What follows belongs to an exercise in optimizing a design on an open flow for small area and a short achievable clock period; a production flow would make more cautious choices. The RTL was checked by simulation tests, not by an equivalence proof against the original design. Some runs may be left out. An edit can pass the tests and still lose a function that they never use. Power is estimated from default activity; no workload was simulated.

--- design/flow/config.mk ---
export PLATFORM = sky130hd
export DESIGN_NAME = mult_mat_vec_mac
export DESIGN_NICKNAME = mult_mat_vec_mac
export VERILOG_FILES = /design/flow/design.v
export SDC_FILE = /design/flow/constraint.sdc
export NUM_CORES = 4
export LEC_CHECK = 0
export CAP_MARGIN = 20
export CORE_MARGIN = 2
export CORE_UTILIZATION = 40
export PLACE_DENSITY = 0.6
export SLEW_MARGIN = 20
--- design/flow/constraint.sdc ---
create_clock -name core_clock -period 5.0 [get_ports {clk}]
set_input_delay 1.0000 -clock core_clock [delete_from_list [all_inputs] [get_ports {clk}]]
set_output_delay 1.0000 -clock core_clock [all_outputs]
set_load 0.01 [all_outputs]
--- design/flow/design.v ---
module mul
    #(parameter Nbits = 8)
    (
    input [Nbits - 1:0] multiplier_u,
    input [Nbits - 1:0] multiplicand_u,
    output [2*Nbits-1:0] mult_out_u
    );
    assign mult_out_u = multiplier_u*multiplicand_u;
endmodule
module mac #(
    parameter Nbits = 8
) (
    input clk,
    input reset,
    input [Nbits-1:0] multiplier,
    input [Nbits-1:0] multiplicand,
    output reg [2*Nbits-1:0] accumulator_out
);
    wire [2*Nbits-1:0] oprod, omux;
    mul #(
        .Nbits(Nbits)
    ) multi (
        .multiplier_u(multiplier),
        .multiplicand_u(multiplicand),
        .mult_out_u(oprod)
    );
    assign omux = reset ? 0 : accumulator_out;
    always @(posedge clk) begin
        accumulator_out <= omux + oprod;
    end
endmodule
module scalar_product_mac #(
    parameter Ndata = 4,
    Nbits = 8
) (
    input [Nbits*Ndata-1:0] A,
    input [Nbits*Ndata-1:0] B,
    input clk,
    input reset,
    output reg [2*Nbits-1:0] out
);
    reg [Nbits*Ndata-1:0] A_reg, B_reg;
    reg [4:0] index;
    reg [Nbits-1:0] multiplier;
    reg [Nbits-1:0] multiplicand;
    wire [2*Nbits-1:0] mac_acc;
    mac #(.Nbits(Nbits)) mac_inst (
    .clk(clk),
    .reset(reset),
    .multiplier(multiplier),
    .multiplicand(multiplicand),
    .accumulator_out(mac_acc)
    );
    always @(posedge clk) begin
        if(reset) begin
            A_reg <= A;
            B_reg <= B;
            multiplier <= 0;
            multiplicand <=0;
            index <= 0;
        end else if (index <= Ndata) begin
            multiplier <= A_reg[Nbits-1:0];
            multiplicand <= B_reg[Nbits-1:0];
            A_reg <= A_reg >> Nbits;
            B_reg <= B_reg >> Nbits;
            index <= index +1;
        end else begin
            out <= mac_acc;
        end
    end
endmodule
module mult_mat_vec_mac #(
    parameter Mdata = 8,
    Ndata = 8,
    Nbits = 8
) (
    input [Mdata*Ndata*Nbits-1:0] M,
    input [Ndata*Nbits-1:0] X,
    input clk,
    input reset,
    output [Mdata*(2*Nbits)-1:0] out
);
    genvar i;
    for (i = 0; i < Mdata; i = i + 1) begin
        scalar_product_mac #(
            .Ndata(Ndata),
            .Nbits(Nbits)
        ) sp (
            .A(M[(i+1)*Ndata*Nbits-1:i*Ndata*Nbits]),
            .B(X[Ndata*Nbits-1:0]),
            .clk(clk),
            .reset(reset),
            .out(out[(i+1)*2*Nbits-1:i*2*Nbits])
        );
    end
endmodule
--- design/flow/run.sh ---
#!/bin/bash
# synth_recipe.tcl (not shown) runs the flow's synth.tcl, then flattens the netlist and writes it again
# the make line also repeats each setting of config.mk as NAME=value (left out here)
make -C /OpenROAD-flow-scripts/flow DESIGN_CONFIG=/design/flow/config.mk WORK_HOME=/design/flow/orfs CLKGATE_MAP_FILE= SYNTH_SCRIPT=/design/flow/synth_recipe.tcl finish
### Metal 2, run 1

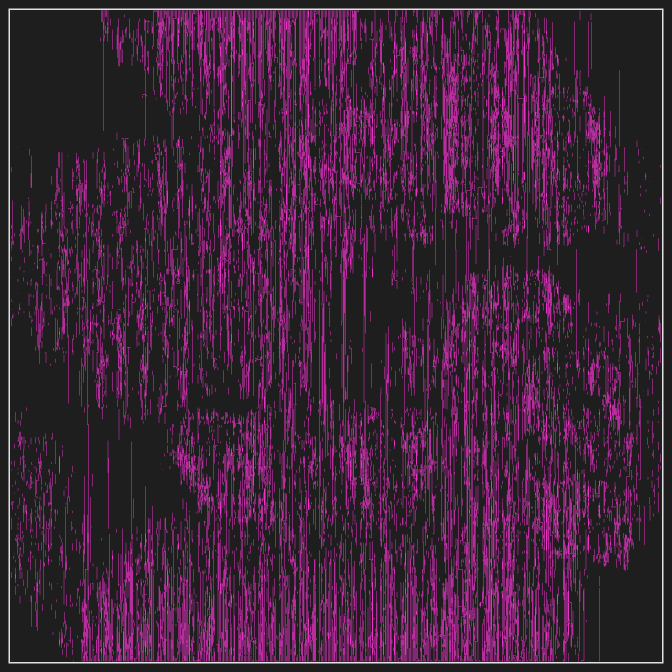
main direction: vertical
longest straight run: 201 um
share of all routed wire: 50%
nets with wire on the layer: 6,569
met2 Resource Use GR: 33.99%
WL final: 188.7 mm
Via Count: 44,790

### Drive-strength map, run 1

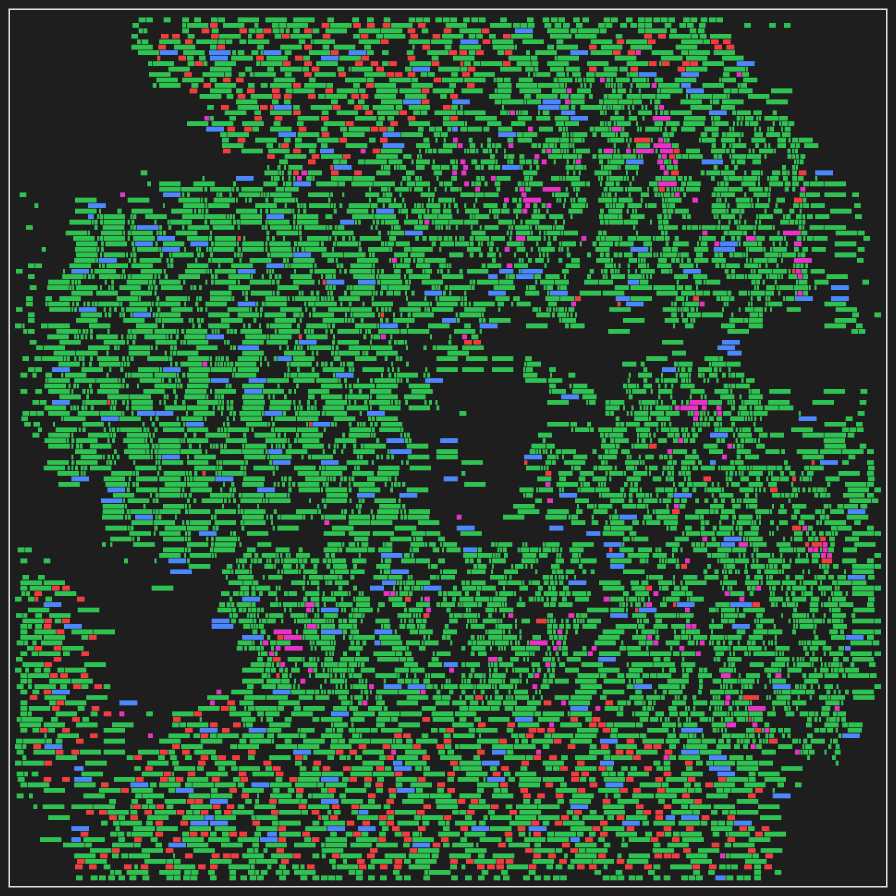
legend:
  x1 and smaller:
    colour: green
    cells: 6,106
    share: 87%
    most_used: inv_1
  x6 and larger:
    colour: blue
    cells: 225
    share: 3.2%
    most_used: clkbuf_16
  x2:
    colour: red
    cells: 497
    share: 7.1%
    most_used: mux2_2
  x3 and x4:
    colour: magenta
    cells: 168
    share: 2.4%
    most_used: buf_4
fin worst setup slack: 0.5057 ns
Layout area overhead: 21.96%

==> impl_metrics.tcl, run 1 <==
set metrics [dict create \
    worst_setup_path_end_kind "register" \
    ys_ff_latch 1448 \
    cts_post_setup_buffers_inserted 0 \
    synth_area_um2 74660 \
    dpl.hpwl_mm 140.0 \
    max_stage_delay_ns 0.58 \
    grt_pass1_wl_mm 289.6 \
    ys.flop_type "edfxtp_1" \
    drc 0 \
    dieArea_um2 190100 \
    die_w_um 436.0 \
    synthCells 6065 \
    place.gp.congestion 0.8707 \
    grt_pass1_vias 46424 \
    start_kind "register" \
    port_buffers 705 \
    period_minus_slack_ns 4.494 \
    cp.arrival_ns 5.24 \
    clockBufferDepth 3 \
    synth_warnings 2 \
    synthArstFlopShare_pct 0 \
    avgSynthCellArea_um2 12.31 \
    slew_violations 0 \
    hp-class "reg2reg" \
    cts_sinks 1448 \
    min_to "genblk1[4].sp.out[2]" \
    path_class "reg2reg" \
    rsz0062_at_grt "false" \
    peakVddDrop_v 0.0002743 \
    dp.cells 9172 \
    critPathMaxFanout 9 \
    dpl_worst_slack_ns -0.1180 \
    grt_overflow_total 0 \
    post_cts_resized 0 \
    htreeDepth 4 \
    ys_types 66 \
    drt_iter0_markers 2657 \
    layout-drive-gt1-share_pct 12.72 \
    routed_via_density 4.719 \
    tightest_slew_ns 0.9884 \
    crit_top_cell "fa_1" \
    status "timing/DRC/antenna clean" \
    hold_viol 0 \
    setup_violations 0 \
    power_mw 33.53 \
    reg2regPathDepth 14 \
    leakagePower_nw 39.48 \
    first_pass_iters 7 \
    rrSetupSlack_ns 0.51 \
    slew_headroom_pct 34.11 \
    num_rows 158 \
    synth_edf_count 1152 \
    final_cell_mix "1,177 x inv_1, 1,152 x edfxtp_1, 704 x clkdlybuf4s50_1" \
    wl_per_cell_um 19.88 \
    cts_tree "yes" \
    final_common_cell "inv_1" \
    powerDensity_nw_per_um2 368.3 \
    grt_max_degree 234 \
    cts_root_buf "clkbuf_16" \
    regToRegEndpoint "genblk1[5].sp.mac_inst.accumulator_out[12]" \
    fin_setup_tns_ns 0 \
    yosysSeqAreaShare_pct 54.27 \
    fmaxAchievable_mhz 222.5 \
    post-route-period-util_pct 89.89 \
    cp_data_required_time_ns 5.74 \
    r2r_start "genblk1[5].sp.multiplier[6]" \
    track_usage_pct 19.97 \
    crit_slowest_cell "dfxtp_1" \
    core_region_area_um2 185400 \
    io_pins 706 \
    nets 8131 \
    cap_violations 0 \
    clk_pin_slew_ns 0.07 \
    cts_buffers 163 \
    antenna_found_initial 26 \
    detail-route-antenna-nets 0 \
    final_cells 9491 \
    min_path_cells 0 \
    initial_core_util_pct 40.26 \
    syn-num-nets 7339 \
    die_height_um 436.0 \
    path_cells "nand2_1, fa_1, inv_1, fa_1, fa_1, inv_1, fa_1, inv_2, ha_4, or4_1, o21ai_1, a31oi_2, or4b_1, nand4b_1" \
    worstHoldStart "genblk1[4].sp.mac_inst.accumulator_out[2]" \
    holdBufCountCts 0 \
]
### Clock distribution, run 1

Bar = 100 um.
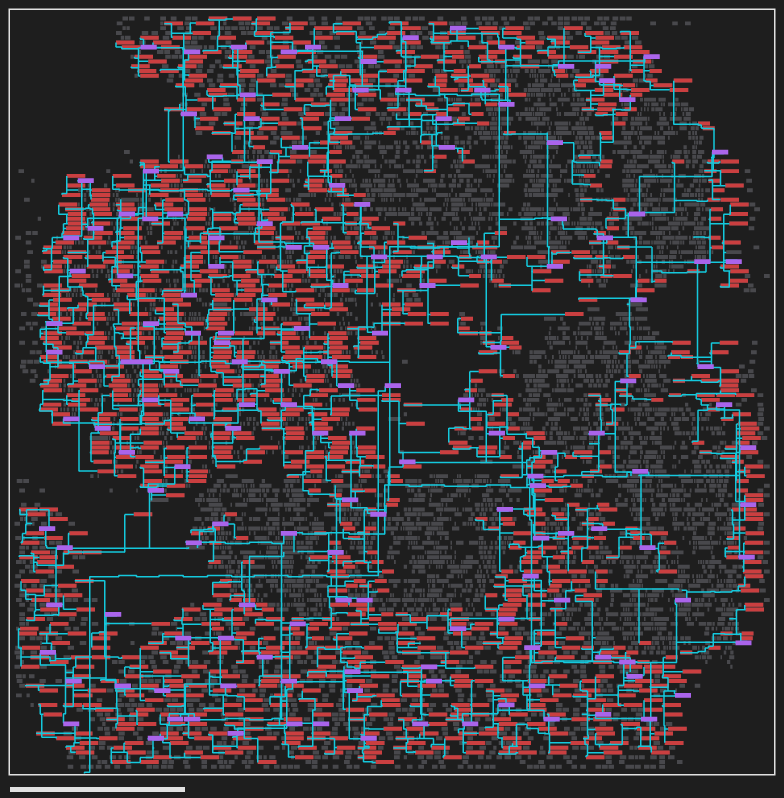
legend:
  clock-net drivers:
    colour: purple
    count: 163
  flip-flops:
    colour: red
    count: 1,448
  clock wires:
    colour: cyan
    length: 19,500 um
routed clock nets: 164
flops lie: spread over the die
Clock net power: 12.2 mW
skew final: 0.03925 ns
Clock power frac: 36.4%
clk latency of the worst-skew pair: 0.82 ns

## run 1: metrics by stage
stage,area (um^2),hold slack (ns),util [%]
after global placement,85530,0.4070,46.12
after global routing,91050,0.4259,49.10
after CTS,91020,0.4251,49.08
after detailed placement,85530,0.4122,46.12
final,91050,0.4232,49.10
after floorplan,75050,0.4005,-
## run 1: power by group
part,internal [mW],switching [mW]
logic,2.88,3.01
registers,14.5,0.937
clock network,7.13,5.07
total,24.5,9.02
## run 1: worst max path at each step
stage	start	endpoint	slack, ns	cells after the start
final	genblk1[5].sp.multiplier[6]	genblk1[5].sp.mac_inst.accumulator_out[12]	0.51	14
after global routing	genblk1[5].sp.multiplicand[6]	genblk1[5].sp.mac_inst.accumulator_out[12]	0.35	14
after CTS	genblk1[5].sp.multiplier[6]	genblk1[5].sp.mac_inst.accumulator_out[12]	0.48	14
after detailed placement	reset	genblk1[1].sp.mac_inst.accumulator_out[12]	-0.12	16
after global placement	reset	genblk1[5].sp.mac_inst.accumulator_out[12]	-0.09	16
after floorplan	reset	genblk1[5].sp.mac_inst.accumulator_out[12]	-0.34	19
## run 1: cell families after synthesis
family | share of synthesized area [%]
fa+ha+maj | 15.69
compound gates | 5.108
simple gates | 7.964
flops | 54.27
buf+inv | 7.158
mux | 8.515
xor+xnor | 1.299
## run 1: critical path: cells and delay by family, from the launching register on
kind,cells,cell delay [ns]
adders and majority gates,5,2.24
buffers and inverters,3,0.16
DFF,1,0.58
and+or+nand+nor,4,1.25
AOI/OAI and AO/OA,2,0.17
## run 1: metal layers
layer / GRT usage (%) / up-vias / part of all wire (%)
li1: - / 21672 / -
met1: 26.45 / 22096 / 44
met2: 33.99 / 765 / 50
met3: 2.608 / 257 / 3.2
met4: 6.279 / 0 / 2.7
met5: 0 / - / 0
## run 1: area by class of cell
class,instances,area [um^2]
fillers,16550,94380
flip-flops and latches,1448,40520
multi-input cells,3225,29190
repair buffers,841,8295
clock buffers,218,4513
inverters,1178,4422
well taps,2480,3103
clock inverters,86,972.2
diodes,15,37.54
## run 1: synth_stat cells (11+ instances only)
cell type / n / area, um^2
o211ai_1: 15 / 112.6
nand2b_1: 86 / 538.0
clkbuf_1: 119 / 446.7
nor2b_1: 70 / 437.9
buf_2: 94 / 470.5
o21a_1: 20 / 150.1
a21oi_1: 69 / 345.3
mux2_2: 449 / 5056
edfxtp_1: 1152 / 34590
and2_1: 363 / 2271
xor2_1: 25 / 219.0
dfxtp_1: 296 / 5926
o21ai_0: 476 / 2382
ha_1: 296 / 3704
mux2i_1: 130 / 1301
nor2_1: 216 / 810.8
xnor2_1: 78 / 683.2
nand3_1: 22 / 110.1
a21o_1: 18 / 135.1
nand4_1: 11 / 68.82
nor3_1: 23 / 115.1
inv_1: 1178 / 4422
nand2_1: 319 / 1197
a31oi_1: 12 / 75.07
fa_1: 400 / 8008
==> run 2: a larger rewrite; changed files in full <==
==> design/flow/design.v <==
module mult_mat_vec_mac #(
    parameter Mdata = 8,
    Ndata = 8,
    Nbits = 8
) (
    input [Mdata*Ndata*Nbits-1:0] M,
    input [Ndata*Nbits-1:0] X,
    input clk,
    input reset,
    output reg [Mdata*(2*Nbits)-1:0] out
);
    reg [511:0] mr;
    reg [63:0] xr;
    reg [35:0] yr;
    reg [8:0] ph;
    reg [87:0] sr, cr;
    wire [7:0] bo;
    wire [87:0] so, co;
    integer e, k, p;
    always @(posedge clk) begin
        for (e = 0; e < 64; e = e + 1) begin
            for (k = 0; k < 7; k = k + 1)
                mr[e*8+k] <= reset ? M[e*8+k] : mr[e*8+k+1];
            mr[e*8+7] <= M[e*8+7];
        end
        if (reset) begin
            xr <= X;
            for (p = 0; p < 4; p = p + 1)
                yr[p*9 +: 9] <= {1'b0, X[(2*p)*8 +: 8]} + {1'b0, X[(2*p+1)*8 +: 8]};
        end
        ph <= reset ? 9'b1 : {ph[7:0], 1'b0};
        sr <= reset ? 88'b0 : so;
        cr <= reset ? 88'b0 : co;
    end
    genvar i, b;
    for (i = 0; i < 8; i = i + 1) begin : row
        wire [7:0] mb;
        for (b = 0; b < 8; b = b + 1) begin : sel
            assign mb[b] = mr[(i*8+b)*8];
        end
        mv_row r (
            .m(mb), .x(xr), .y(yr),
            .s(sr[i*11 +: 11]), .c(cr[i*11 +: 11]),
            .bo(bo[i]), .so(so[i*11 +: 11]), .co(co[i*11 +: 11])
        );
        for (b = 0; b < 8; b = b + 1) begin : lo
            always @(posedge clk)
                if (ph[b]) out[i*16+b] <= bo[i];
        end
        always @(posedge clk)
            if (ph[8]) out[i*16+8 +: 8] <= sr[i*11 +: 8] + cr[i*11 +: 8];
    end
endmodule
module mv_row (
  input  [7:0] m,
  input  [63:0] x,
  input  [35:0] y,
  input  [10:0] s,
  input  [10:0] c,
  output bo,
  output [10:0] so,
  output [10:0] co
);
  wire sa0 = m[0] & ~m[1];
  wire sb0 = ~m[0] & m[1];
  wire sy0 = m[0] & m[1];
  wire [8:0] pp0 = ({9{sa0}} & {1'b0, x[7:0]}) | ({9{sb0}} & {1'b0, x[15:8]}) | ({9{sy0}} & y[8:0]);
  wire sa1 = m[2] & ~m[3];
  wire sb1 = ~m[2] & m[3];
  wire sy1 = m[2] & m[3];
  wire [8:0] pp1 = ({9{sa1}} & {1'b0, x[23:16]}) | ({9{sb1}} & {1'b0, x[31:24]}) | ({9{sy1}} & y[17:9]);
  wire sa2 = m[4] & ~m[5];
  wire sb2 = ~m[4] & m[5];
  wire sy2 = m[4] & m[5];
  wire [8:0] pp2 = ({9{sa2}} & {1'b0, x[39:32]}) | ({9{sb2}} & {1'b0, x[47:40]}) | ({9{sy2}} & y[26:18]);
  wire sa3 = m[6] & ~m[7];
  wire sb3 = ~m[6] & m[7];
  wire sy3 = m[6] & m[7];
  wire [8:0] pp3 = ({9{sa3}} & {1'b0, x[55:48]}) | ({9{sb3}} & {1'b0, x[63:56]}) | ({9{sy3}} & y[35:27]);
  wire t1 = c[0] ^ s[0] ^ pp0[0];
  wire t2 = (c[0] & s[0]) | (c[0] & pp0[0]) | (s[0] & pp0[0]);
  wire t3 = pp1[0] ^ pp2[0] ^ pp3[0];
  wire t4 = (pp1[0] & pp2[0]) | (pp1[0] & pp3[0]) | (pp2[0] & pp3[0]);
  wire t5 = t1 ^ t3;
  wire t6 = t1 & t3;
  wire t7 = c[1] ^ s[1] ^ pp0[1];
  wire t8 = (c[1] & s[1]) | (c[1] & pp0[1]) | (s[1] & pp0[1]);
  wire t9 = pp1[1] ^ pp2[1] ^ pp3[1];
  wire t10 = (pp1[1] & pp2[1]) | (pp1[1] & pp3[1]) | (pp2[1] & pp3[1]);
  wire t11 = t2 ^ t4 ^ t7;
  wire t12 = (t2 & t4) | (t2 & t7) | (t4 & t7);
  wire t13 = t9 ^ t11 ^ t6;
  wire t14 = (t9 & t11) | (t9 & t6) | (t11 & t6);
  wire t15 = c[2] ^ s[2] ^ pp0[2];
  wire t16 = (c[2] & s[2]) | (c[2] & pp0[2]) | (s[2] & pp0[2]);
  wire t17 = pp1[2] ^ pp2[2] ^ pp3[2];
  wire t18 = (pp1[2] & pp2[2]) | (pp1[2] & pp3[2]) | (pp2[2] & pp3[2]);
  wire t19 = t10 ^ t15 ^ t17;
  wire t20 = (t10 & t15) | (t10 & t17) | (t15 & t17);
  wire t21 = t8 ^ t12 ^ t19;
  wire t22 = (t8 & t12) | (t8 & t19) | (t12 & t19);
  wire t23 = c[3] ^ s[3] ^ pp0[3];
  wire t24 = (c[3] & s[3]) | (c[3] & pp0[3]) | (s[3] & pp0[3]);
  wire t25 = pp1[3] ^ pp2[3] ^ pp3[3];
  wire t26 = (pp1[3] & pp2[3]) | (pp1[3] & pp3[3]) | (pp2[3] & pp3[3]);
  wire t27 = t16 ^ t18 ^ t23;
  wire t28 = (t16 & t18) | (t16 & t23) | (t18 & t23);
  wire t29 = t25 ^ t20 ^ t27;
  wire t30 = (t25 & t20) | (t25 & t27) | (t20 & t27);
  wire t31 = c[4] ^ s[4] ^ pp0[4];
  wire t32 = (c[4] & s[4]) | (c[4] & pp0[4]) | (s[4] & pp0[4]);
  wire t33 = pp1[4] ^ pp2[4] ^ pp3[4];
  wire t34 = (pp1[4] & pp2[4]) | (pp1[4] & pp3[4]) | (pp2[4] & pp3[4]);
  wire t35 = t24 ^ t26 ^ t31;
  wire t36 = (t24 & t26) | (t24 & t31) | (t26 & t31);
  wire t37 = t33 ^ t28 ^ t35;
  wire t38 = (t33 & t28) | (t33 & t35) | (t28 & t35);
  wire t39 = c[5] ^ s[5] ^ pp0[5];
  wire t40 = (c[5] & s[5]) | (c[5] & pp0[5]) | (s[5] & pp0[5]);
  wire t41 = pp1[5] ^ pp2[5] ^ pp3[5];
  wire t42 = (pp1[5] & pp2[5]) | (pp1[5] & pp3[5]) | (pp2[5] & pp3[5]);
  wire t43 = t32 ^ t34 ^ t39;
  wire t44 = (t32 & t34) | (t32 & t39) | (t34 & t39);
  wire t45 = t41 ^ t36 ^ t43;
  wire t46 = (t41 & t36) | (t41 & t43) | (t36 & t43);
  wire t47 = c[6] ^ s[6] ^ pp0[6];
  wire t48 = (c[6] & s[6]) | (c[6] & pp0[6]) | (s[6] & pp0[6]);
  wire t49 = pp1[6] ^ pp2[6] ^ pp3[6];
  wire t50 = (pp1[6] & pp2[6]) | (pp1[6] & pp3[6]) | (pp2[6] & pp3[6]);
  wire t51 = t40 ^ t42 ^ t47;
  wire t52 = (t40 & t42) | (t40 & t47) | (t42 & t47);
  wire t53 = t49 ^ t44 ^ t51;
  wire t54 = (t49 & t44) | (t49 & t51) | (t44 & t51);
  wire t55 = c[7] ^ s[7] ^ pp0[7];
  wire t56 = (c[7] & s[7]) | (c[7] & pp0[7]) | (s[7] & pp0[7]);
  wire t57 = pp1[7] ^ pp2[7] ^ pp3[7];
  wire t58 = (pp1[7] & pp2[7]) | (pp1[7] & pp3[7]) | (pp2[7] & pp3[7]);
  wire t59 = t48 ^ t50 ^ t55;
  wire t60 = (t48 & t50) | (t48 & t55) | (t50 & t55);
  wire t61 = t57 ^ t52 ^ t59;
  wire t62 = (t57 & t52) | (t57 & t59) | (t52 & t59);
  wire t63 = c[8] ^ s[8] ^ pp0[8];
  wire t64 = (c[8] & s[8]) | (c[8] & pp0[8]) | (s[8] & pp0[8]);
  wire t65 = pp1[8] ^ pp2[8] ^ pp3[8];
  wire t66 = (pp1[8] & pp2[8]) | (pp1[8] & pp3[8]) | (pp2[8] & pp3[8]);
  wire t67 = t56 ^ t58 ^ t63;
  wire t68 = (t56 & t58) | (t56 & t63) | (t58 & t63);
  wire t69 = t65 ^ t60 ^ t67;
  wire t70 = (t65 & t60) | (t65 & t67) | (t60 & t67);
  wire t71 = c[9] ^ s[9] ^ t64;
  wire t72 = (c[9] & s[9]) | (c[9] & t64) | (s[9] & t64);
  wire t73 = t66 ^ t68 ^ t71;
  wire t74 = (t66 & t68) | (t66 & t71) | (t68 & t71);
  wire t75 = c[10] ^ s[10] ^ t72;
  wire t76 = (c[10] & s[10]) | (c[10] & t72) | (s[10] & t72);
  assign bo = t5;
  assign so[0] = t13;
  assign co[0] = 1'b0;
  assign so[1] = t14;
  assign co[1] = t21;
  assign so[2] = t22;
  assign co[2] = t29;
  assign so[3] = t30;
  assign co[3] = t37;
  assign so[4] = t38;
  assign co[4] = t45;
  assign so[5] = t46;
  assign co[5] = t53;
  assign so[6] = t54;
  assign co[6] = t61;
  assign so[7] = t62;
  assign co[7] = t69;
  assign so[8] = t70;
  assign co[8] = t73;
  assign so[9] = t74;
  assign co[9] = t75;
  assign so[10] = t76;
  assign co[10] = 1'b0;
endmodule
==> impl_metrics.tcl, run 2 <==
set metrics [dict create \
    synthCells 3326 \
    io_pins 706 \
    track_usage_pct 23.31 \
    rsz0062_at_grt "false" \
    worst_setup_path_end_kind "register" \
    post_cts_resized 0 \
    r2r_start "mr[224]" \
    drt_iter0_markers 2112 \
    cp_data_required_time_ns 5.60 \
    dieArea_um2 110800 \
    synth_warnings 1 \
    largest_register_ff_count 512 \
    routed_via_density 5.109 \
    first_pass_iters 6 \
    detail-route-antenna-nets 0 \
    crit_top_cell "fa_1" \
    nets 4935 \
    drc 0 \
    cts_buffers 99 \
    fin_setup_tns_ns 0 \
    path_cells "nor2b_1, a22oi_1, fa_1, fa_1, inv_1, fa_1, nor2b_1" \
    num_rows 120 \
    ys_top_cells_by_area "dfxtp_1 32%, mux2_2 16%, edfxtp_1 16%" \
    dpl.hpwl_mm 96.72 \
    cts_post_setup_buffers_inserted 0 \
    cap_violations 0 \
    holdBufCountCts 0 \
    leakagePower_nw 22.02 \
    utilization_pct 51.06 \
    port_buffers 705 \
    die_height_um 332.9 \
    cts_sinks 909 \
    tightest_slew_ns 0.9235 \
    regMostFlops "mr" \
    die_w_um 332.9 \
    core_region_area_um2 107200 \
    rrSetupSlack_ns 1.63 \
    cp.arrival_ns 3.98 \
    crit_slowest_cell "dfxtp_1" \
    post-route-period-util_pct 67.47 \
    synth-xor-area-share_pct 1.032 \
    netlist.area_leader.share_pct 31.51 \
    regToRegEndpoint "cr[34]" \
    grt_max_degree 81 \
    pwr-share-comb_pct 32.3 \
    yosysSeqAreaShare_pct 47.33 \
    period_minus_slack_ns 3.373 \
    synthArstFlopShare_pct 0 \
    grt_pass1_wl_mm 188.0 \
    slew_violations 0 \
    clockBufferDepth 3 \
    power_mw 25.67 \
    peakVddDrop_v 0.0002705 \
    start_kind "register" \
    max_stage_delay_ns 0.63 \
    htreeDepth 3 \
    startpoint "mr[224]" \
    yosysMostFrequentCell "dfxtp_1" \
    grt_overflow_total 0 \
    synth_compound_area_share_pct 6.139 \
    yosys.area.top_type "dfxtp_1" \
    synthTopCellsByCount "681 x dfxtp_1, 624 x mux2_2, 385 x inv_1" \
    synthMuxAreaShare_pct 19.02 \
    final_common_cell "clkdlybuf4s50_1" \
    grt_pass1_vias 28654 \
    power_switching_share_pct 31.88 \
    fmaxAchievable_mhz 296.4 \
    antenna_found_initial 17 \
    status "timing/DRC/antenna clean" \
    layout-drive-gt1-share_pct 21.86 \
    setup_violations 0 \
    ys.flop_type "dfxtp_1" \
    synth_edf_count 228 \
    synth_fa_ha_area_share_pct 16.75 \
    initial_core_util_pct 40.36 \
    syn2layout_area_growth_pct 26.49 \
    place.gp.congestion 0.9497 \
    syn-num-nets 4308 \
    final_cell_mix "704 x clkdlybuf4s50_1, 680 x dfxtp_1, 624 x mux2_2" \
    slew_headroom_pct 38.43 \
    clk_pin_slew_ns 0.06 \
    crit_end "cr[34]" \
    synthSimpleGateAreaFrac_pct 4.271 \
    p_int_mw 17.49 \
    avgSynthCellArea_um2 13.01 \
    powerDensity_nw_per_um2 469.0 \
    netSwitchingPower_mw 8.185 \
    path_class "reg2reg" \
    ys_ff_latch 909 \
    synth_top_family_by_area "multiplexers" \
    pwr-share-seq_pct 38.6 \
    synth_area_um2 43270 \
    skew_ns 0.02786 \
    hold_ws_ns 0.4409 \
    reg2regPathDepth 7 \
    hold_viol 0 \
    cts_tree "yes" \
    wl_per_cell_um 24.05 \
    ys_types 52 \
    critPathMaxFanout 10 \
    hp-class "reg2reg" \
    cts_root_buf "clkbuf_16" \
    clock_power_share_pct 29.1 \
]
## run 2: cell types whose count changed in the layout (fill, tap and decap cells not counted), sizes merged, moves of 184 or more
cell,change
mux2,+255
nand2,-313
o21ai,-451
inv,-795
and2,-362
dfxtp,+385
edfxtp,-924
a22oi,+240
ha,-184
nor2,-196
## run 2: cell families after synthesis
| logic type | after synthesis |
|---|---|
| DFF | 909 |
| muxes | 704 |
| buffers and inverters | 583 |
| adders and majority gates | 404 |
| AOI/OAI and AO/OA | 368 |
| and+or+nand+nor | 307 |
| xor gates and xnor gates | 51 |
## run 2: area by class of cell
| cell class | instances | area, um^2 |
|---|---|---|
| inverters | 385 | 1445 |
| multi-input cells | 1834 | 20430 |
| clock buffers | 151 | 2909 |
| diodes | 4 | 10.01 |
| flip-flops and latches | 909 | 20480 |
| fillers | 9614 | 52470 |
| well taps | 1403 | 1755 |
| repair buffers | 724 | 7292 |
| clock inverters | 36 | 411.6 |
## run 2: worst min path at each step
stage,startpoint,to,cells after the start,slack (ns)
finish,mr[106],mr[105],1,0.44
global route,mr[363],mr[362],1,0.46
CTS,mr[277],mr[276],1,0.45
detailed placement,mr[442],mr[441],1,0.44
global placement,mr[453],mr[452],1,0.44
floorplan,sr[66],out[104],0,0.41
## run 2: metrics by stage
stage,instance area [um^2],cells,setup WS (ns)
floorplan,43270,3326,2.222
global placement,51400,5255,1.691
detailed placement,51400,5255,1.597
CTS,54720,5442,1.631
global route,54720,5442,1.486
finish,54730,5446,1.627
## run 2: power groups by stage
stage / logic [mW] / registers, mW / clock network, mW
6_report: 8.30 / 9.90 / 7.47
5_1_grt: 9.62 / 9.97 / 7.95
4_1_cts: 8.44 / 9.85 / 7.68
3_5_place_dp: 8.34 / 10.0 / 0
3_3_place_gp: 8.16 / 9.99 / 0
2_1_floorplan: 6.14 / 9.40 / 0
## run 2: layer usage
layer	GRT usage [%]	vias to the layer above	wire length, um
met5	0	-	115
met4	7.461	18	4340
met3	8.541	282	14290
met2	38.14	1238	61990
met1	28.46	13695	50230
li1	-	12591	-
## run 2: worst max-delay path: cells and delay by family, from the launching register on
kind	cells	cell delay, ns
buffers and inverters	1	0.05
adder cells (fa/ha/maj)	3	1.64
AO/OA/AOI/OAI	1	0.23
flip-flops	1	0.63
AND/OR/NAND/NOR	2	0.76
### M3 wires, run 2

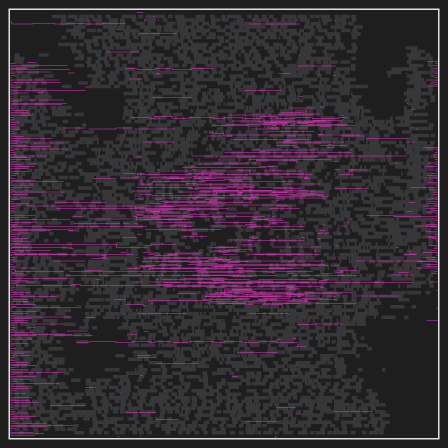
nets with wire on the layer: 545
longest straight run: 189 um
share of all routed wire: 11%
main direction: horizontal
grt met3 use: 8.541%
WL final: 131.0 mm
Via Count: 27,824

### Metal 2, run 2

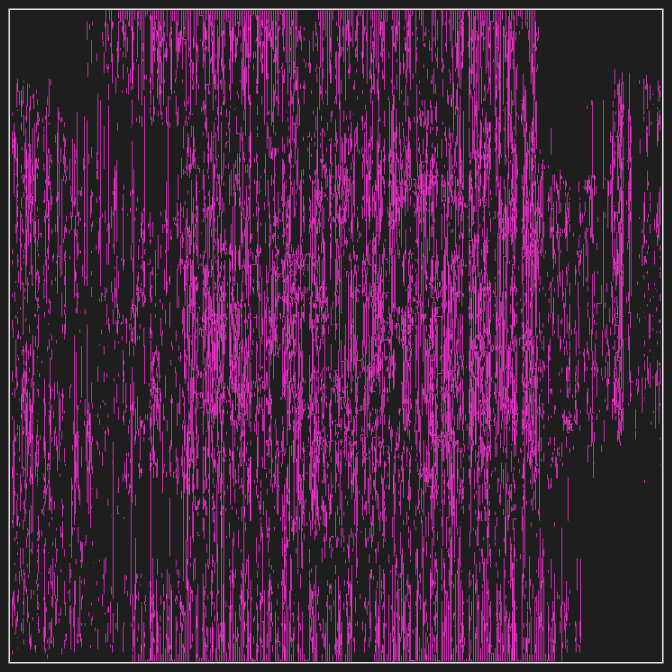
wire length on this layer: 62.0 mm
nets with wire on the layer: 4,332
longest straight run: 108 um
met2 Resource Use GR: 38.14%

### Drive-strength map, run 2

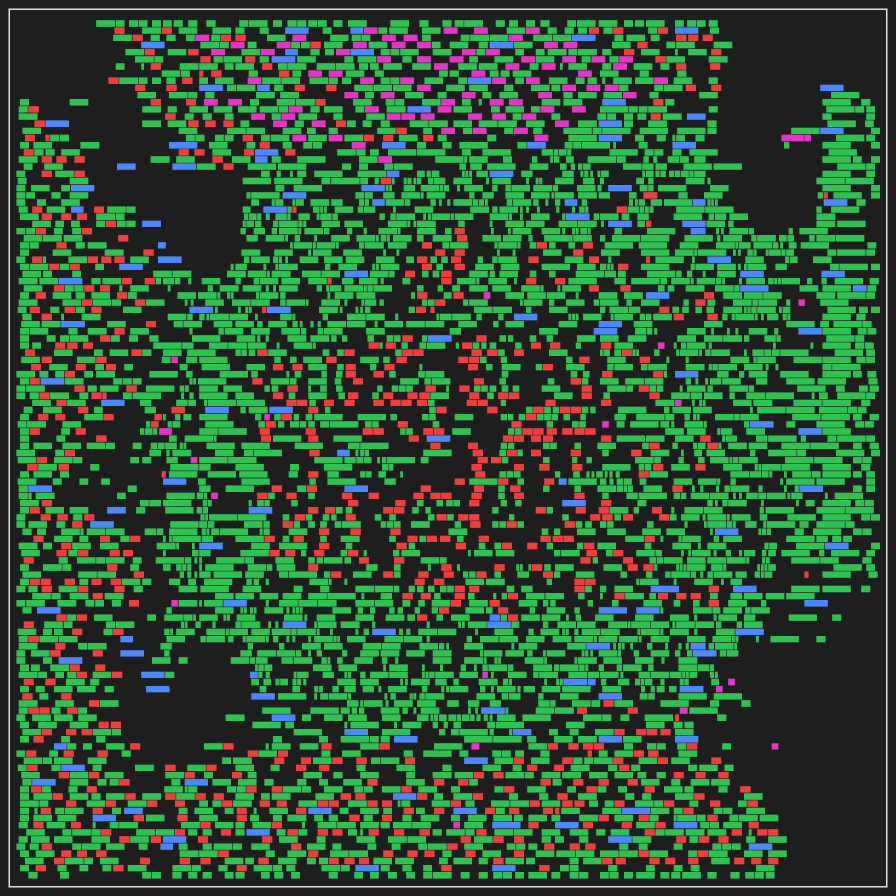
legend:
  x1 and smaller:
    colour: green
    cells: 3,156
    share: 78%
    most_used: clkdlybuf4s50_1
  x2:
    colour: red
    cells: 644
    share: 16%
    most_used: mux2_2
  x6 and larger:
    colour: blue
    cells: 139
    share: 3.4%
    most_used: clkbuf_16
  x3 and x4:
    colour: magenta
    cells: 100
    share: 2.5%
    most_used: mux2_4
design area: 54,730 um^2
fin worst setup slack: 1.627 ns

### Clock wiring as the flow saved it, run 2

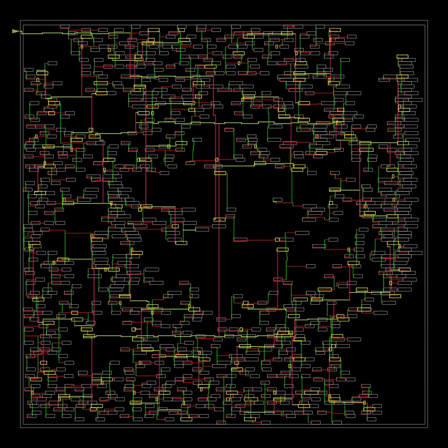
Clock Buffer Count: 151
clk latency of the worst-skew pair: 0.69 ns

### Clock distribution, run 2

Bar = 100 um.
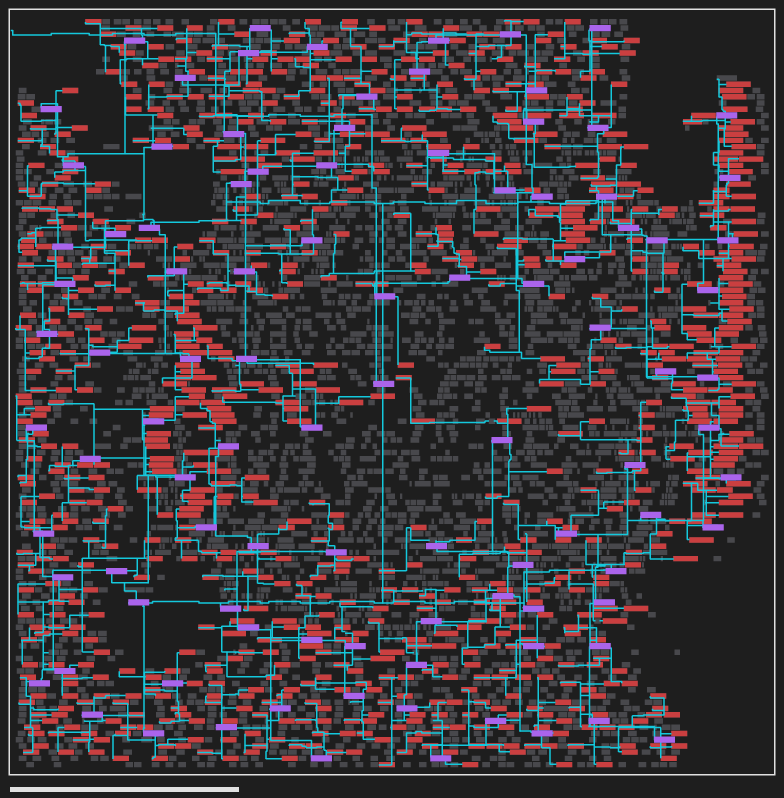

==> run 3, diff against run 2 <==
--- a/design/flow/config.mk
+++ b/design/flow/config.mk
@@ -6,7 +6,9 @@
 export NUM_CORES = 4
 export LEC_CHECK = 0
+export ABC_CLOCK_PERIOD_IN_PS = 2000
 export CAP_MARGIN = 20
 export CORE_MARGIN = 2
 export CORE_UTILIZATION = 40
 export PLACE_DENSITY = 0.6
+export SETUP_SLACK_MARGIN = 2.6
 export SLEW_MARGIN = 20
### Clock distribution, run 3

Bar = 100 um.
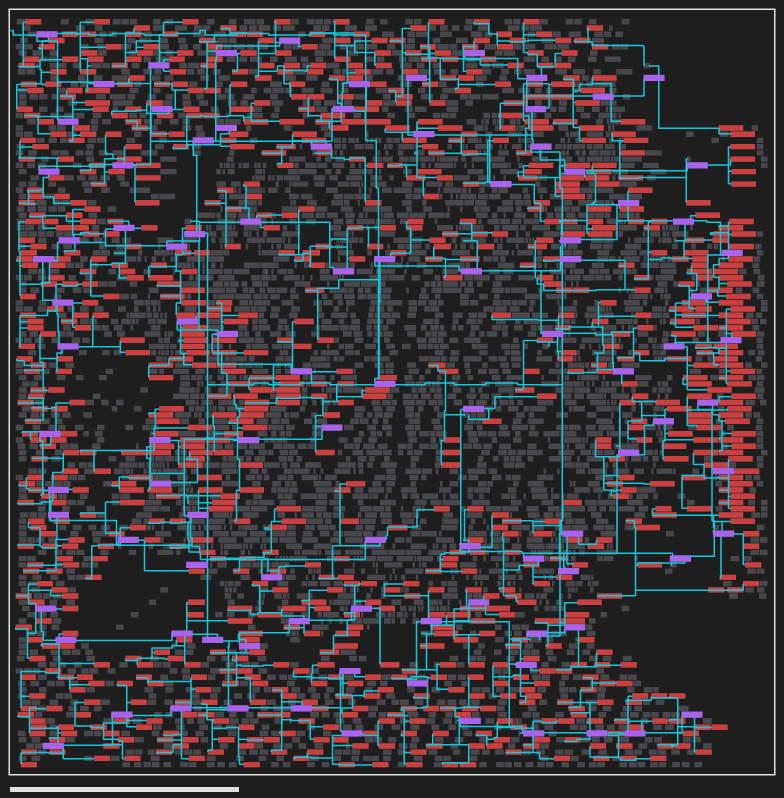
legend:
  flip-flops:
    colour: red
    count: 909
  clock-net drivers:
    colour: purple
    count: 98
  clock wires:
    colour: cyan
    length: 12,300 um
flops lie: spread over the die
Clock power frac: 27.3%
skew final: 0.02717 ns
Clock net power: 7.27 mW

### Drive-strength map, run 3

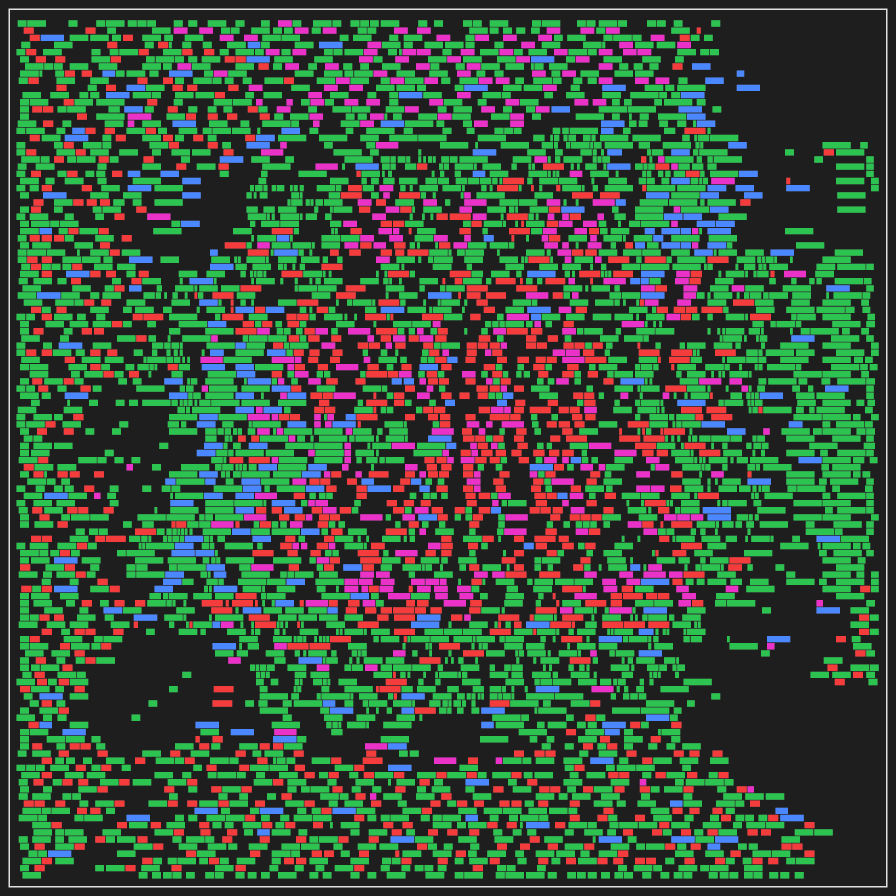
legend:
  x1 and smaller:
    colour: green
    cells: 2,772
    share: 66%
    most_used: dfxtp_1
  x6 and larger:
    colour: blue
    cells: 242
    share: 5.7%
    most_used: clkbuf_16
  x2:
    colour: red
    cells: 858
    share: 20%
    most_used: mux2_2
  x3 and x4:
    colour: magenta
    cells: 344
    share: 8.2%
    most_used: mux2_4
Layout area overhead: 35.49%
Non-clock buffers: 909
fin worst setup slack: 2.150 ns
design area: 58,630 um^2

==> impl_metrics.tcl, run 3 <==
set metrics [dict create \
    status "timing/DRC/antenna clean" \
    use_met1_pct 28.87 \
    start_kind "register" \
    insertion_delay_ns 0.69 \
    drt_iter0_markers 2036 \
    final_cell_mix "622 x dfxtp_1, 572 x clkdlybuf4s50_1, 555 x mux2_2" \
    cp.arrival_ns 3.47 \
    cts_tree "yes" \
    crit_top_cell "fa_1" \
    top_usage_layer "met2" \
    regMostFlops "mr" \
    die_w_um 332.9 \
    htreeDepth 3 \
    grt_max_degree 98 \
    regToRegEndpoint "cr[34]" \
    drc 0 \
    hold_ws_ns 0.4401 \
    slew_headroom_pct 29.08 \
    leakagePower_nw 23.84 \
    ys_ff_latch 909 \
    initial_core_util_pct 40.36 \
    ys_top_cells_by_area "dfxtp_1 32%, mux2_2 16%, edfxtp_1 16%" \
    seq_area_um2 20660 \
    yosysSeqAreaShare_pct 47.33 \
    fillers 9218 \
    hp-class "reg2reg" \
    netSwitchingPower_mw 8.470 \
    critPathMaxFanout 8 \
    tightest_slew_ns 1.064 \
    pwr-share-seq_pct 35.8 \
    power_mw 26.60 \
    rsz0062_at_grt "true" \
    yosysMostFrequentCell "dfxtp_1" \
    path_class "reg2reg" \
    power_switching_share_pct 31.84 \
    ys_types 52 \
    track_usage_pct 23.96 \
    clk_pin_slew_ns 0.06 \
    hold_viol 0 \
    final_common_cell "dfxtp_1" \
    num_rows 120 \
    powerDensity_nw_per_um2 453.7 \
    worstHoldStart "mr[265]" \
    multi_input_area_um2 21930 \
    post-route-period-util_pct 57.00 \
    slew_violations 0 \
    grt_pass1_vias 29648 \
    netlist.area_leader.share_pct 31.51 \
    dieArea_um2 110800 \
    crit_slowest_cell "edfxtp_1" \
    cap_violations 0 \
    first_pass_iters 6 \
    holdBufCountCts 0 \
    nets 5119 \
    port_buffers 705 \
    pwr-share-comb_pct 36.8 \
    path_cells "a22oi_1, fa_1, fa_1, inv_1, fa_2, nor2b_1" \
    p_int_mw 18.13 \
    syn-num-nets 4308 \
    antenna_found_initial 14 \
    ys.flop_type "dfxtp_1" \
    dpl.hpwl_mm 97.07 \
    layout-drive-gt1-share_pct 34.25 \
    detail-route-antenna-nets 0 \
    dpl_worst_slack_ns 1.723 \
    setup_violations 0 \
    core_region_area_um2 107200 \
    die_height_um 332.9 \
    cts_root_buf "clkbuf_16" \
    min_path_cells 1 \
    synthArstFlopShare_pct 0 \
    max_stage_delay_ns 0.74 \
    fin_setup_tns_ns 0 \
    place.gp.congestion 0.9355 \
    routed_via_density 5.115 \
    place_area_um2 52220 \
    r2r_start "xr[17]" \
    grtUsageMet2_pct 39.36 \
    cp_data_required_time_ns 5.62 \
    rrSetupSlack_ns 2.15 \
    avgSynthCellArea_um2 13.01 \
    synth_area_um2 43270 \
    reg2regPathDepth 6 \
    peakVddDrop_v 0.0002913 \
    synthCells 3326 \
    synth_warnings 1 \
    largest_register_ff_count 512 \
    synth_edf_count 228 \
    grt_pass1_wl_mm 193.9 \
    clockBufferDepth 3 \
    synthTopCellsByCount "681 x dfxtp_1, 624 x mux2_2, 385 x inv_1" \
    period_minus_slack_ns 2.850 \
    grt_overflow_total 0 \
    min_to "mr[264]" \
    io_pins 706 \
    worst_setup_path_end_kind "register" \
    yosys.area.top_type "dfxtp_1" \
    wl_per_cell_um 23.98 \
    fmaxAchievable_mhz 350.8 \
]
### M3 wires, run 3

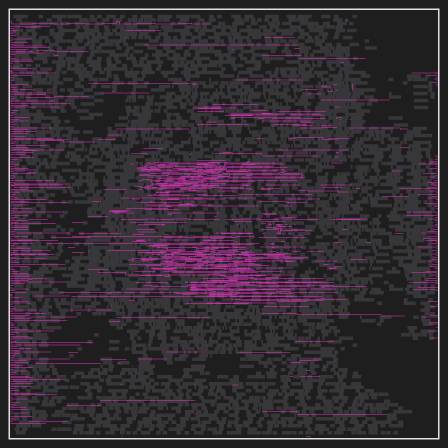
wire length on this layer: 14,900 um
share of all routed wire: 11%
WL final: 134.8 mm
grt met3 use: 9.083%
Via Count: 28,752

### Clock wiring as the flow saved it, run 3

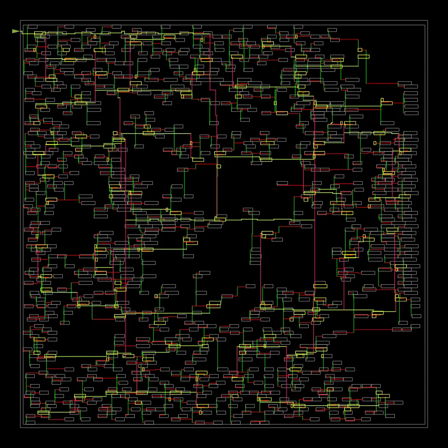
seq_cells: 909
Clock Buffer Count: 147
number of CTS-inserted buffers: 98
Sink Count: 909

## run 3: cell types whose count changed in the layout (fill, tap and decap cells not counted), moves of 58 or more
cell	change
a22oi_1	-101
dfxtp_1	-58
buf_4	+80
dlygate4sd2_1	+86
mux2_4	+69
clkdlybuf4s50_1	-132
fa_1	-103
mux2_2	-69
fa_2	+103
a22oi_2	+101
buf_12	+74
## run 3: timing repair
action                     4_1_cts  5_1_grt
setup endpoints to repair      344      208
gates resized for setup        418      121
gates cloned                     0        0
buffers inserted               167       15
pin swaps                       73       57
## run 3: cell families after synthesis
group           count (synthesis)  share of synthesized area [%]
compound gates                368                          6.139
mux                           704                          19.02
flops                         909                          47.33
simple gates                  307                          4.271
xor+xnor                       51                          1.032
fa+ha+maj                     404                          16.75
buf+inv                       583                          5.465
## run 3: area by class of cell
cell class | count | share of cell area (%)
multi-input combinational | 1834 | 37.41
sequential | 909 | 35.23
timing repair buffer | 909 | 16.40
clock buffer | 147 | 4.881
tap | 1403 | 2.994
inverter | 385 | 2.465
clock inverter | 32 | 0.6040
antenna | 2 | 0.008537
## run 3: per-stage QoR
step | utilization, % | cells
2_1_floorplan | - | 3326
3_3_place_gp | 48.71 | 5258
3_5_place_dp | 48.71 | 5258
4_1_cts | 54.22 | 5604
5_1_grt | 54.68 | 5619
6_report | 54.69 | 5621
## run 3: worst max path at each step
stage,cells past startpoint,from,end
2_1_floorplan,9,mr[320],cr[56]
3_3_place_gp,7,mr[448],cr[83]
3_5_place_dp,7,mr[448],cr[78]
4_1_cts,8,xr[15],cr[28]
5_1_grt,8,yr[7],cr[39]
6_report,6,xr[17],cr[34]
## run 3: routing by layer
metal,share of wire [%],vias up
met5,0.074,-
met4,3.2,14
met3,11,267
met2,48,1320
met1,38,14181
li1,-,12970
## run 3: critical path: cells and delay by family (launching register included)
family          cells  cell delay [ns]
fa+ha+maj           3             1.58
buf+inv             1             0.05
flops               1             0.74
compound gates      1             0.31
simple gates        1             0.11
## run 3: power groups by stage
stage | clock (mW) | sequential [mW] | combinational (mW)
6_report | 7.27 | 9.53 | 9.79
5_1_grt | 7.78 | 9.64 | 11.1
4_1_cts | 7.48 | 9.53 | 9.46
3_5_place_dp | 0 | 10.1 | 8.46
3_3_place_gp | 0 | 10.0 | 8.30
2_1_floorplan | 0 | 9.41 | 6.30
==> run 4, diff against run 3 <==
--- a/design/flow/config.mk
+++ b/design/flow/config.mk
@@ -9,6 +9,6 @@
 export CAP_MARGIN = 20
 export CORE_MARGIN = 2
-export CORE_UTILIZATION = 40
-export PLACE_DENSITY = 0.6
-export SETUP_SLACK_MARGIN = 2.6
+export CORE_UTILIZATION = 55
+export PLACE_DENSITY = 0.7
+export SETUP_SLACK_MARGIN = 3.0
 export SLEW_MARGIN = 20
### M3 wires, run 4

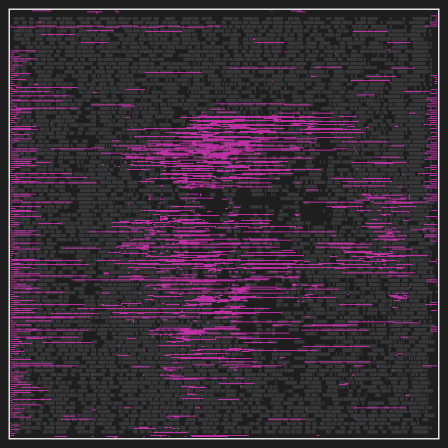
longest straight run: 130 um
share of all routed wire: 9.3%
Via Count: 30,004
WL final: 143.3 mm

### Drive-strength map, run 4

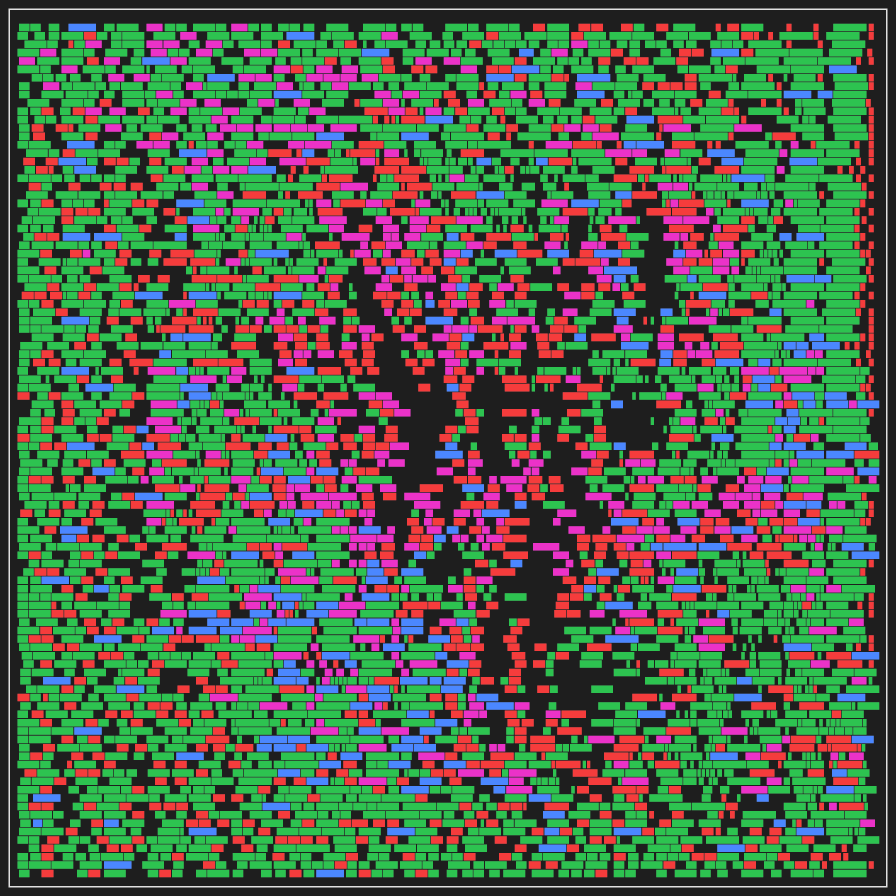
legend:
  x1 and smaller:
    colour: green
    cells: 2,455
    share: 57%
    most_used: dfxtp_1
  x2:
    colour: red
    cells: 1,097
    share: 26%
    most_used: mux2_2
  x3 and x4:
    colour: magenta
    cells: 483
    share: 11%
    most_used: mux2_4
  x6 and larger:
    colour: blue
    cells: 263
    share: 6.1%
    most_used: clkbuf_16
design area: 59,280 um^2
Non-clock buffers: 992
fin worst setup slack: 2.009 ns
Layout area overhead: 37.00%

### Clock wiring as the flow saved it, run 4

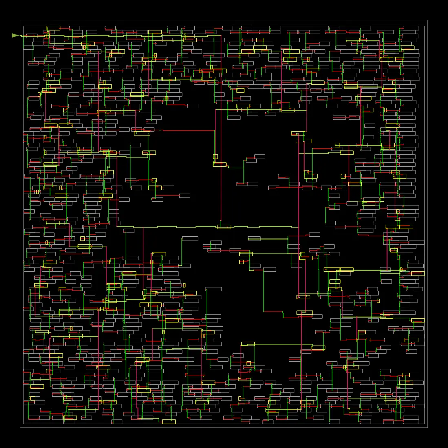
Clock Buffer Count: 134
clk latency of the worst-skew pair: 0.68 ns
number of CTS-inserted buffers: 95
skew final: 0.03955 ns

### Clock distribution, run 4

Bar = 100 um.
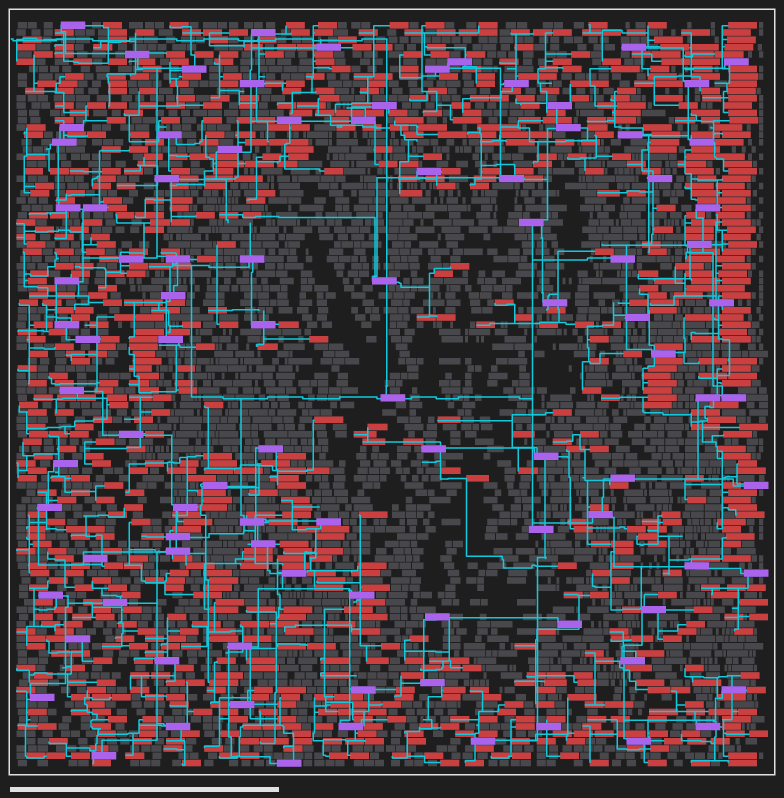
legend:
  flip-flops:
    colour: red
    count: 909
  clock-net drivers:
    colour: purple
    count: 95
  clock wires:
    colour: cyan
    length: 10,900 um
routed clock nets: 96
Clock net power: 6.97 mW
Clock power frac: 25.4%

==> impl_metrics.tcl, run 4 <==
set metrics [dict create \
    status "timing/DRC/antenna clean" \
    die_height_um 284.5 \
    initial_core_util_pct 55.67 \
    largest_register_ff_count 512 \
    period_minus_slack_ns 2.991 \
    routed_via_density 5.594 \
    nets 5199 \
    fin_setup_tns_ns 0 \
    io_pins 706 \
    utilization_pct 76.27 \
    clk_pin_slew_ns 0.06 \
    hp-class "reg2reg" \
    place.gp.congestion 0.9409 \
    fillers 4720 \
    synthArstFlopShare_pct 0 \
    ys.flop_type "dfxtp_1" \
    detail-route-antenna-nets 0 \
    power_switching_share_pct 32.95 \
    netSwitchingPower_mw 9.047 \
    clockBufferDepth 3 \
    ys_types 52 \
    grt_overflow_total 0 \
    regMostFlops "mr" \
    layout-drive-gt1-share_pct 42.88 \
    die_w_um 284.5 \
    track_usage_pct 34.78 \
    syn-num-nets 4308 \
    cp.arrival_ns 3.57 \
    yosysMostFrequentCell "dfxtp_1" \
    num_rows 102 \
    pwr-share-seq_pct 34.9 \
    grt_max_degree 96 \
    synthCells 3326 \
    critPathMaxFanout 8 \
    slew_violations 0 \
    avgSynthCellArea_um2 13.01 \
    rsz0062_at_grt "true" \
    place_area_um2 52150 \
    cts_sinks 909 \
    dp.cells 4890 \
    drt_iter0_markers 2409 \
    start_kind "register" \
    htreeDepth 3 \
    cp_data_required_time_ns 5.58 \
    path_class "reg2reg" \
    cts_root_buf "clkbuf_16" \
    leakagePower_nw 24.25 \
    antenna_found_initial 23 \
    final_cell_mix "612 x dfxtp_1, 540 x mux2_2, 540 x clkdlybuf4s50_1" \
    setup_violations 0 \
    slew_headroom_pct 36.92 \
    drc 0 \
    yosys.area.top_type "dfxtp_1" \
    synth_area_um2 43270 \
    ys_top_cells_by_area "dfxtp_1 32%, mux2_2 16%, edfxtp_1 16%" \
    final_common_cell "dfxtp_1" \
    grt_pass1_vias 31923 \
    dpl.hpwl_mm 98.01 \
    core_region_area_um2 77720 \
    worst_setup_path_end_kind "register" \
    first_pass_iters 7 \
    yosysSeqAreaShare_pct 47.33 \
    grt_pass1_wl_mm 206.6 \
    synth_warnings 1 \
    cts_tree "yes" \
    netlist.area_leader.share_pct 31.51 \
    holdBufCountCts 0 \
    pwr-share-comb_pct 39.7 \
    port_buffers 705 \
    powerDensity_nw_per_um2 463.1 \
    final_cells 5364 \
    hold_viol 0 \
    post-route-period-util_pct 59.83 \
    peakVddDrop_v 0.0002851 \
    tightest_slew_ns 0.9462 \
    synthTopCellsByCount "681 x dfxtp_1, 624 x mux2_2, 385 x inv_1" \
    p_int_mw 18.41 \
    cap_violations 0 \
    wl_per_cell_um 26.71 \
    ys_ff_latch 909 \
    fmaxAchievable_mhz 334.3 \
    dieArea_um2 80930 \
    synth_edf_count 228 \
]
## run 4: area by class of cell
| cell class | count | area [um^2] | area share [%] |
|---|---|---|---|
| repair buffers | 992 | 9782 | 16.50 |
| flip-flops and latches | 909 | 20650 | 34.84 |
| diodes | 26 | 65.06 | 0.1098 |
| clock inverters | 44 | 424.2 | 0.7155 |
| clock buffers | 134 | 2665 | 4.496 |
| inverters | 385 | 1445 | 2.438 |
| well taps | 1040 | 1301 | 2.195 |
| multi-input cells | 1834 | 22950 | 38.71 |
## run 4: power by group through the flow
stage          logic (mW)  registers, mW  clock network [mW]
6_report             10.9           9.58                6.97
5_1_grt              12.0           9.67                7.36
4_1_cts              10.2           9.54                7.03
3_5_place_dp         8.95           10.1                   0
3_3_place_gp         8.47           10.0                   0
2_1_floorplan        6.49           9.41                   0
## run 4: metrics by stage
stage | hold WS, ns | total power, mW | worst slack, ns
6_report | 0.4454 | 27.45 | 2.009
5_1_grt | 0.4592 | 29.03 | 1.972
4_1_cts | 0.4443 | 26.78 | 2.077
3_5_place_dp | 0.4325 | 19.02 | 1.558
3_3_place_gp | 0.4355 | 18.50 | 1.654
2_1_floorplan | 0.4148 | 15.91 | 2.418
## run 4: kinds of logic (layout without fill, tap and decap cells)
family	Yosys count	in the layout	synth area share, %
compound gates	368	368	6.139
xor+xnor	51	51	1.032
fa+ha+maj	404	404	16.75
buf+inv	583	1555	5.465
flops	909	909	47.33
mux	704	704	19.02
other cells	0	26	0
simple gates	307	307	4.271
## run 4: layer usage
| metal | share of wire (%) | GRT usage (%) | vias to the layer above |
|---|---|---|---|
| li1 | - | - | 13160 |
| met1 | 38 | 42.64 | 14841 |
| met2 | 47 | 56.91 | 1559 |
| met3 | 9.3 | 10.03 | 444 |
| met4 | 5.3 | 15.80 | 0 |
| met5 | 0 | 0 | - |
## run 4: final timing paths
check	start	end	slack, ns	cells after the start
max	xr[15]	cr[17]	2.01	8
min	mr[91]	mr[90]	0.45	1
max reg2reg	xr[15]	cr[17]	2.01	8
min reg2reg	mr[91]	mr[90]	0.45	1
## run 4: repair_timing
action                                  in CTS  in global routing
endpoints found under the setup margin     420                374
resized for setup                          907                230
cloned                                       0                  0
setup buffers                              209                 61
pin swaps                                   97                 96
## run 4: worst max-delay path, cell delays in order (launching register included)
cell and delay [ns]:
edfxtp_1 0.42, buf_12 0.18, mux2_4 0.28, a22oi_2 0.25, fa_2 0.52, fa_2 0.57
inv_2 0.04, fa_2 0.51, nor2b_1 0.11
==> run 5, diff against run 4 <==
==> design/flow/flow/run.sh (new file) <==
#!/bin/bash
# Standard ORFS layout; only the cell used for the port buffers is chosen
# (the smallest plain buffer instead of the resizer's default pick).
set -e
export BUFFER_PORTS_ARGS="-buffer_cell sky130_fd_sc_hd__buf_1"
bash standard.sh > standard.log 2>&1
==> design/flow/standard.sh (new file) <==
#!/bin/bash
# synth_recipe.tcl (not shown) runs the flow's synth.tcl, then flattens the netlist and writes it again
# the make line also repeats each setting of config.mk as NAME=value (left out here)
make -C /OpenROAD-flow-scripts/flow DESIGN_CONFIG=/design/flow/config.mk WORK_HOME=/design/flow/orfs CLKGATE_MAP_FILE= SYNTH_SCRIPT=/design/flow/synth_recipe.tcl "${@:-finish}"
--- a/design/flow/config.mk
+++ b/design/flow/config.mk
@@ -9,6 +9,6 @@
 export CAP_MARGIN = 20
 export CORE_MARGIN = 2
-export CORE_UTILIZATION = 55
-export PLACE_DENSITY = 0.7
-export SETUP_SLACK_MARGIN = 3.0
+export CORE_UTILIZATION = 40
+export PLACE_DENSITY = 0.6
+export SETUP_SLACK_MARGIN = 2.6
 export SLEW_MARGIN = 20
removed: design/flow/run.sh
### Drive-strength map, run 5

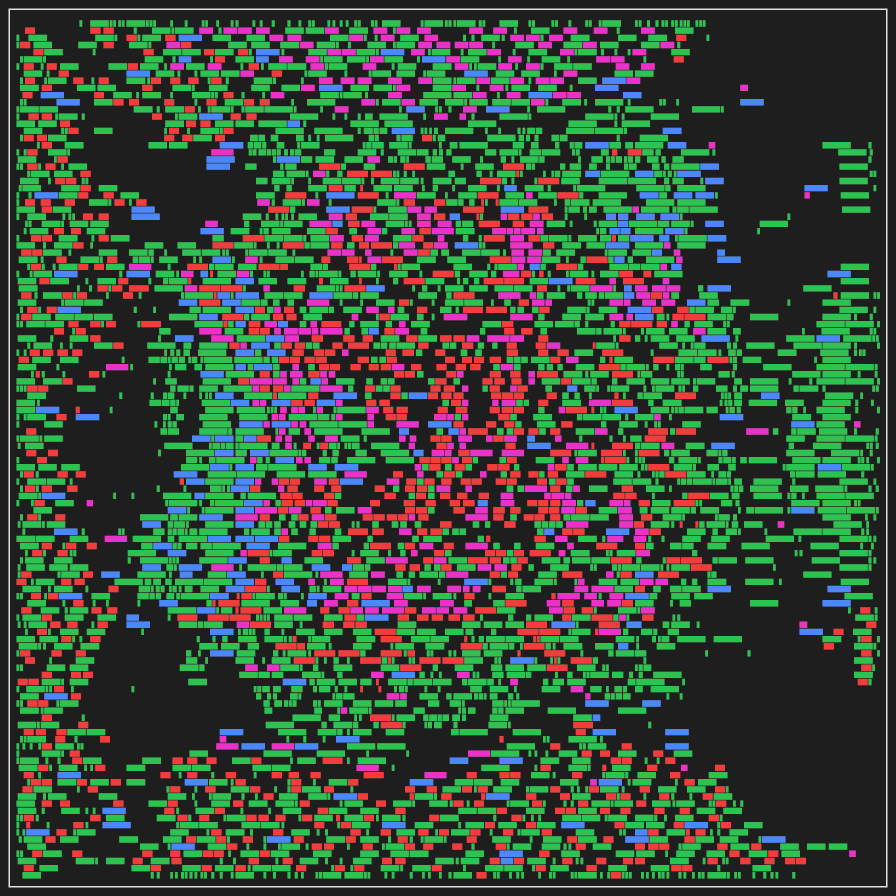
legend:
  x3 and x4:
    colour: magenta
    cells: 386
    share: 9.1%
    most_used: mux2_4
  x6 and larger:
    colour: blue
    cells: 232
    share: 5.5%
    most_used: clkbuf_16
  x2:
    colour: red
    cells: 843
    share: 20%
    most_used: mux2_2
  x1 and smaller:
    colour: green
    cells: 2,779
    share: 66%
    most_used: buf_1
Layout area overhead: 26.00%
fin worst setup slack: 2.156 ns
Non-clock buffers: 927
design area: 54,520 um^2

### M3 wires, run 5

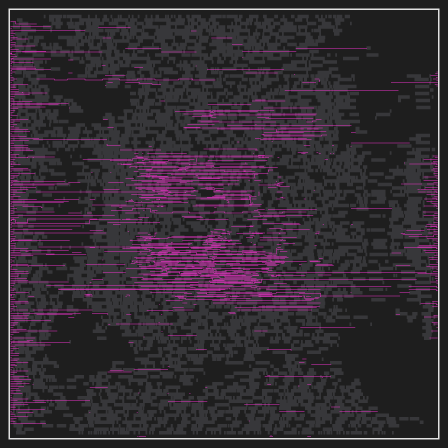
main direction: horizontal
share of all routed wire: 11%
wire length on this layer: 14,900 um
longest straight run: 175 um
nets with wire on the layer: 573
WL final: 132.7 mm
Via Count: 28,921
grt met3 use: 8.809%

### Clock wiring as the flow saved it, run 5

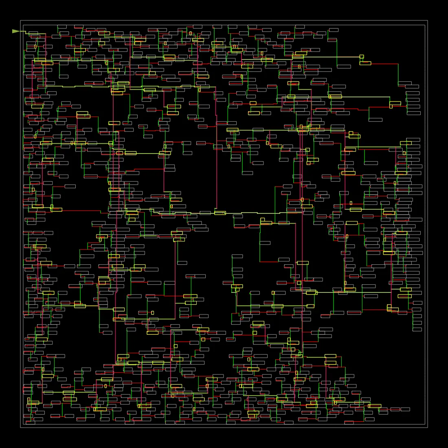
number of CTS-inserted buffers: 100
Clock Buffer Count: 136
Clock net power: 7.47 mW
clk latency of the worst-skew pair: 0.69 ns
skew final: 0.02821 ns

### Metal 2, run 5

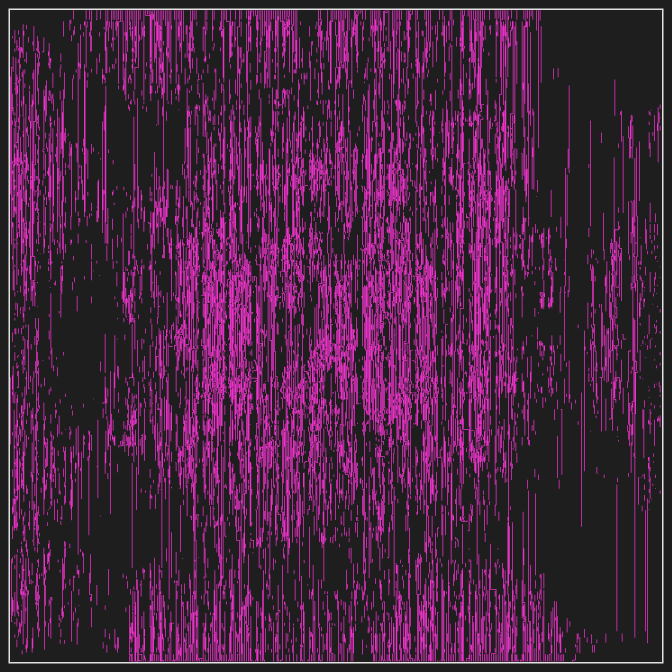
share of all routed wire: 47%
nets with wire on the layer: 4,591
met2 Resource Use GR: 38.45%

==> impl_metrics.tcl, run 5 <==
set metrics [dict create \
    crit_slowest_cell "fa_2" \
    dpl.hpwl_mm 95.13 \
    final_cell_mix "704 x buf_1, 618 x dfxtp_1, 552 x mux2_2" \
    wl_per_cell_um 23.50 \
    grt_overflow_total 0 \
    ys.flop_type "dfxtp_1" \
    port_buffers 705 \
    netlist.area_leader.share_pct 31.51 \
    place.gp.congestion 0.9279 \
    cp_num_buf_inv 2 \
    yosysSeqAreaShare_pct 47.33 \
    rsz0062_at_grt "true" \
    hp-class "in2reg" \
    period_minus_slack_ns 2.844 \
    ys_types 52 \
    avgSynthCellArea_um2 13.01 \
    critPathMaxFanout 8 \
    post-route-period-util_pct 56.88 \
    drc 0 \
    powerDensity_nw_per_um2 486.0 \
    synthCells 3326 \
    core_region_area_um2 107200 \
    clk_pin_slew_ns 0.06 \
    num_rows 120 \
    ys_ff_latch 909 \
    setup_violations 0 \
    first_pass_iters 5 \
    routed_via_density 5.121 \
    synth_warnings 1 \
    yosys.area.top_type "dfxtp_1" \
    grt_pass1_wl_mm 191.6 \
    synth_area_um2 43270 \
    yosysMostFrequentCell "dfxtp_1" \
    start_kind "register" \
    hold_viol 0 \
    cts_tree "yes" \
    regMostFlops "mr" \
    synthArstFlopShare_pct 0 \
    holdBufCountCts 0 \
    dp.cells 5255 \
    detail-route-antenna-nets 0 \
    dieArea_um2 110800 \
    final_cells 5648 \
    worst_setup_path_end_kind "register" \
    htreeDepth 3 \
    fin_setup_tns_ns 0 \
    cts_sinks 909 \
    max_stage_delay_ns 0.51 \
    syn-num-nets 4308 \
    clockBufferDepth 3 \
    die_height_um 332.9 \
    cp.arrival_ns 3.47 \
    dpl_worst_slack_ns 1.739 \
    crit_top_cell "fa_1" \
    track_usage_pct 23.60 \
    cp_data_required_time_ns 5.62 \
    cap_violations 0 \
    grt_max_degree 115 \
    status "timing/DRC/antenna clean" \
    ys_top_cells_by_area "dfxtp_1 32%, mux2_2 16%, edfxtp_1 16%" \
    layout-drive-gt1-share_pct 34.46 \
    final_common_cell "buf_1" \
    initial_core_util_pct 40.36 \
    slew_violations 0 \
    leakagePower_nw 21.88 \
    synth_edf_count 228 \
    power_mw 26.49 \
    peakVddDrop_v 0.0003264 \
    slew_headroom_pct 39.42 \
    grt_pass1_vias 29805 \
    tightest_slew_ns 0.9087 \
    fmaxAchievable_mhz 351.6 \
    nets 5139 \
    cts_root_buf "clkbuf_16" \
    largest_register_ff_count 512 \
    cp_top_family "adder cells" \
    path_cells "buf_12, mux2_4, a22oi_2, fa_1, fa_1, inv_1, fa_2, nor2b_1" \
    synthTopCellsByCount "681 x dfxtp_1, 624 x mux2_2, 385 x inv_1" \
    antenna_found_initial 29 \
    drt_iter0_markers 2424 \
    io_pins 706 \
    die_w_um 332.9 \
    path_class "reg2reg" \
]
-- run 5: cell counts after synthesis --
No cell type changed its count.
-- run 5: power breakdown --
group	internal (mW)	switching, mW
clock network	4.36	3.11
logic	4.71	4.78
registers	8.90	0.639
total	18.0	8.53
-- run 5: per-stage QoR --
stage / utilization, % / area [um^2] / hold slack (ns)
2_1_floorplan: - / 44510 / 0.4148
3_3_place_gp: 44.59 / 47800 / 0.4349
3_5_place_dp: 44.59 / 47800 / 0.4408
4_1_cts: 50.33 / 53960 / 0.3421
5_1_grt: 50.85 / 54510 / 0.3749
6_report: 50.86 / 54520 / 0.3939
-- run 5: worst paths after layout --
| check | startpoint | endpoint | slack, ns | cells past startpoint |
|---|---|---|---|---|
| max | xr[58] | cr[34] | 2.16 | 8 |
| min | M[439] | mr[439] | 0.39 | 1 |
| max reg2reg | xr[58] | cr[34] | 2.16 | 8 |
| min reg2reg | mr[207] | mr[206] | 0.45 | 1 |
-- run 5: cells by family after synthesis --
kind of cell / Yosys count / share of synthesized area [%]
AO/OA/AOI/OAI: 368 / 6.139
XOR/XNOR: 51 / 1.032
adder cells (fa/ha/maj): 404 / 16.75
buffers and inverters: 583 / 5.465
flip-flops: 909 / 47.33
multiplexers: 704 / 19.02
AND/OR/NAND/NOR: 307 / 4.271
-- run 5: area by class of cell --
class / instances / area, um^2
clock inverters: 49 / 483.0
flip-flops and latches: 909 / 20670
well taps: 1403 / 1755
inverters: 385 / 1445
clock buffers: 136 / 2845
repair buffers: 927 / 5326
multi-input cells: 1834 / 21980
fillers: 9459 / 52680
diodes: 5 / 12.51
-- run 5: timing repair --
item	CTS	global route
endpoints found under the setup margin	214	203
pin swaps	70	59
setup buffers	181	22
gates resized for setup	248	122
-- run 5: layer usage --
metal  share of wire (%)  GRT usage, %
met3                  11         8.809
met1                  38         28.18
met5                0.18             0
met2                  47         38.45
met4                 3.8         9.290
## Run 6: files that changed since run 5, shown whole
==> design/flow/design.v <==
module mult_mat_vec_mac #(
    parameter Mdata = 8,
    Ndata = 8,
    Nbits = 8
) (
    input [Mdata*Ndata*Nbits-1:0] M,
    input [Ndata*Nbits-1:0] X,
    input clk,
    input reset,
    output reg [Mdata*(2*Nbits)-1:0] out
);
    reg [511:0] mr;
    reg [63:0] xr;
    reg [35:0] yr;
    reg [9:0] ph;
    reg [8*19-1:0] qr;
    reg [87:0] sr, cr;
    wire [8*19-1:0] q;
    wire [7:0] bo;
    wire [87:0] so, co;
    integer e, k, p;
    always @(posedge clk) begin
        for (e = 0; e < 64; e = e + 1) begin
            for (k = 0; k < 7; k = k + 1)
                mr[e*8+k] <= reset ? M[e*8+k] : mr[e*8+k+1];
            mr[e*8+7] <= M[e*8+7];
        end
        if (reset) begin
            xr <= X;
            for (p = 0; p < 4; p = p + 1)
                yr[p*9 +: 9] <= {1'b0, X[(2*p)*8 +: 8]} + {1'b0, X[(2*p+1)*8 +: 8]};
        end
        ph <= {ph[8:0] & {9{~reset}}, reset};
        qr <= q;
        sr <= ph[0] ? 88'b0 : so;
        cr <= ph[0] ? 88'b0 : co;
    end
    genvar i, j, b;
    for (i = 0; i < 8; i = i + 1) begin : row
        wire [7:0] mb;
        for (j = 0; j < 8; j = j + 1) begin : sel
            assign mb[j] = mr[(i*8+j)*8];
        end
        mv_pp s1 (.m(mb), .x(xr), .y(yr), .q(q[i*19 +: 19]));
        mv_acc s2 (
            .q(qr[i*19 +: 19]), .s(sr[i*11 +: 11]), .c(cr[i*11 +: 11]),
            .bo(bo[i]), .so(so[i*11 +: 11]), .co(co[i*11 +: 11])
        );
        for (b = 0; b < 8; b = b + 1) begin : lo
            always @(posedge clk)
                if (ph[b+1]) out[i*16+b] <= bo[i];
        end
        always @(posedge clk)
            if (ph[9]) out[i*16+8 +: 8] <= sr[i*11 +: 8] + cr[i*11 +: 8];
    end
endmodule
module mv_pp (
  input  [7:0] m,
  input  [63:0] x,
  input  [35:0] y,
  output [18:0] q
);
  wire sa0 = m[0] & ~m[1];
  wire sb0 = ~m[0] & m[1];
  wire sy0 = m[0] & m[1];
  wire [8:0] pp0 = ({9{sa0}} & {1'b0, x[7:0]}) | ({9{sb0}} & {1'b0, x[15:8]}) | ({9{sy0}} & y[8:0]);
  wire sa1 = m[2] & ~m[3];
  wire sb1 = ~m[2] & m[3];
  wire sy1 = m[2] & m[3];
  wire [8:0] pp1 = ({9{sa1}} & {1'b0, x[23:16]}) | ({9{sb1}} & {1'b0, x[31:24]}) | ({9{sy1}} & y[17:9]);
  wire sa2 = m[4] & ~m[5];
  wire sb2 = ~m[4] & m[5];
  wire sy2 = m[4] & m[5];
  wire [8:0] pp2 = ({9{sa2}} & {1'b0, x[39:32]}) | ({9{sb2}} & {1'b0, x[47:40]}) | ({9{sy2}} & y[26:18]);
  wire sa3 = m[6] & ~m[7];
  wire sb3 = ~m[6] & m[7];
  wire sy3 = m[6] & m[7];
  wire [8:0] pp3 = ({9{sa3}} & {1'b0, x[55:48]}) | ({9{sb3}} & {1'b0, x[63:56]}) | ({9{sy3}} & y[35:27]);
  wire u1 = pp0[0] ^ pp1[0] ^ pp2[0];
  wire u2 = (pp0[0] & pp1[0]) | (pp0[0] & pp2[0]) | (pp1[0] & pp2[0]);
  wire u3 = pp0[1] ^ pp1[1] ^ pp2[1];
  wire u4 = (pp0[1] & pp1[1]) | (pp0[1] & pp2[1]) | (pp1[1] & pp2[1]);
  wire u5 = pp3[1] ^ u2 ^ u3;
  wire u6 = (pp3[1] & u2) | (pp3[1] & u3) | (u2 & u3);
  wire u7 = pp0[2] ^ pp1[2] ^ pp2[2];
  wire u8 = (pp0[2] & pp1[2]) | (pp0[2] & pp2[2]) | (pp1[2] & pp2[2]);
  wire u9 = pp3[2] ^ u4 ^ u7;
  wire u10 = (pp3[2] & u4) | (pp3[2] & u7) | (u4 & u7);
  wire u11 = pp0[3] ^ pp1[3] ^ pp2[3];
  wire u12 = (pp0[3] & pp1[3]) | (pp0[3] & pp2[3]) | (pp1[3] & pp2[3]);
  wire u13 = pp3[3] ^ u11 ^ u8;
  wire u14 = (pp3[3] & u11) | (pp3[3] & u8) | (u11 & u8);
  wire u15 = pp0[4] ^ pp1[4] ^ pp2[4];
  wire u16 = (pp0[4] & pp1[4]) | (pp0[4] & pp2[4]) | (pp1[4] & pp2[4]);
  wire u17 = pp3[4] ^ u12 ^ u15;
  wire u18 = (pp3[4] & u12) | (pp3[4] & u15) | (u12 & u15);
  wire u19 = pp0[5] ^ pp1[5] ^ pp2[5];
  wire u20 = (pp0[5] & pp1[5]) | (pp0[5] & pp2[5]) | (pp1[5] & pp2[5]);
  wire u21 = pp3[5] ^ u16 ^ u19;
  wire u22 = (pp3[5] & u16) | (pp3[5] & u19) | (u16 & u19);
  wire u23 = pp0[6] ^ pp1[6] ^ pp2[6];
  wire u24 = (pp0[6] & pp1[6]) | (pp0[6] & pp2[6]) | (pp1[6] & pp2[6]);
  wire u25 = pp3[6] ^ u20 ^ u23;
  wire u26 = (pp3[6] & u20) | (pp3[6] & u23) | (u20 & u23);
  wire u27 = pp0[7] ^ pp1[7] ^ pp2[7];
  wire u28 = (pp0[7] & pp1[7]) | (pp0[7] & pp2[7]) | (pp1[7] & pp2[7]);
  wire u29 = pp3[7] ^ u24 ^ u27;
  wire u30 = (pp3[7] & u24) | (pp3[7] & u27) | (u24 & u27);
  wire u31 = pp0[8] ^ pp1[8] ^ pp2[8];
  wire u32 = (pp0[8] & pp1[8]) | (pp0[8] & pp2[8]) | (pp1[8] & pp2[8]);
  wire u33 = pp3[8] ^ u28 ^ u31;
  wire u34 = (pp3[8] & u28) | (pp3[8] & u31) | (u28 & u31);
  assign q[0] = pp3[0];   
  assign q[1] = u1;   
  assign q[2] = u5;   
  assign q[3] = u6;   
  assign q[4] = u9;   
  assign q[5] = u10;   
  assign q[6] = u13;   
  assign q[7] = u14;   
  assign q[8] = u17;   
  assign q[9] = u18;   
  assign q[10] = u21;   
  assign q[11] = u22;   
  assign q[12] = u25;   
  assign q[13] = u26;   
  assign q[14] = u29;   
  assign q[15] = u30;   
  assign q[16] = u33;   
  assign q[17] = u32;   
  assign q[18] = u34;   
endmodule
module mv_acc (
  input  [18:0] q,
  input  [10:0] s,
  input  [10:0] c,
  output bo,
  output [10:0] so,
  output [10:0] co
);
  wire v1 = c[0] ^ q[0] ^ q[1];
  wire v2 = (c[0] & q[0]) | (c[0] & q[1]) | (q[0] & q[1]);
  wire v3 = s[0] ^ v1;
  wire v4 = s[0] & v1;
  wire v5 = c[1] ^ q[2] ^ s[1];
  wire v6 = (c[1] & q[2]) | (c[1] & s[1]) | (q[2] & s[1]);
  wire v7 = v2 ^ v5;
  wire v8 = v2 & v5;
  wire v9 = c[2] ^ q[3] ^ q[4];
  wire v10 = (c[2] & q[3]) | (c[2] & q[4]) | (q[3] & q[4]);
  wire v11 = s[2] ^ v6 ^ v9;
  wire v12 = (s[2] & v6) | (s[2] & v9) | (v6 & v9);
  wire v13 = c[3] ^ q[5] ^ q[6];
  wire v14 = (c[3] & q[5]) | (c[3] & q[6]) | (q[5] & q[6]);
  wire v15 = s[3] ^ v10 ^ v13;
  wire v16 = (s[3] & v10) | (s[3] & v13) | (v10 & v13);
  wire v17 = c[4] ^ q[7] ^ q[8];
  wire v18 = (c[4] & q[7]) | (c[4] & q[8]) | (q[7] & q[8]);
  wire v19 = s[4] ^ v14 ^ v17;
  wire v20 = (s[4] & v14) | (s[4] & v17) | (v14 & v17);
  wire v21 = c[5] ^ q[10] ^ q[9];
  wire v22 = (c[5] & q[10]) | (c[5] & q[9]) | (q[10] & q[9]);
  wire v23 = s[5] ^ v18 ^ v21;
  wire v24 = (s[5] & v18) | (s[5] & v21) | (v18 & v21);
  wire v25 = c[6] ^ q[11] ^ q[12];
  wire v26 = (c[6] & q[11]) | (c[6] & q[12]) | (q[11] & q[12]);
  wire v27 = s[6] ^ v22 ^ v25;
  wire v28 = (s[6] & v22) | (s[6] & v25) | (v22 & v25);
  wire v29 = c[7] ^ q[13] ^ q[14];
  wire v30 = (c[7] & q[13]) | (c[7] & q[14]) | (q[13] & q[14]);
  wire v31 = s[7] ^ v26 ^ v29;
  wire v32 = (s[7] & v26) | (s[7] & v29) | (v26 & v29);
  wire v33 = c[8] ^ q[15] ^ q[16];
  wire v34 = (c[8] & q[15]) | (c[8] & q[16]) | (q[15] & q[16]);
  wire v35 = s[8] ^ v30 ^ v33;
  wire v36 = (s[8] & v30) | (s[8] & v33) | (v30 & v33);
  wire v37 = c[9] ^ q[17] ^ q[18];
  wire v38 = (c[9] & q[17]) | (c[9] & q[18]) | (q[17] & q[18]);
  wire v39 = s[9] ^ v34 ^ v37;
  wire v40 = (s[9] & v34) | (s[9] & v37) | (v34 & v37);
  wire v41 = c[10] ^ s[10] ^ v38;
  wire v42 = (c[10] & s[10]) | (c[10] & v38) | (s[10] & v38);
  assign bo = v3;
  assign so[0] = v4;
  assign co[0] = v7;
  assign so[1] = v8;
  assign co[1] = v11;
  assign so[2] = v12;
  assign co[2] = v15;
  assign so[3] = v16;
  assign co[3] = v19;
  assign so[4] = v20;
  assign co[4] = v23;
  assign so[5] = v24;
  assign co[5] = v27;
  assign so[6] = v28;
  assign co[6] = v31;
  assign so[7] = v32;
  assign co[7] = v35;
  assign so[8] = v36;
  assign co[8] = v39;
  assign so[9] = v40;
  assign co[9] = v41;
  assign so[10] = v42;
  assign co[10] = 1'b0;
endmodule
==> impl_metrics.tcl, run 6 <==
set metrics [dict create \
    slew_violations 0 \
    die_w_um 341.5 \
    synthTopCellsByCount "842 x dfxtp_1, 704 x mux2_2, 292 x fa_1" \
    ys_top_cells_by_area "dfxtp_1 37%, mux2_2 17%, edfxtp_1 15%" \
    syn-num-nets 4254 \
    status "timing/DRC/antenna clean" \
    tightest_slew_ns 1.002 \
    netlist.area_leader.share_pct 36.99 \
    synth_edf_count 228 \
    leakagePower_nw 21.67 \
    dieArea_um2 116600 \
    first_pass_iters 6 \
    fin_setup_tns_ns 0 \
    avgSynthCellArea_um2 13.93 \
    min_path_cells 1 \
    initial_core_util_pct 40.40 \
    ys_ff_latch 1070 \
    yosysMostFrequentCell "dfxtp_1" \
    dpl.hpwl_mm 94.98 \
    cts_buffers 114 \
    yosys.area.top_type "dfxtp_1" \
    regToRegEndpoint "qr[88]" \
    hold_viol 0 \
    cts_sinks 1070 \
    path_cells "mux2_2, a22oi_1, fa_1, inv_1, fa_1" \
    post-route-period-util_pct 49.00 \
    reg2regPathDepth 5 \
    synthArstFlopShare_pct 0 \
    grt_max_degree 85 \
    htreeDepth 3 \
    synth_compound_area_share_pct 6.249 \
    start_kind "register" \
    critPathMaxFanout 8 \
    nets 4938 \
    fillers 10120 \
    clockBufferDepth 3 \
    power_mw 27.97 \
    synth-xor-area-share_pct 1.461 \
    synthSimpleGateAreaFrac_pct 4.050 \
    core_region_area_um2 112800 \
    dp.cells 5296 \
    rrSetupSlack_ns 2.55 \
    crit_slowest_cell "edfxtp_1" \
    min_to "mr[335]" \
    max_stage_delay_ns 0.62 \
    setup_violations 0 \
    track_usage_pct 22.05 \
    grt_pass1_vias 29156 \
    crit_top_cell "fa_1" \
    grt_pass1_wl_mm 188.1 \
    peakVddDrop_v 0.0003328 \
    cts_root_buf "clkbuf_16" \
    worstHoldStart "M[335]" \
    yosysSeqAreaShare_pct 52.01 \
    largest_register_ff_count 512 \
    place.gp.congestion 0.9556 \
    fmaxAchievable_mhz 408.2 \
    synth_area_um2 45570 \
    regMostFlops "mr" \
    ys.flop_type "dfxtp_1" \
    utilization_pct 48.14 \
    grt_overflow_total 0 \
    path_class "reg2reg" \
    cts_tree "yes" \
    final_cell_mix "815 x dfxtp_1, 704 x mux2_2, 703 x buf_1" \
    cp.arrival_ns 3.03 \
    synth_warnings 1 \
    r2r_start "yr[6]" \
    place_area_um2 49520 \
    detail-route-antenna-nets 0 \
    final_common_cell "dfxtp_1" \
    die_height_um 341.5 \
    cp_data_required_time_ns 5.58 \
    powerDensity_nw_per_um2 515.1 \
    slew_headroom_pct 33.17 \
    antenna_found_initial 26 \
    dpl_worst_slack_ns 2.136 \
    io_pins 706 \
    synthCells 3272 \
    layout-drive-gt1-share_pct 25.23 \
    clk_pin_slew_ns 0.06 \
    num_rows 123 \
    drc 0 \
    synthMuxAreaShare_pct 17.40 \
    hold_ws_ns 0.3468 \
    hp-class "in2reg" \
    worst_setup_path_end_kind "register" \
    period_minus_slack_ns 2.450 \
    skew_ns 0.05189 \
    port_buffers 705 \
    drt_iter0_markers 2145 \
    synth_top_family_by_area "multiplexers" \
    cap_violations 0 \
    routed_via_density 5.077 \
    synth_fa_ha_area_share_pct 15.90 \
    wl_per_cell_um 23.44 \
    ys_types 47 \
    final_cells 5562 \
    rsz0062_at_grt "false" \
]
-- run 6: cells by family (layout without fill, tap and decap cells) --
family                   Yosys count  after routing
XOR/XNOR                          76             76
other                              0              7
AND/OR/NAND/NOR                  309            309
buffers and inverters            328           1111
flip-flops                      1070           1070
AO/OA/AOI/OAI                    381            381
adder cells (fa/ha/maj)          404            404
multiplexers                     704            704
-- run 6: per-layer routing --
layer | track usage [%] | wire, um
met5 | 0 | 124
met4 | 9.563 | 5626
met3 | 6.211 | 12430
met2 | 37.42 | 63210
met1 | 26.05 | 48980
-- run 6: critical path: cells and delay by family, from the launching register on --
family	cells	cell delay, ns
fa+ha+maj	2	0.92
flops	1	0.62
mux	1	0.38
compound gates	1	0.29
buf+inv	1	0.09
-- run 6: worst max-delay path by stage --
| stage | startpoint | end | slack, ns | cells after the start |
|---|---|---|---|---|
| final | yr[6] | qr[88] | 2.55 | 5 |
| after global routing | mr[328] | qr[99] | 2.60 | 5 |
| after CTS | yr[14] | qr[86] | 2.60 | 5 |
| after detailed placement | reset | mr[336] | 2.14 | 4 |
| after global placement | reset | mr[336] | 2.14 | 4 |
| after floorplan | X[16] | yr[17] | 2.52 | 7 |
-- run 6: timing repair --
action | in CTS | in global routing
resized for setup | 42 | 22
buffers inserted | 16 | 28
setup endpoints to repair | 120 | 82
hold buffers | 0 | 0
-- run 6: power by group --
group          internal, mW  switching [mW]  leakage, nW
combinational          3.65            3.40         10.5
sequential             10.8            1.40         9.20
clock                  5.08            3.69         1.94
total                  19.5            8.48         21.7
-- run 6: layout make-up --
cell class | instances | area (um^2) | area share (%)
Sequential cell | 1070 | 23740 | 43.72
Multi-Input combinational cell | 1874 | 20710 | 38.13
Timing Repair Buffer | 765 | 3465 | 6.379
Clock buffer | 152 | 3239 | 5.965
Tap cell | 1500 | 1877 | 3.456
Clock inverter | 63 | 767.0 | 1.412
Inverter | 131 | 491.7 | 0.9054
Antenna cell | 7 | 17.52 | 0.03225
### M3 wires, run 6

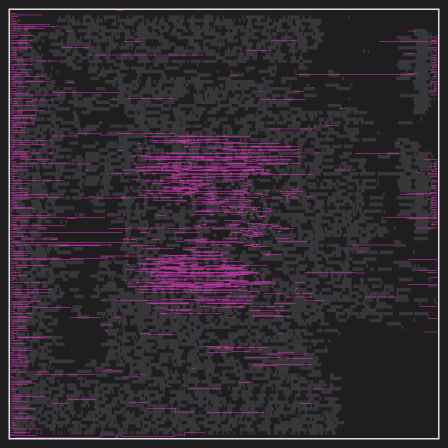
main direction: horizontal
wire length on this layer: 12,400 um
Via Count: 28,241
WL final: 130.4 mm
grt met3 use: 6.211%

### Clock distribution, run 6

Bar = 100 um.
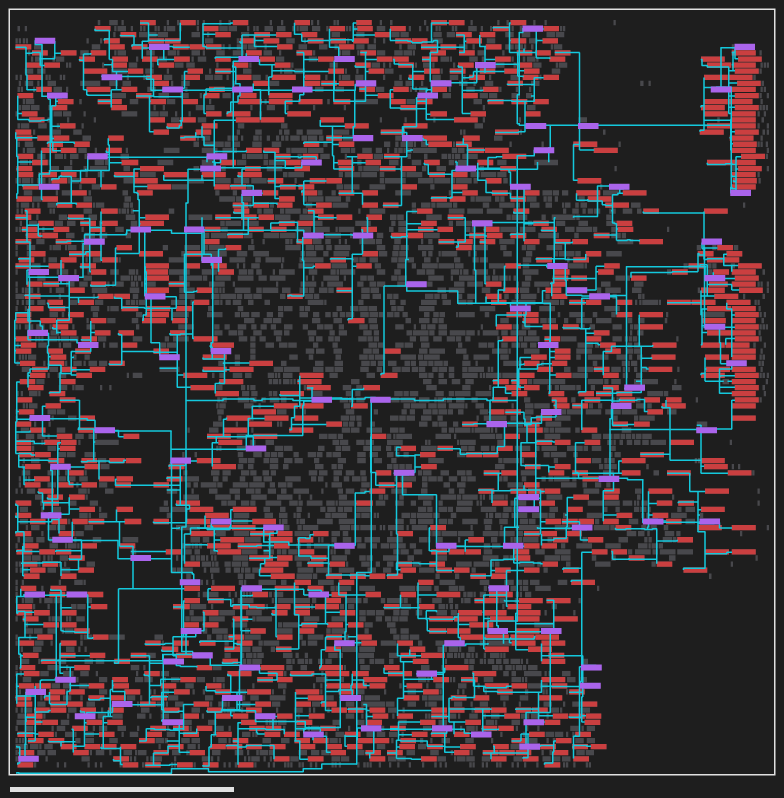
legend:
  flip-flops:
    colour: red
    count: 1,070
  clock wires:
    colour: cyan
    length: 13,600 um
  clock-net drivers:
    colour: purple
    count: 114
routed clock nets: 115
clk latency of the worst-skew pair: 0.74 ns
Clock power frac: 31.3%
Clock net power: 8.77 mW

### Metal 2, run 6

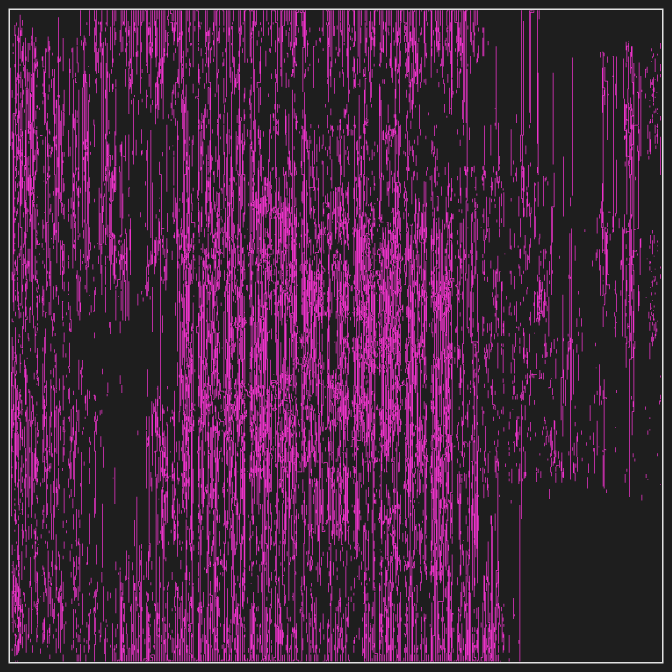
main direction: vertical
share of all routed wire: 48%
met2 Resource Use GR: 37.42%

### Drive-strength map, run 6

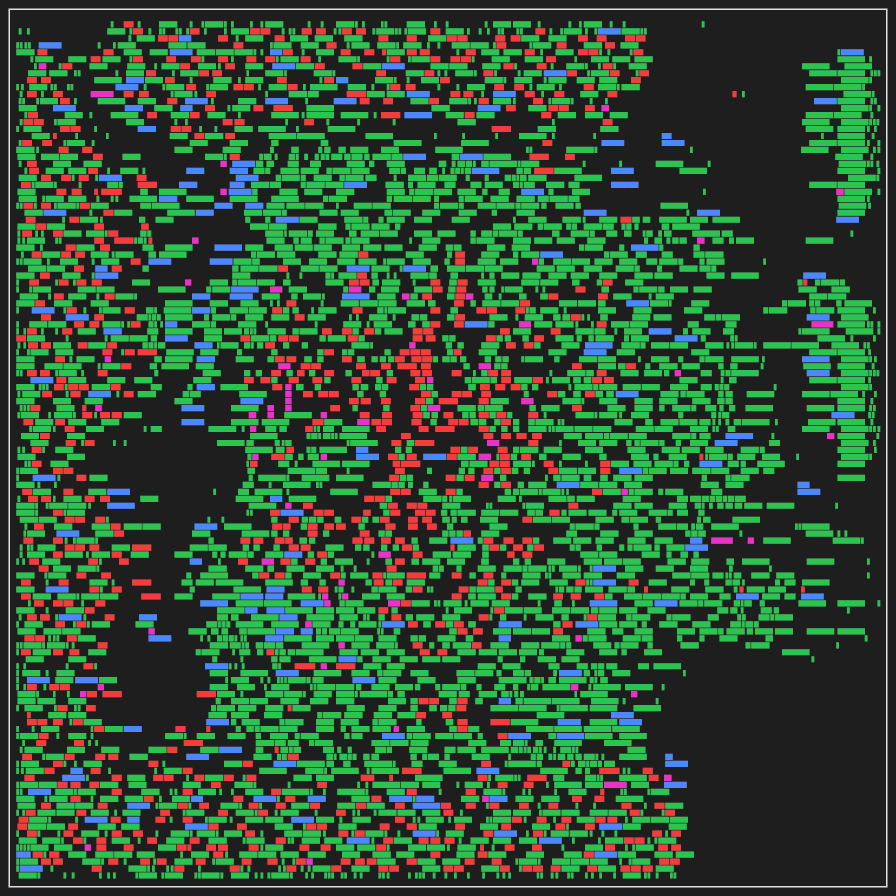
legend:
  x3 and x4:
    colour: magenta
    cells: 67
    share: 1.7%
    most_used: buf_4
  x1 and smaller:
    colour: green
    cells: 3,032
    share: 75%
    most_used: dfxtp_1
  x2:
    colour: red
    cells: 773
    share: 19%
    most_used: mux2_2
  x6 and larger:
    colour: blue
    cells: 183
    share: 4.5%
    most_used: clkbuf_16
Non-clock buffers: 765
Layout area overhead: 19.18%
design area: 54,310 um^2
fin worst setup slack: 2.550 ns

==> run 7, diff against run 6 <==
--- a/design/flow/design.v
+++ b/design/flow/design.v
@@ -11,4 +11,5 @@
 );
     reg [511:0] mr;
+    reg [31:0] sa, sb, sy;
     reg [63:0] xr;
     reg [35:0] yr;
@@ -22,7 +23,12 @@
     always @(posedge clk) begin
         for (e = 0; e < 64; e = e + 1) begin
-            for (k = 0; k < 7; k = k + 1)
+            for (k = 1; k < 7; k = k + 1)
                 mr[e*8+k] <= reset ? M[e*8+k] : mr[e*8+k+1];
             mr[e*8+7] <= M[e*8+7];
+        end
+        for (e = 0; e < 32; e = e + 1) begin
+            sa[e] <= reset ? (M[(2*e)*8] & ~M[(2*e+1)*8]) : (mr[(2*e)*8+1] & ~mr[(2*e+1)*8+1]);
+            sb[e] <= reset ? (~M[(2*e)*8] & M[(2*e+1)*8]) : (~mr[(2*e)*8+1] & mr[(2*e+1)*8+1]);
+            sy[e] <= reset ? (M[(2*e)*8] & M[(2*e+1)*8]) : (mr[(2*e)*8+1] & mr[(2*e+1)*8+1]);
         end
         if (reset) begin
@@ -36,11 +42,8 @@
         cr <= ph[0] ? 88'b0 : co;
     end
-    genvar i, j, b;
+    genvar i, b;
     for (i = 0; i < 8; i = i + 1) begin : row
-        wire [7:0] mb;
-        for (j = 0; j < 8; j = j + 1) begin : sel
-            assign mb[j] = mr[(i*8+j)*8];
-        end
-        mv_pp s1 (.m(mb), .x(xr), .y(yr), .q(q[i*19 +: 19]));
+        mv_pp s1 (.sa(sa[i*4 +: 4]), .sb(sb[i*4 +: 4]), .sy(sy[i*4 +: 4]),
+                  .x(xr), .y(yr), .q(q[i*19 +: 19]));
         mv_acc s2 (
             .q(qr[i*19 +: 19]), .s(sr[i*11 +: 11]), .c(cr[i*11 +: 11]),
@@ -56,25 +59,15 @@
 endmodule
 module mv_pp (
-  input  [7:0] m,
+  input  [3:0] sa,
+  input  [3:0] sb,
+  input  [3:0] sy,
   input  [63:0] x,
   input  [35:0] y,
   output [18:0] q
 );
-  wire sa0 = m[0] & ~m[1];
-  wire sb0 = ~m[0] & m[1];
-  wire sy0 = m[0] & m[1];
-  wire [8:0] pp0 = ({9{sa0}} & {1'b0, x[7:0]}) | ({9{sb0}} & {1'b0, x[15:8]}) | ({9{sy0}} & y[8:0]);
-  wire sa1 = m[2] & ~m[3];
-  wire sb1 = ~m[2] & m[3];
-  wire sy1 = m[2] & m[3];
-  wire [8:0] pp1 = ({9{sa1}} & {1'b0, x[23:16]}) | ({9{sb1}} & {1'b0, x[31:24]}) | ({9{sy1}} & y[17:9]);
-  wire sa2 = m[4] & ~m[5];
-  wire sb2 = ~m[4] & m[5];
-  wire sy2 = m[4] & m[5];
-  wire [8:0] pp2 = ({9{sa2}} & {1'b0, x[39:32]}) | ({9{sb2}} & {1'b0, x[47:40]}) | ({9{sy2}} & y[26:18]);
-  wire sa3 = m[6] & ~m[7];
-  wire sb3 = ~m[6] & m[7];
-  wire sy3 = m[6] & m[7];
-  wire [8:0] pp3 = ({9{sa3}} & {1'b0, x[55:48]}) | ({9{sb3}} & {1'b0, x[63:56]}) | ({9{sy3}} & y[35:27]);
+  wire [8:0] pp0 = ({9{sa[0]}} & {1'b0, x[7:0]}) | ({9{sb[0]}} & {1'b0, x[15:8]}) | ({9{sy[0]}} & y[8:0]);
+  wire [8:0] pp1 = ({9{sa[1]}} & {1'b0, x[23:16]}) | ({9{sb[1]}} & {1'b0, x[31:24]}) | ({9{sy[1]}} & y[17:9]);
+  wire [8:0] pp2 = ({9{sa[2]}} & {1'b0, x[39:32]}) | ({9{sb[2]}} & {1'b0, x[47:40]}) | ({9{sy[2]}} & y[26:18]);
+  wire [8:0] pp3 = ({9{sa[3]}} & {1'b0, x[55:48]}) | ({9{sb[3]}} & {1'b0, x[63:56]}) | ({9{sy[3]}} & y[35:27]);
   wire u1 = pp0[0] ^ pp1[0] ^ pp2[0];
   wire u2 = (pp0[0] & pp1[0]) | (pp0[0] & pp2[0]) | (pp1[0] & pp2[0]);
==> impl_metrics.tcl, run 7 <==
set metrics [dict create \
    status "timing/DRC/antenna clean" \
    post-route-period-util_pct 48.46 \
    reg2regPathDepth 4 \
    final_cell_mix "872 x dfxtp_1, 704 x buf_1, 289 x fa_1" \
    largest_register_ff_count 448 \
    ys.flop_type "dfxtp_1" \
    leakagePower_nw 21.25 \
    clockBufferDepth 3 \
    grt_overflow_total 0 \
    dpl.hpwl_mm 100.1 \
    place.gp.congestion 0.9643 \
    fin_setup_tns_ns 0 \
    worstHoldStart "M[175]" \
    cap_violations 0 \
    crit_slowest_cell "a222oi_1" \
    ys_ff_latch 1102 \
    hold_viol 0 \
    syn-num-nets 4355 \
    grt_pass1_wl_mm 187.5 \
    worst_setup_path_end_kind "register" \
    fmaxAchievable_mhz 412.7 \
    regToRegEndpoint "qr[2]" \
    hold_ws_ns 0.3716 \
    track_usage_pct 21.82 \
    synthTopCellsByCount "874 x dfxtp_1, 292 x fa_1, 284 x mux2_2" \
    slew_violations 0 \
    slew_headroom_pct 44.10 \
    ys_top_cells_by_area "dfxtp_1 39%, edfxtp_1 15%, fa_1 13%" \
    synthCells 3373 \
    initial_core_util_pct 40.18 \
    crit_top_cell "fa_1" \
    io_pins 706 \
    layout-drive-gt1-share_pct 13.01 \
    drt_iter0_markers 3803 \
    fillers 10178 \
    holdBufCountCts 0 \
    detail-route-antenna-nets 0 \
    rsz0062_at_grt "true" \
    max_stage_delay_ns 0.64 \
    powerDensity_nw_per_um2 521.2 \
    setup_violations 0 \
    netlist.area_leader.share_pct 38.81 \
    grt_pass1_vias 29363 \
    die_height_um 339.7 \
    peakVddDrop_v 0.0003271 \
    clk_pin_slew_ns 0.06 \
    start_kind "register" \
    path_cells "a222oi_1, fa_1, inv_1, fa_1" \
    regMostFlops "mr" \
    tightest_slew_ns 0.8386 \
    cp_num_buf_inv 1 \
    wl_per_cell_um 23.09 \
    rrSetupSlack_ns 2.58 \
    cts_sinks 1102 \
    dieArea_um2 115400 \
    final_common_cell "dfxtp_1" \
    first_pass_iters 17 \
    avgSynthCellArea_um2 13.37 \
    hp-class "in2reg" \
    r2r_start "yr[1]" \
    min_path_cells 1 \
    synth_edf_count 228 \
    antenna_found_initial 21 \
    cp.arrival_ns 2.99 \
    path_class "reg2reg" \
    cts_root_buf "clkbuf_16" \
    nets 4934 \
    yosysSeqAreaShare_pct 54.00 \
    yosys.area.top_type "dfxtp_1" \
    period_minus_slack_ns 2.423 \
    synthArstFlopShare_pct 0 \
    cts_tree "yes" \
    synth_warnings 1 \
    grt_max_degree 117 \
    min_to "mr[175]" \
    num_rows 123 \
    power_mw 27.52 \
    cp_top_family "adder cells" \
    htreeDepth 3 \
    core_region_area_um2 112200 \
    port_buffers 705 \
    yosysMostFrequentCell "dfxtp_1" \
    critPathMaxFanout 8 \
    insertion_delay_ns 0.72 \
    routed_via_density 5.179 \
    synth_area_um2 45080 \
    ys_types 50 \
    cp_data_required_time_ns 5.56 \
    die_w_um 339.7 \
    drc 0 \
]
==> run 7: cell count changes in the layout (fill, tap and decap cells not counted), sizes merged, moves of 38 or more <==
| cell | delta |
|---|---|
| a222oi | +256 |
| a22o | -88 |
| a22oi | -168 |
| inv | +123 |
| mux2 | -320 |
| nor2b | -38 |
==> run 7: how the worst max path moves through the flow <==
stage                     startpoint       to  slack, ns  cells past startpoint
after global placement         X[32]   yr[26]       2.04                      8
after global routing          xr[33]   qr[97]       2.60                      5
after detailed placement       reset  mr[436]       2.02                      3
final                          yr[1]    qr[2]       2.58                      4
after CTS                     xr[35]  qr[120]       2.61                      4
after floorplan                X[16]   yr[17]       2.52                      7
==> run 7: timing repair <==
item / in CTS / in global routing
endpoints found under the setup margin: 1 / 16
setup buffers: 4 / 7
gates resized for setup: 0 / 2
cloned: 0 / 0
endpoints found under the hold margin: 0 / 0
pin swaps: 1 / 6
==> run 7: final cells by class <==
cell class / count / area [um^2] / share of cell area [%]
clock buffer: 158 / 3306 / 6.260
tap: 1500 / 1877 / 3.554
timing repair buffer: 733 / 2927 / 5.542
clock inverter: 56 / 670.6 / 1.270
antenna: 7 / 17.52 / 0.03317
inverter: 252 / 945.9 / 1.791
multi-input combinational: 1749 / 18710 / 35.44
sequential: 1102 / 24350 / 46.11
==> run 7: per-layer routing <==
metal	vias to the layer above	GRT usage, %	wire [um]
met1	13884	26.03	49730
met2	1425	37.66	62960
met4	10	9.458	5181
met5	-	0	69
li1	13103	-	-
met3	359	4.979	10350
==> run 7: metrics by stage <==
stage / setup WS, ns / cells / area (um^2) / utilization (%)
after floorplan: 2.519 / 3373 / 45130 / -
after global placement: 2.040 / 5325 / 48730 / 43.43
after detailed placement: 2.024 / 5325 / 48730 / 43.43
after CTS: 2.614 / 5543 / 52730 / 47.00
after global routing: 2.598 / 5557 / 52810 / 47.07
final: 2.577 / 5557 / 52810 / 47.07
==> run 7: logic make-up after synthesis <==
| logic type | count (synthesis) | share of synthesized area (%) |
|---|---|---|
| muxes | 384 | 9.592 |
| buffers and inverters | 522 | 4.588 |
| DFF | 1102 | 54.00 |
| adders and majority gates | 404 | 16.08 |
| and+or+nand+nor | 408 | 5.304 |
| AOI/OAI and AO/OA | 478 | 8.987 |
| xor gates and xnor gates | 75 | 1.457 |
==> run 7: power by group <==
part,leakage (nW),switching [mW],internal (mW)
Clock,1.96,3.63,5.17
Combinational,9.83,3.17,3.17
Sequential,9.45,1.43,11.0
### Drive-strength map, run 7

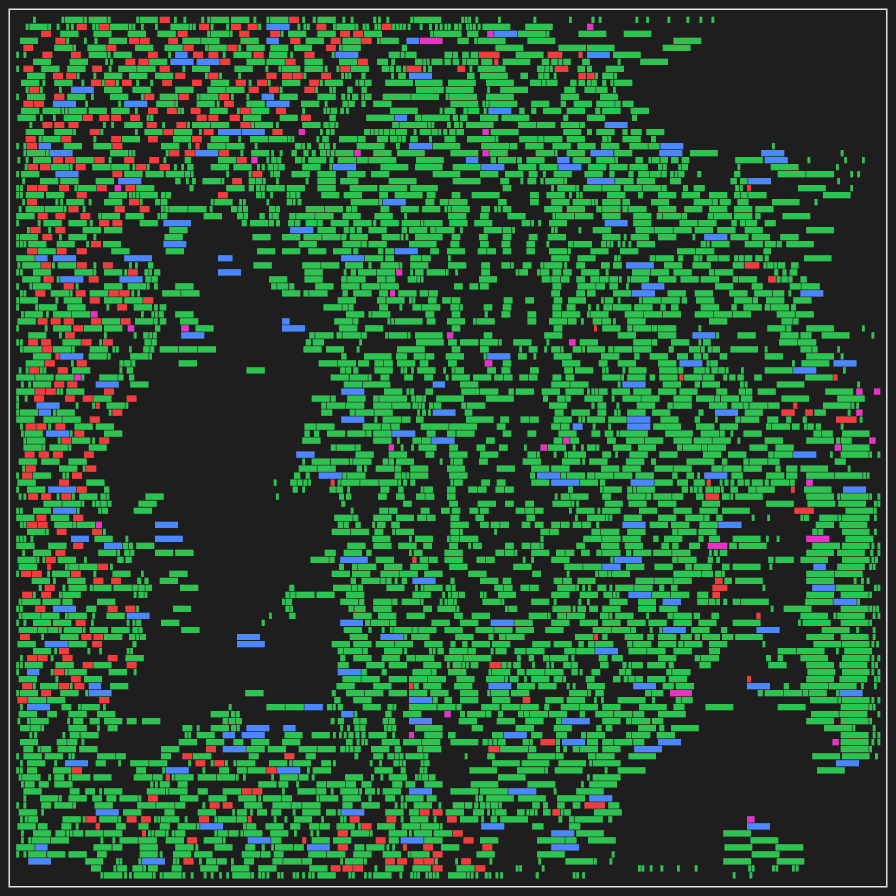
legend:
  x3 and x4:
    colour: magenta
    cells: 35
    share: 0.86%
    most_used: buf_4
  x6 and larger:
    colour: blue
    cells: 160
    share: 4.0%
    most_used: clkbuf_16
  x1 and smaller:
    colour: green
    cells: 3,523
    share: 87%
    most_used: dfxtp_1
  x2:
    colour: red
    cells: 332
    share: 8.2%
    most_used: mux2_2
design area: 52,810 um^2
fin worst setup slack: 2.577 ns
Non-clock buffers: 733
Layout area overhead: 17.13%

### Clock wiring as the flow saved it, run 7

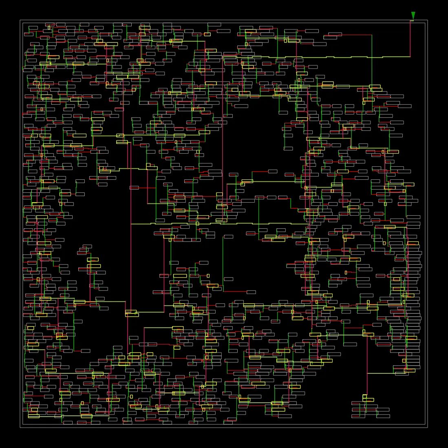
skew final: 0.05198 ns
number of CTS-inserted buffers: 114
seq_cells: 1,102
Clock net power: 8.80 mW

### Metal 2, run 7

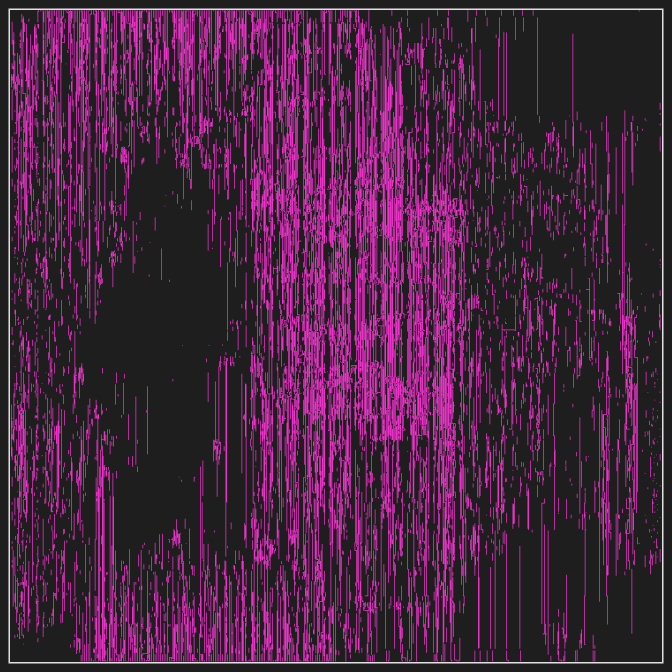
main direction: vertical
longest straight run: 124 um
share of all routed wire: 49%
WL final: 128.3 mm
Via Count: 28,781
met2 Resource Use GR: 37.66%

### M3 wires, run 7

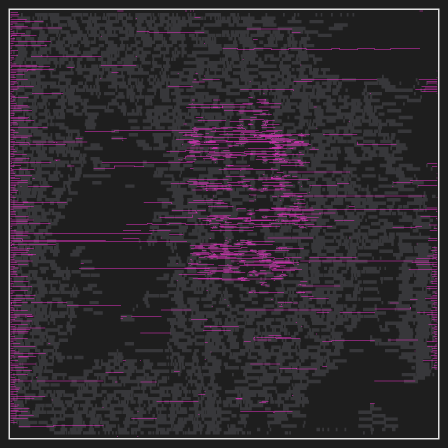
wire length on this layer: 10,400 um
nets with wire on the layer: 616
longest straight run: 139 um
grt met3 use: 4.979%

==> run 8, diff against run 7 <==
--- a/design/flow/config.mk
+++ b/design/flow/config.mk
@@ -11,4 +11,4 @@
 export CORE_UTILIZATION = 40
 export PLACE_DENSITY = 0.6
-export SETUP_SLACK_MARGIN = 2.6
+export SETUP_SLACK_MARGIN = 3.0
 export SLEW_MARGIN = 20
==> impl_metrics.tcl, run 8 <==
set metrics [dict create \
    status "timing/DRC/antenna clean" \
    final_common_cell "dfxtp_1" \
    num_rows 123 \
    synthMuxAreaShare_pct 9.592 \
    crit_top_cell "fa_2" \
    path_class "reg2reg" \
    ys_types 50 \
    regMostFlops "mr" \
    grt_pass1_vias 29513 \
    first_pass_iters 15 \
    drt_iter0_markers 4024 \
    ys_ff_latch 1102 \
    post-route-period-util_pct 47.74 \
    yosysMostFrequentCell "dfxtp_1" \
    synth_fa_ha_area_share_pct 16.08 \
    synthTopCellsByCount "874 x dfxtp_1, 292 x fa_1, 284 x mux2_2" \
    cp_data_required_time_ns 5.57 \
    syn-num-nets 4355 \
    tightest_slew_ns 0.9143 \
    setup_violations 0 \
    p_int_mw 19.28 \
    cap_violations 0 \
    fmaxAchievable_mhz 418.9 \
    initial_core_util_pct 40.18 \
    fin_setup_tns_ns 0 \
    synthSimpleGateAreaFrac_pct 5.304 \
    cts_tree "yes" \
    die_w_um 339.7 \
    synth-xor-area-share_pct 1.457 \
    pwr-share-seq_pct 44.2 \
    use_met1_pct 26.01 \
    start_kind "register" \
    hold_ws_ns 0.3601 \
    seq_area_um2 24430 \
    hp-class "in2reg" \
    avgSynthCellArea_um2 13.37 \
    synthCells 3373 \
    port_buffers 705 \
    hold_viol 0 \
    routed_via_density 5.134 \
    max_stage_delay_ns 0.57 \
    layout-drive-gt1-share_pct 22.27 \
    ys_top_cells_by_area "dfxtp_1 39%, edfxtp_1 15%, fa_1 13%" \
    fillers 10036 \
    cp_top_family "adder cells" \
    peakVddDrop_v 0.0003032 \
    clk_pin_slew_ns 0.07 \
    path_cells "buf_6, a222oi_1, inv_1, fa_2, fa_2" \
    multi_input_area_um2 19080 \
    die_height_um 339.7 \
    ys.flop_type "dfxtp_1" \
    synthArstFlopShare_pct 0 \
    powerDensity_nw_per_um2 509.0 \
    htreeDepth 3 \
    io_pins 706 \
    yosys.area.top_type "dfxtp_1" \
    cp.arrival_ns 2.96 \
    slew_headroom_pct 39.05 \
    pwr-share-comb_pct 24.7 \
    synth_top_family_by_area "adder cells" \
    critPathMaxFanout 3 \
    worst_setup_path_end_kind "register" \
    postLayoutCellArea_um2 54290 \
    rrSetupSlack_ns 2.61 \
    place_area_um2 48960 \
    detail-route-antenna-nets 0 \
    clockBufferDepth 3 \
    dieArea_um2 115400 \
    holdBufCountCts 0 \
    syn2layout_area_growth_pct 20.42 \
    top_usage_layer "met2" \
    drc 0 \
    period_minus_slack_ns 2.387 \
    antenna_found_initial 37 \
    leakagePower_nw 22.00 \
    yosysSeqAreaShare_pct 54.00 \
    track_usage_pct 21.86 \
    crit_slowest_cell "fa_2" \
    largest_register_ff_count 448 \
    slew_violations 0 \
    nets 5035 \
    utilization_pct 48.39 \
    synth_edf_count 228 \
    cts_root_buf "clkbuf_16" \
    gr-usage-met3_pct 6.020 \
    wl_per_cell_um 22.82 \
    power_switching_share_pct 30.22 \
    grt_pass1_wl_mm 187.6 \
    rsz0062_at_grt "true" \
    netSwitchingPower_mw 8.349 \
    cp_num_buf_inv 2 \
    synth_area_um2 45080 \
    grt_overflow_total 0 \
    synth_compound_area_share_pct 8.987 \
    synth_warnings 1 \
]
## run 8: final timing paths
path         cells past startpoint      end  startpoint
max                              5   qr[25]      xr[35]
min                              1  mr[295]      M[295]
max reg2reg                      5   qr[25]      xr[35]
min reg2reg                      1  mr[102]     mr[103]
## run 8: timing repair
action	CTS	global route
pin swaps	134	92
endpoints found under the setup margin	422	249
resized for setup	136	192
setup buffers	89	16
endpoints found under the hold margin	0	0
## run 8: final cells by class
class / instances / area share (%)
flip-flops and latches: 1102 / 45.00
diodes: 15 / 0.06915
well taps: 1500 / 3.457
clock inverters: 56 / 1.111
clock buffers: 161 / 5.951
repair buffers: 833 / 7.511
multi-input cells: 1749 / 35.15
inverters: 252 / 1.742
## run 8: power groups by stage
| stage | Clock (mW) | Combinational [mW] | Sequential [mW] |
|---|---|---|---|
| after floorplan | 0 | 4.82 | 11.8 |
| after global placement | 0 | 6.23 | 12.6 |
| after detailed placement | 0 | 6.44 | 12.6 |
| after CTS | 8.78 | 6.85 | 12.2 |
| after global routing | 9.16 | 7.88 | 12.4 |
| final | 8.59 | 6.82 | 12.2 |
## run 8: kinds of logic (layout without fill, tap and decap cells)
| kind of cell | after synthesis | after routing |
|---|---|---|
| other | 0 | 15 |
| adders and majority gates | 404 | 404 |
| DFF | 1102 | 1102 |
| buffers and inverters | 522 | 1302 |
| xor gates and xnor gates | 75 | 75 |
| and+or+nand+nor | 408 | 408 |
| AOI/OAI and AO/OA | 478 | 478 |
| muxes | 384 | 384 |
## run 8: layer usage
layer	share of wire [%]	wire length, um	vias to the layer above
met2	49	63320	1380
met1	38	49570	14080
li1	-	-	13316
met3	8.9	11520	308
met5	0.11	148	-
met4	3.7	4779	18
## run 8: metrics by stage
stage	power (mW)	std cells	setup slack [ns]
2_1_floorplan	16.63	3373	2.519
3_3_place_gp	18.78	5331	2.076
3_5_place_dp	19.01	5331	2.073
4_1_cts	27.86	5637	2.636
5_1_grt	29.44	5664	2.614
6_report	27.63	5668	2.613
### Clock distribution, run 8

Bar = 100 um.
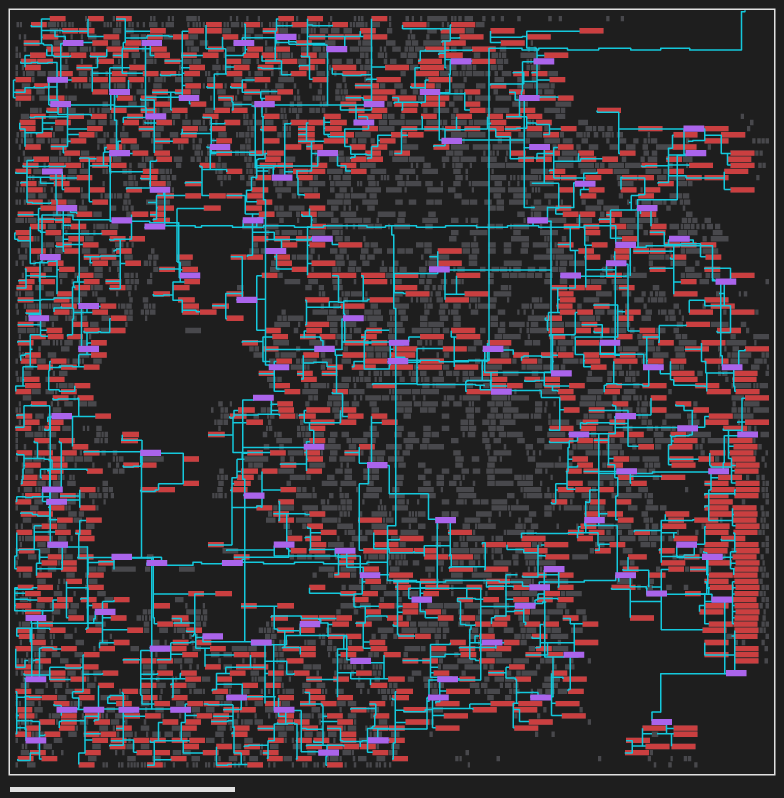
legend:
  clock wires:
    colour: cyan
    length: 13,600 um
  flip-flops:
    colour: red
    count: 1,102
  clock-net drivers:
    colour: purple
    count: 115
routed clock nets: 116
skew final: 0.04619 ns
Clock net power: 8.59 mW
Clock power frac: 31.1%
clk latency of the worst-skew pair: 0.72 ns

### M3 wires, run 8

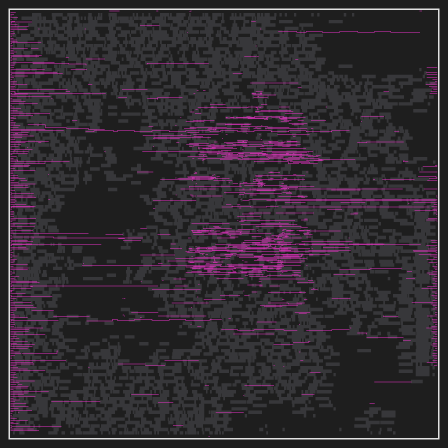
share of all routed wire: 8.9%
main direction: horizontal
nets with wire on the layer: 622
WL final: 129.3 mm
Via Count: 29,102

### Clock wiring as the flow saved it, run 8

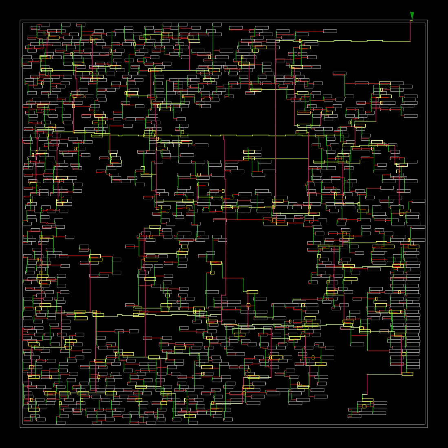
Clock Buffer Count: 161
Sink Count: 1,102
number of CTS-inserted buffers: 115

### Metal 2, run 8

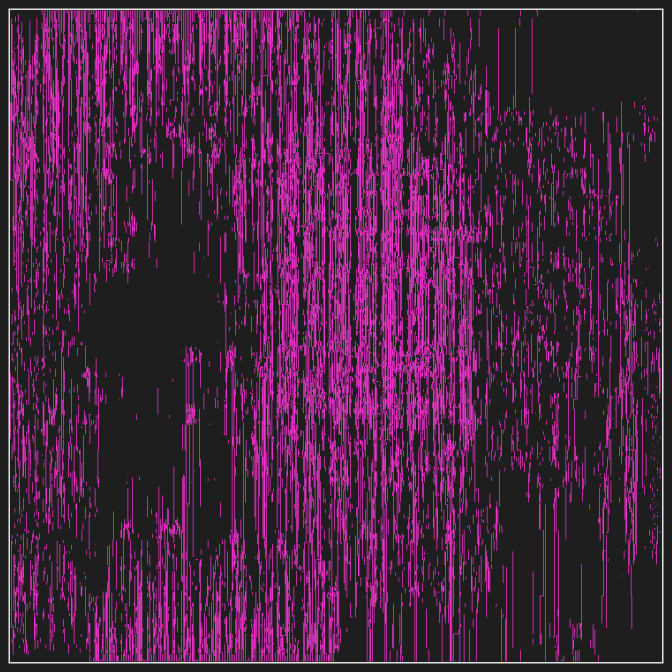
nets with wire on the layer: 4,407
wire length on this layer: 63.3 mm
main direction: vertical
met2 Resource Use GR: 37.68%

port drivers added, routing unchanged:
How much do the figures lean on ideal ports? The routed layouts below were timed once more, with nothing changed but the port constraints.
Step 1: set_driving_cell puts a clkbuf_16 on clk and a buf_2 on each other input, an assumption about the parent block.
Step 2 also shifts input and output timing later by t, the mid clock arrival at the registers, as if the neighbouring blocks saw the same clock.
Slacks: ideal / step 1 / step 2; pairs: ideal / step 1.
| run | shift t [ns] | setup WS [ns] | hold WS [ns] | worst register clock-pin slew, ns | worst data-port slew with drivers (ns) |
|---|---|---|---|---|---|
| run 1 | 0.891 | 0.506 / 0.506 / -0.165 | 0.423 / 0.423 / 0.423 | 0.07 / 0.07 | 0.19 |
| run 2 | 0.748 | 1.627 / 1.627 / 1.511 | 0.441 / 0.441 / 0.441 | 0.07 / 0.07 | 0.15 |
| run 3 | 0.747 | 2.150 / 2.150 / 1.927 | 0.440 / 0.440 / 0.440 | 0.07 / 0.07 | 0.11 |
| run 4 | 0.734 | 2.009 / 2.009 / 2.009 | 0.445 / 0.445 / 0.445 | 0.07 / 0.07 | 0.14 |
| run 5 | 0.754 | 2.156 / 2.156 / 2.033 | 0.394 / 0.347 / 0.451 | 0.07 / 0.07 | 0.20 |
| run 6 | 0.787 | 2.550 / 2.550 / 2.127 | 0.347 / 0.297 / 0.424 | 0.07 / 0.07 | 0.17 |
| run 7 | 0.766 | 2.577 / 2.577 / 1.893 | 0.372 / 0.318 / 0.430 | 0.07 / 0.07 | 0.16 |
| run 8 | 0.772 | 2.613 / 2.613 / 2.263 | 0.360 / 0.309 / 0.429 | 0.07 / 0.07 | 0.19 |
With both steps, setup timing fails in run 1, where it was met with ideal ports. For run 7, which loses most, drivers alone change the setup slack by 0.000 ns; drivers and shift together by -0.684 ns.
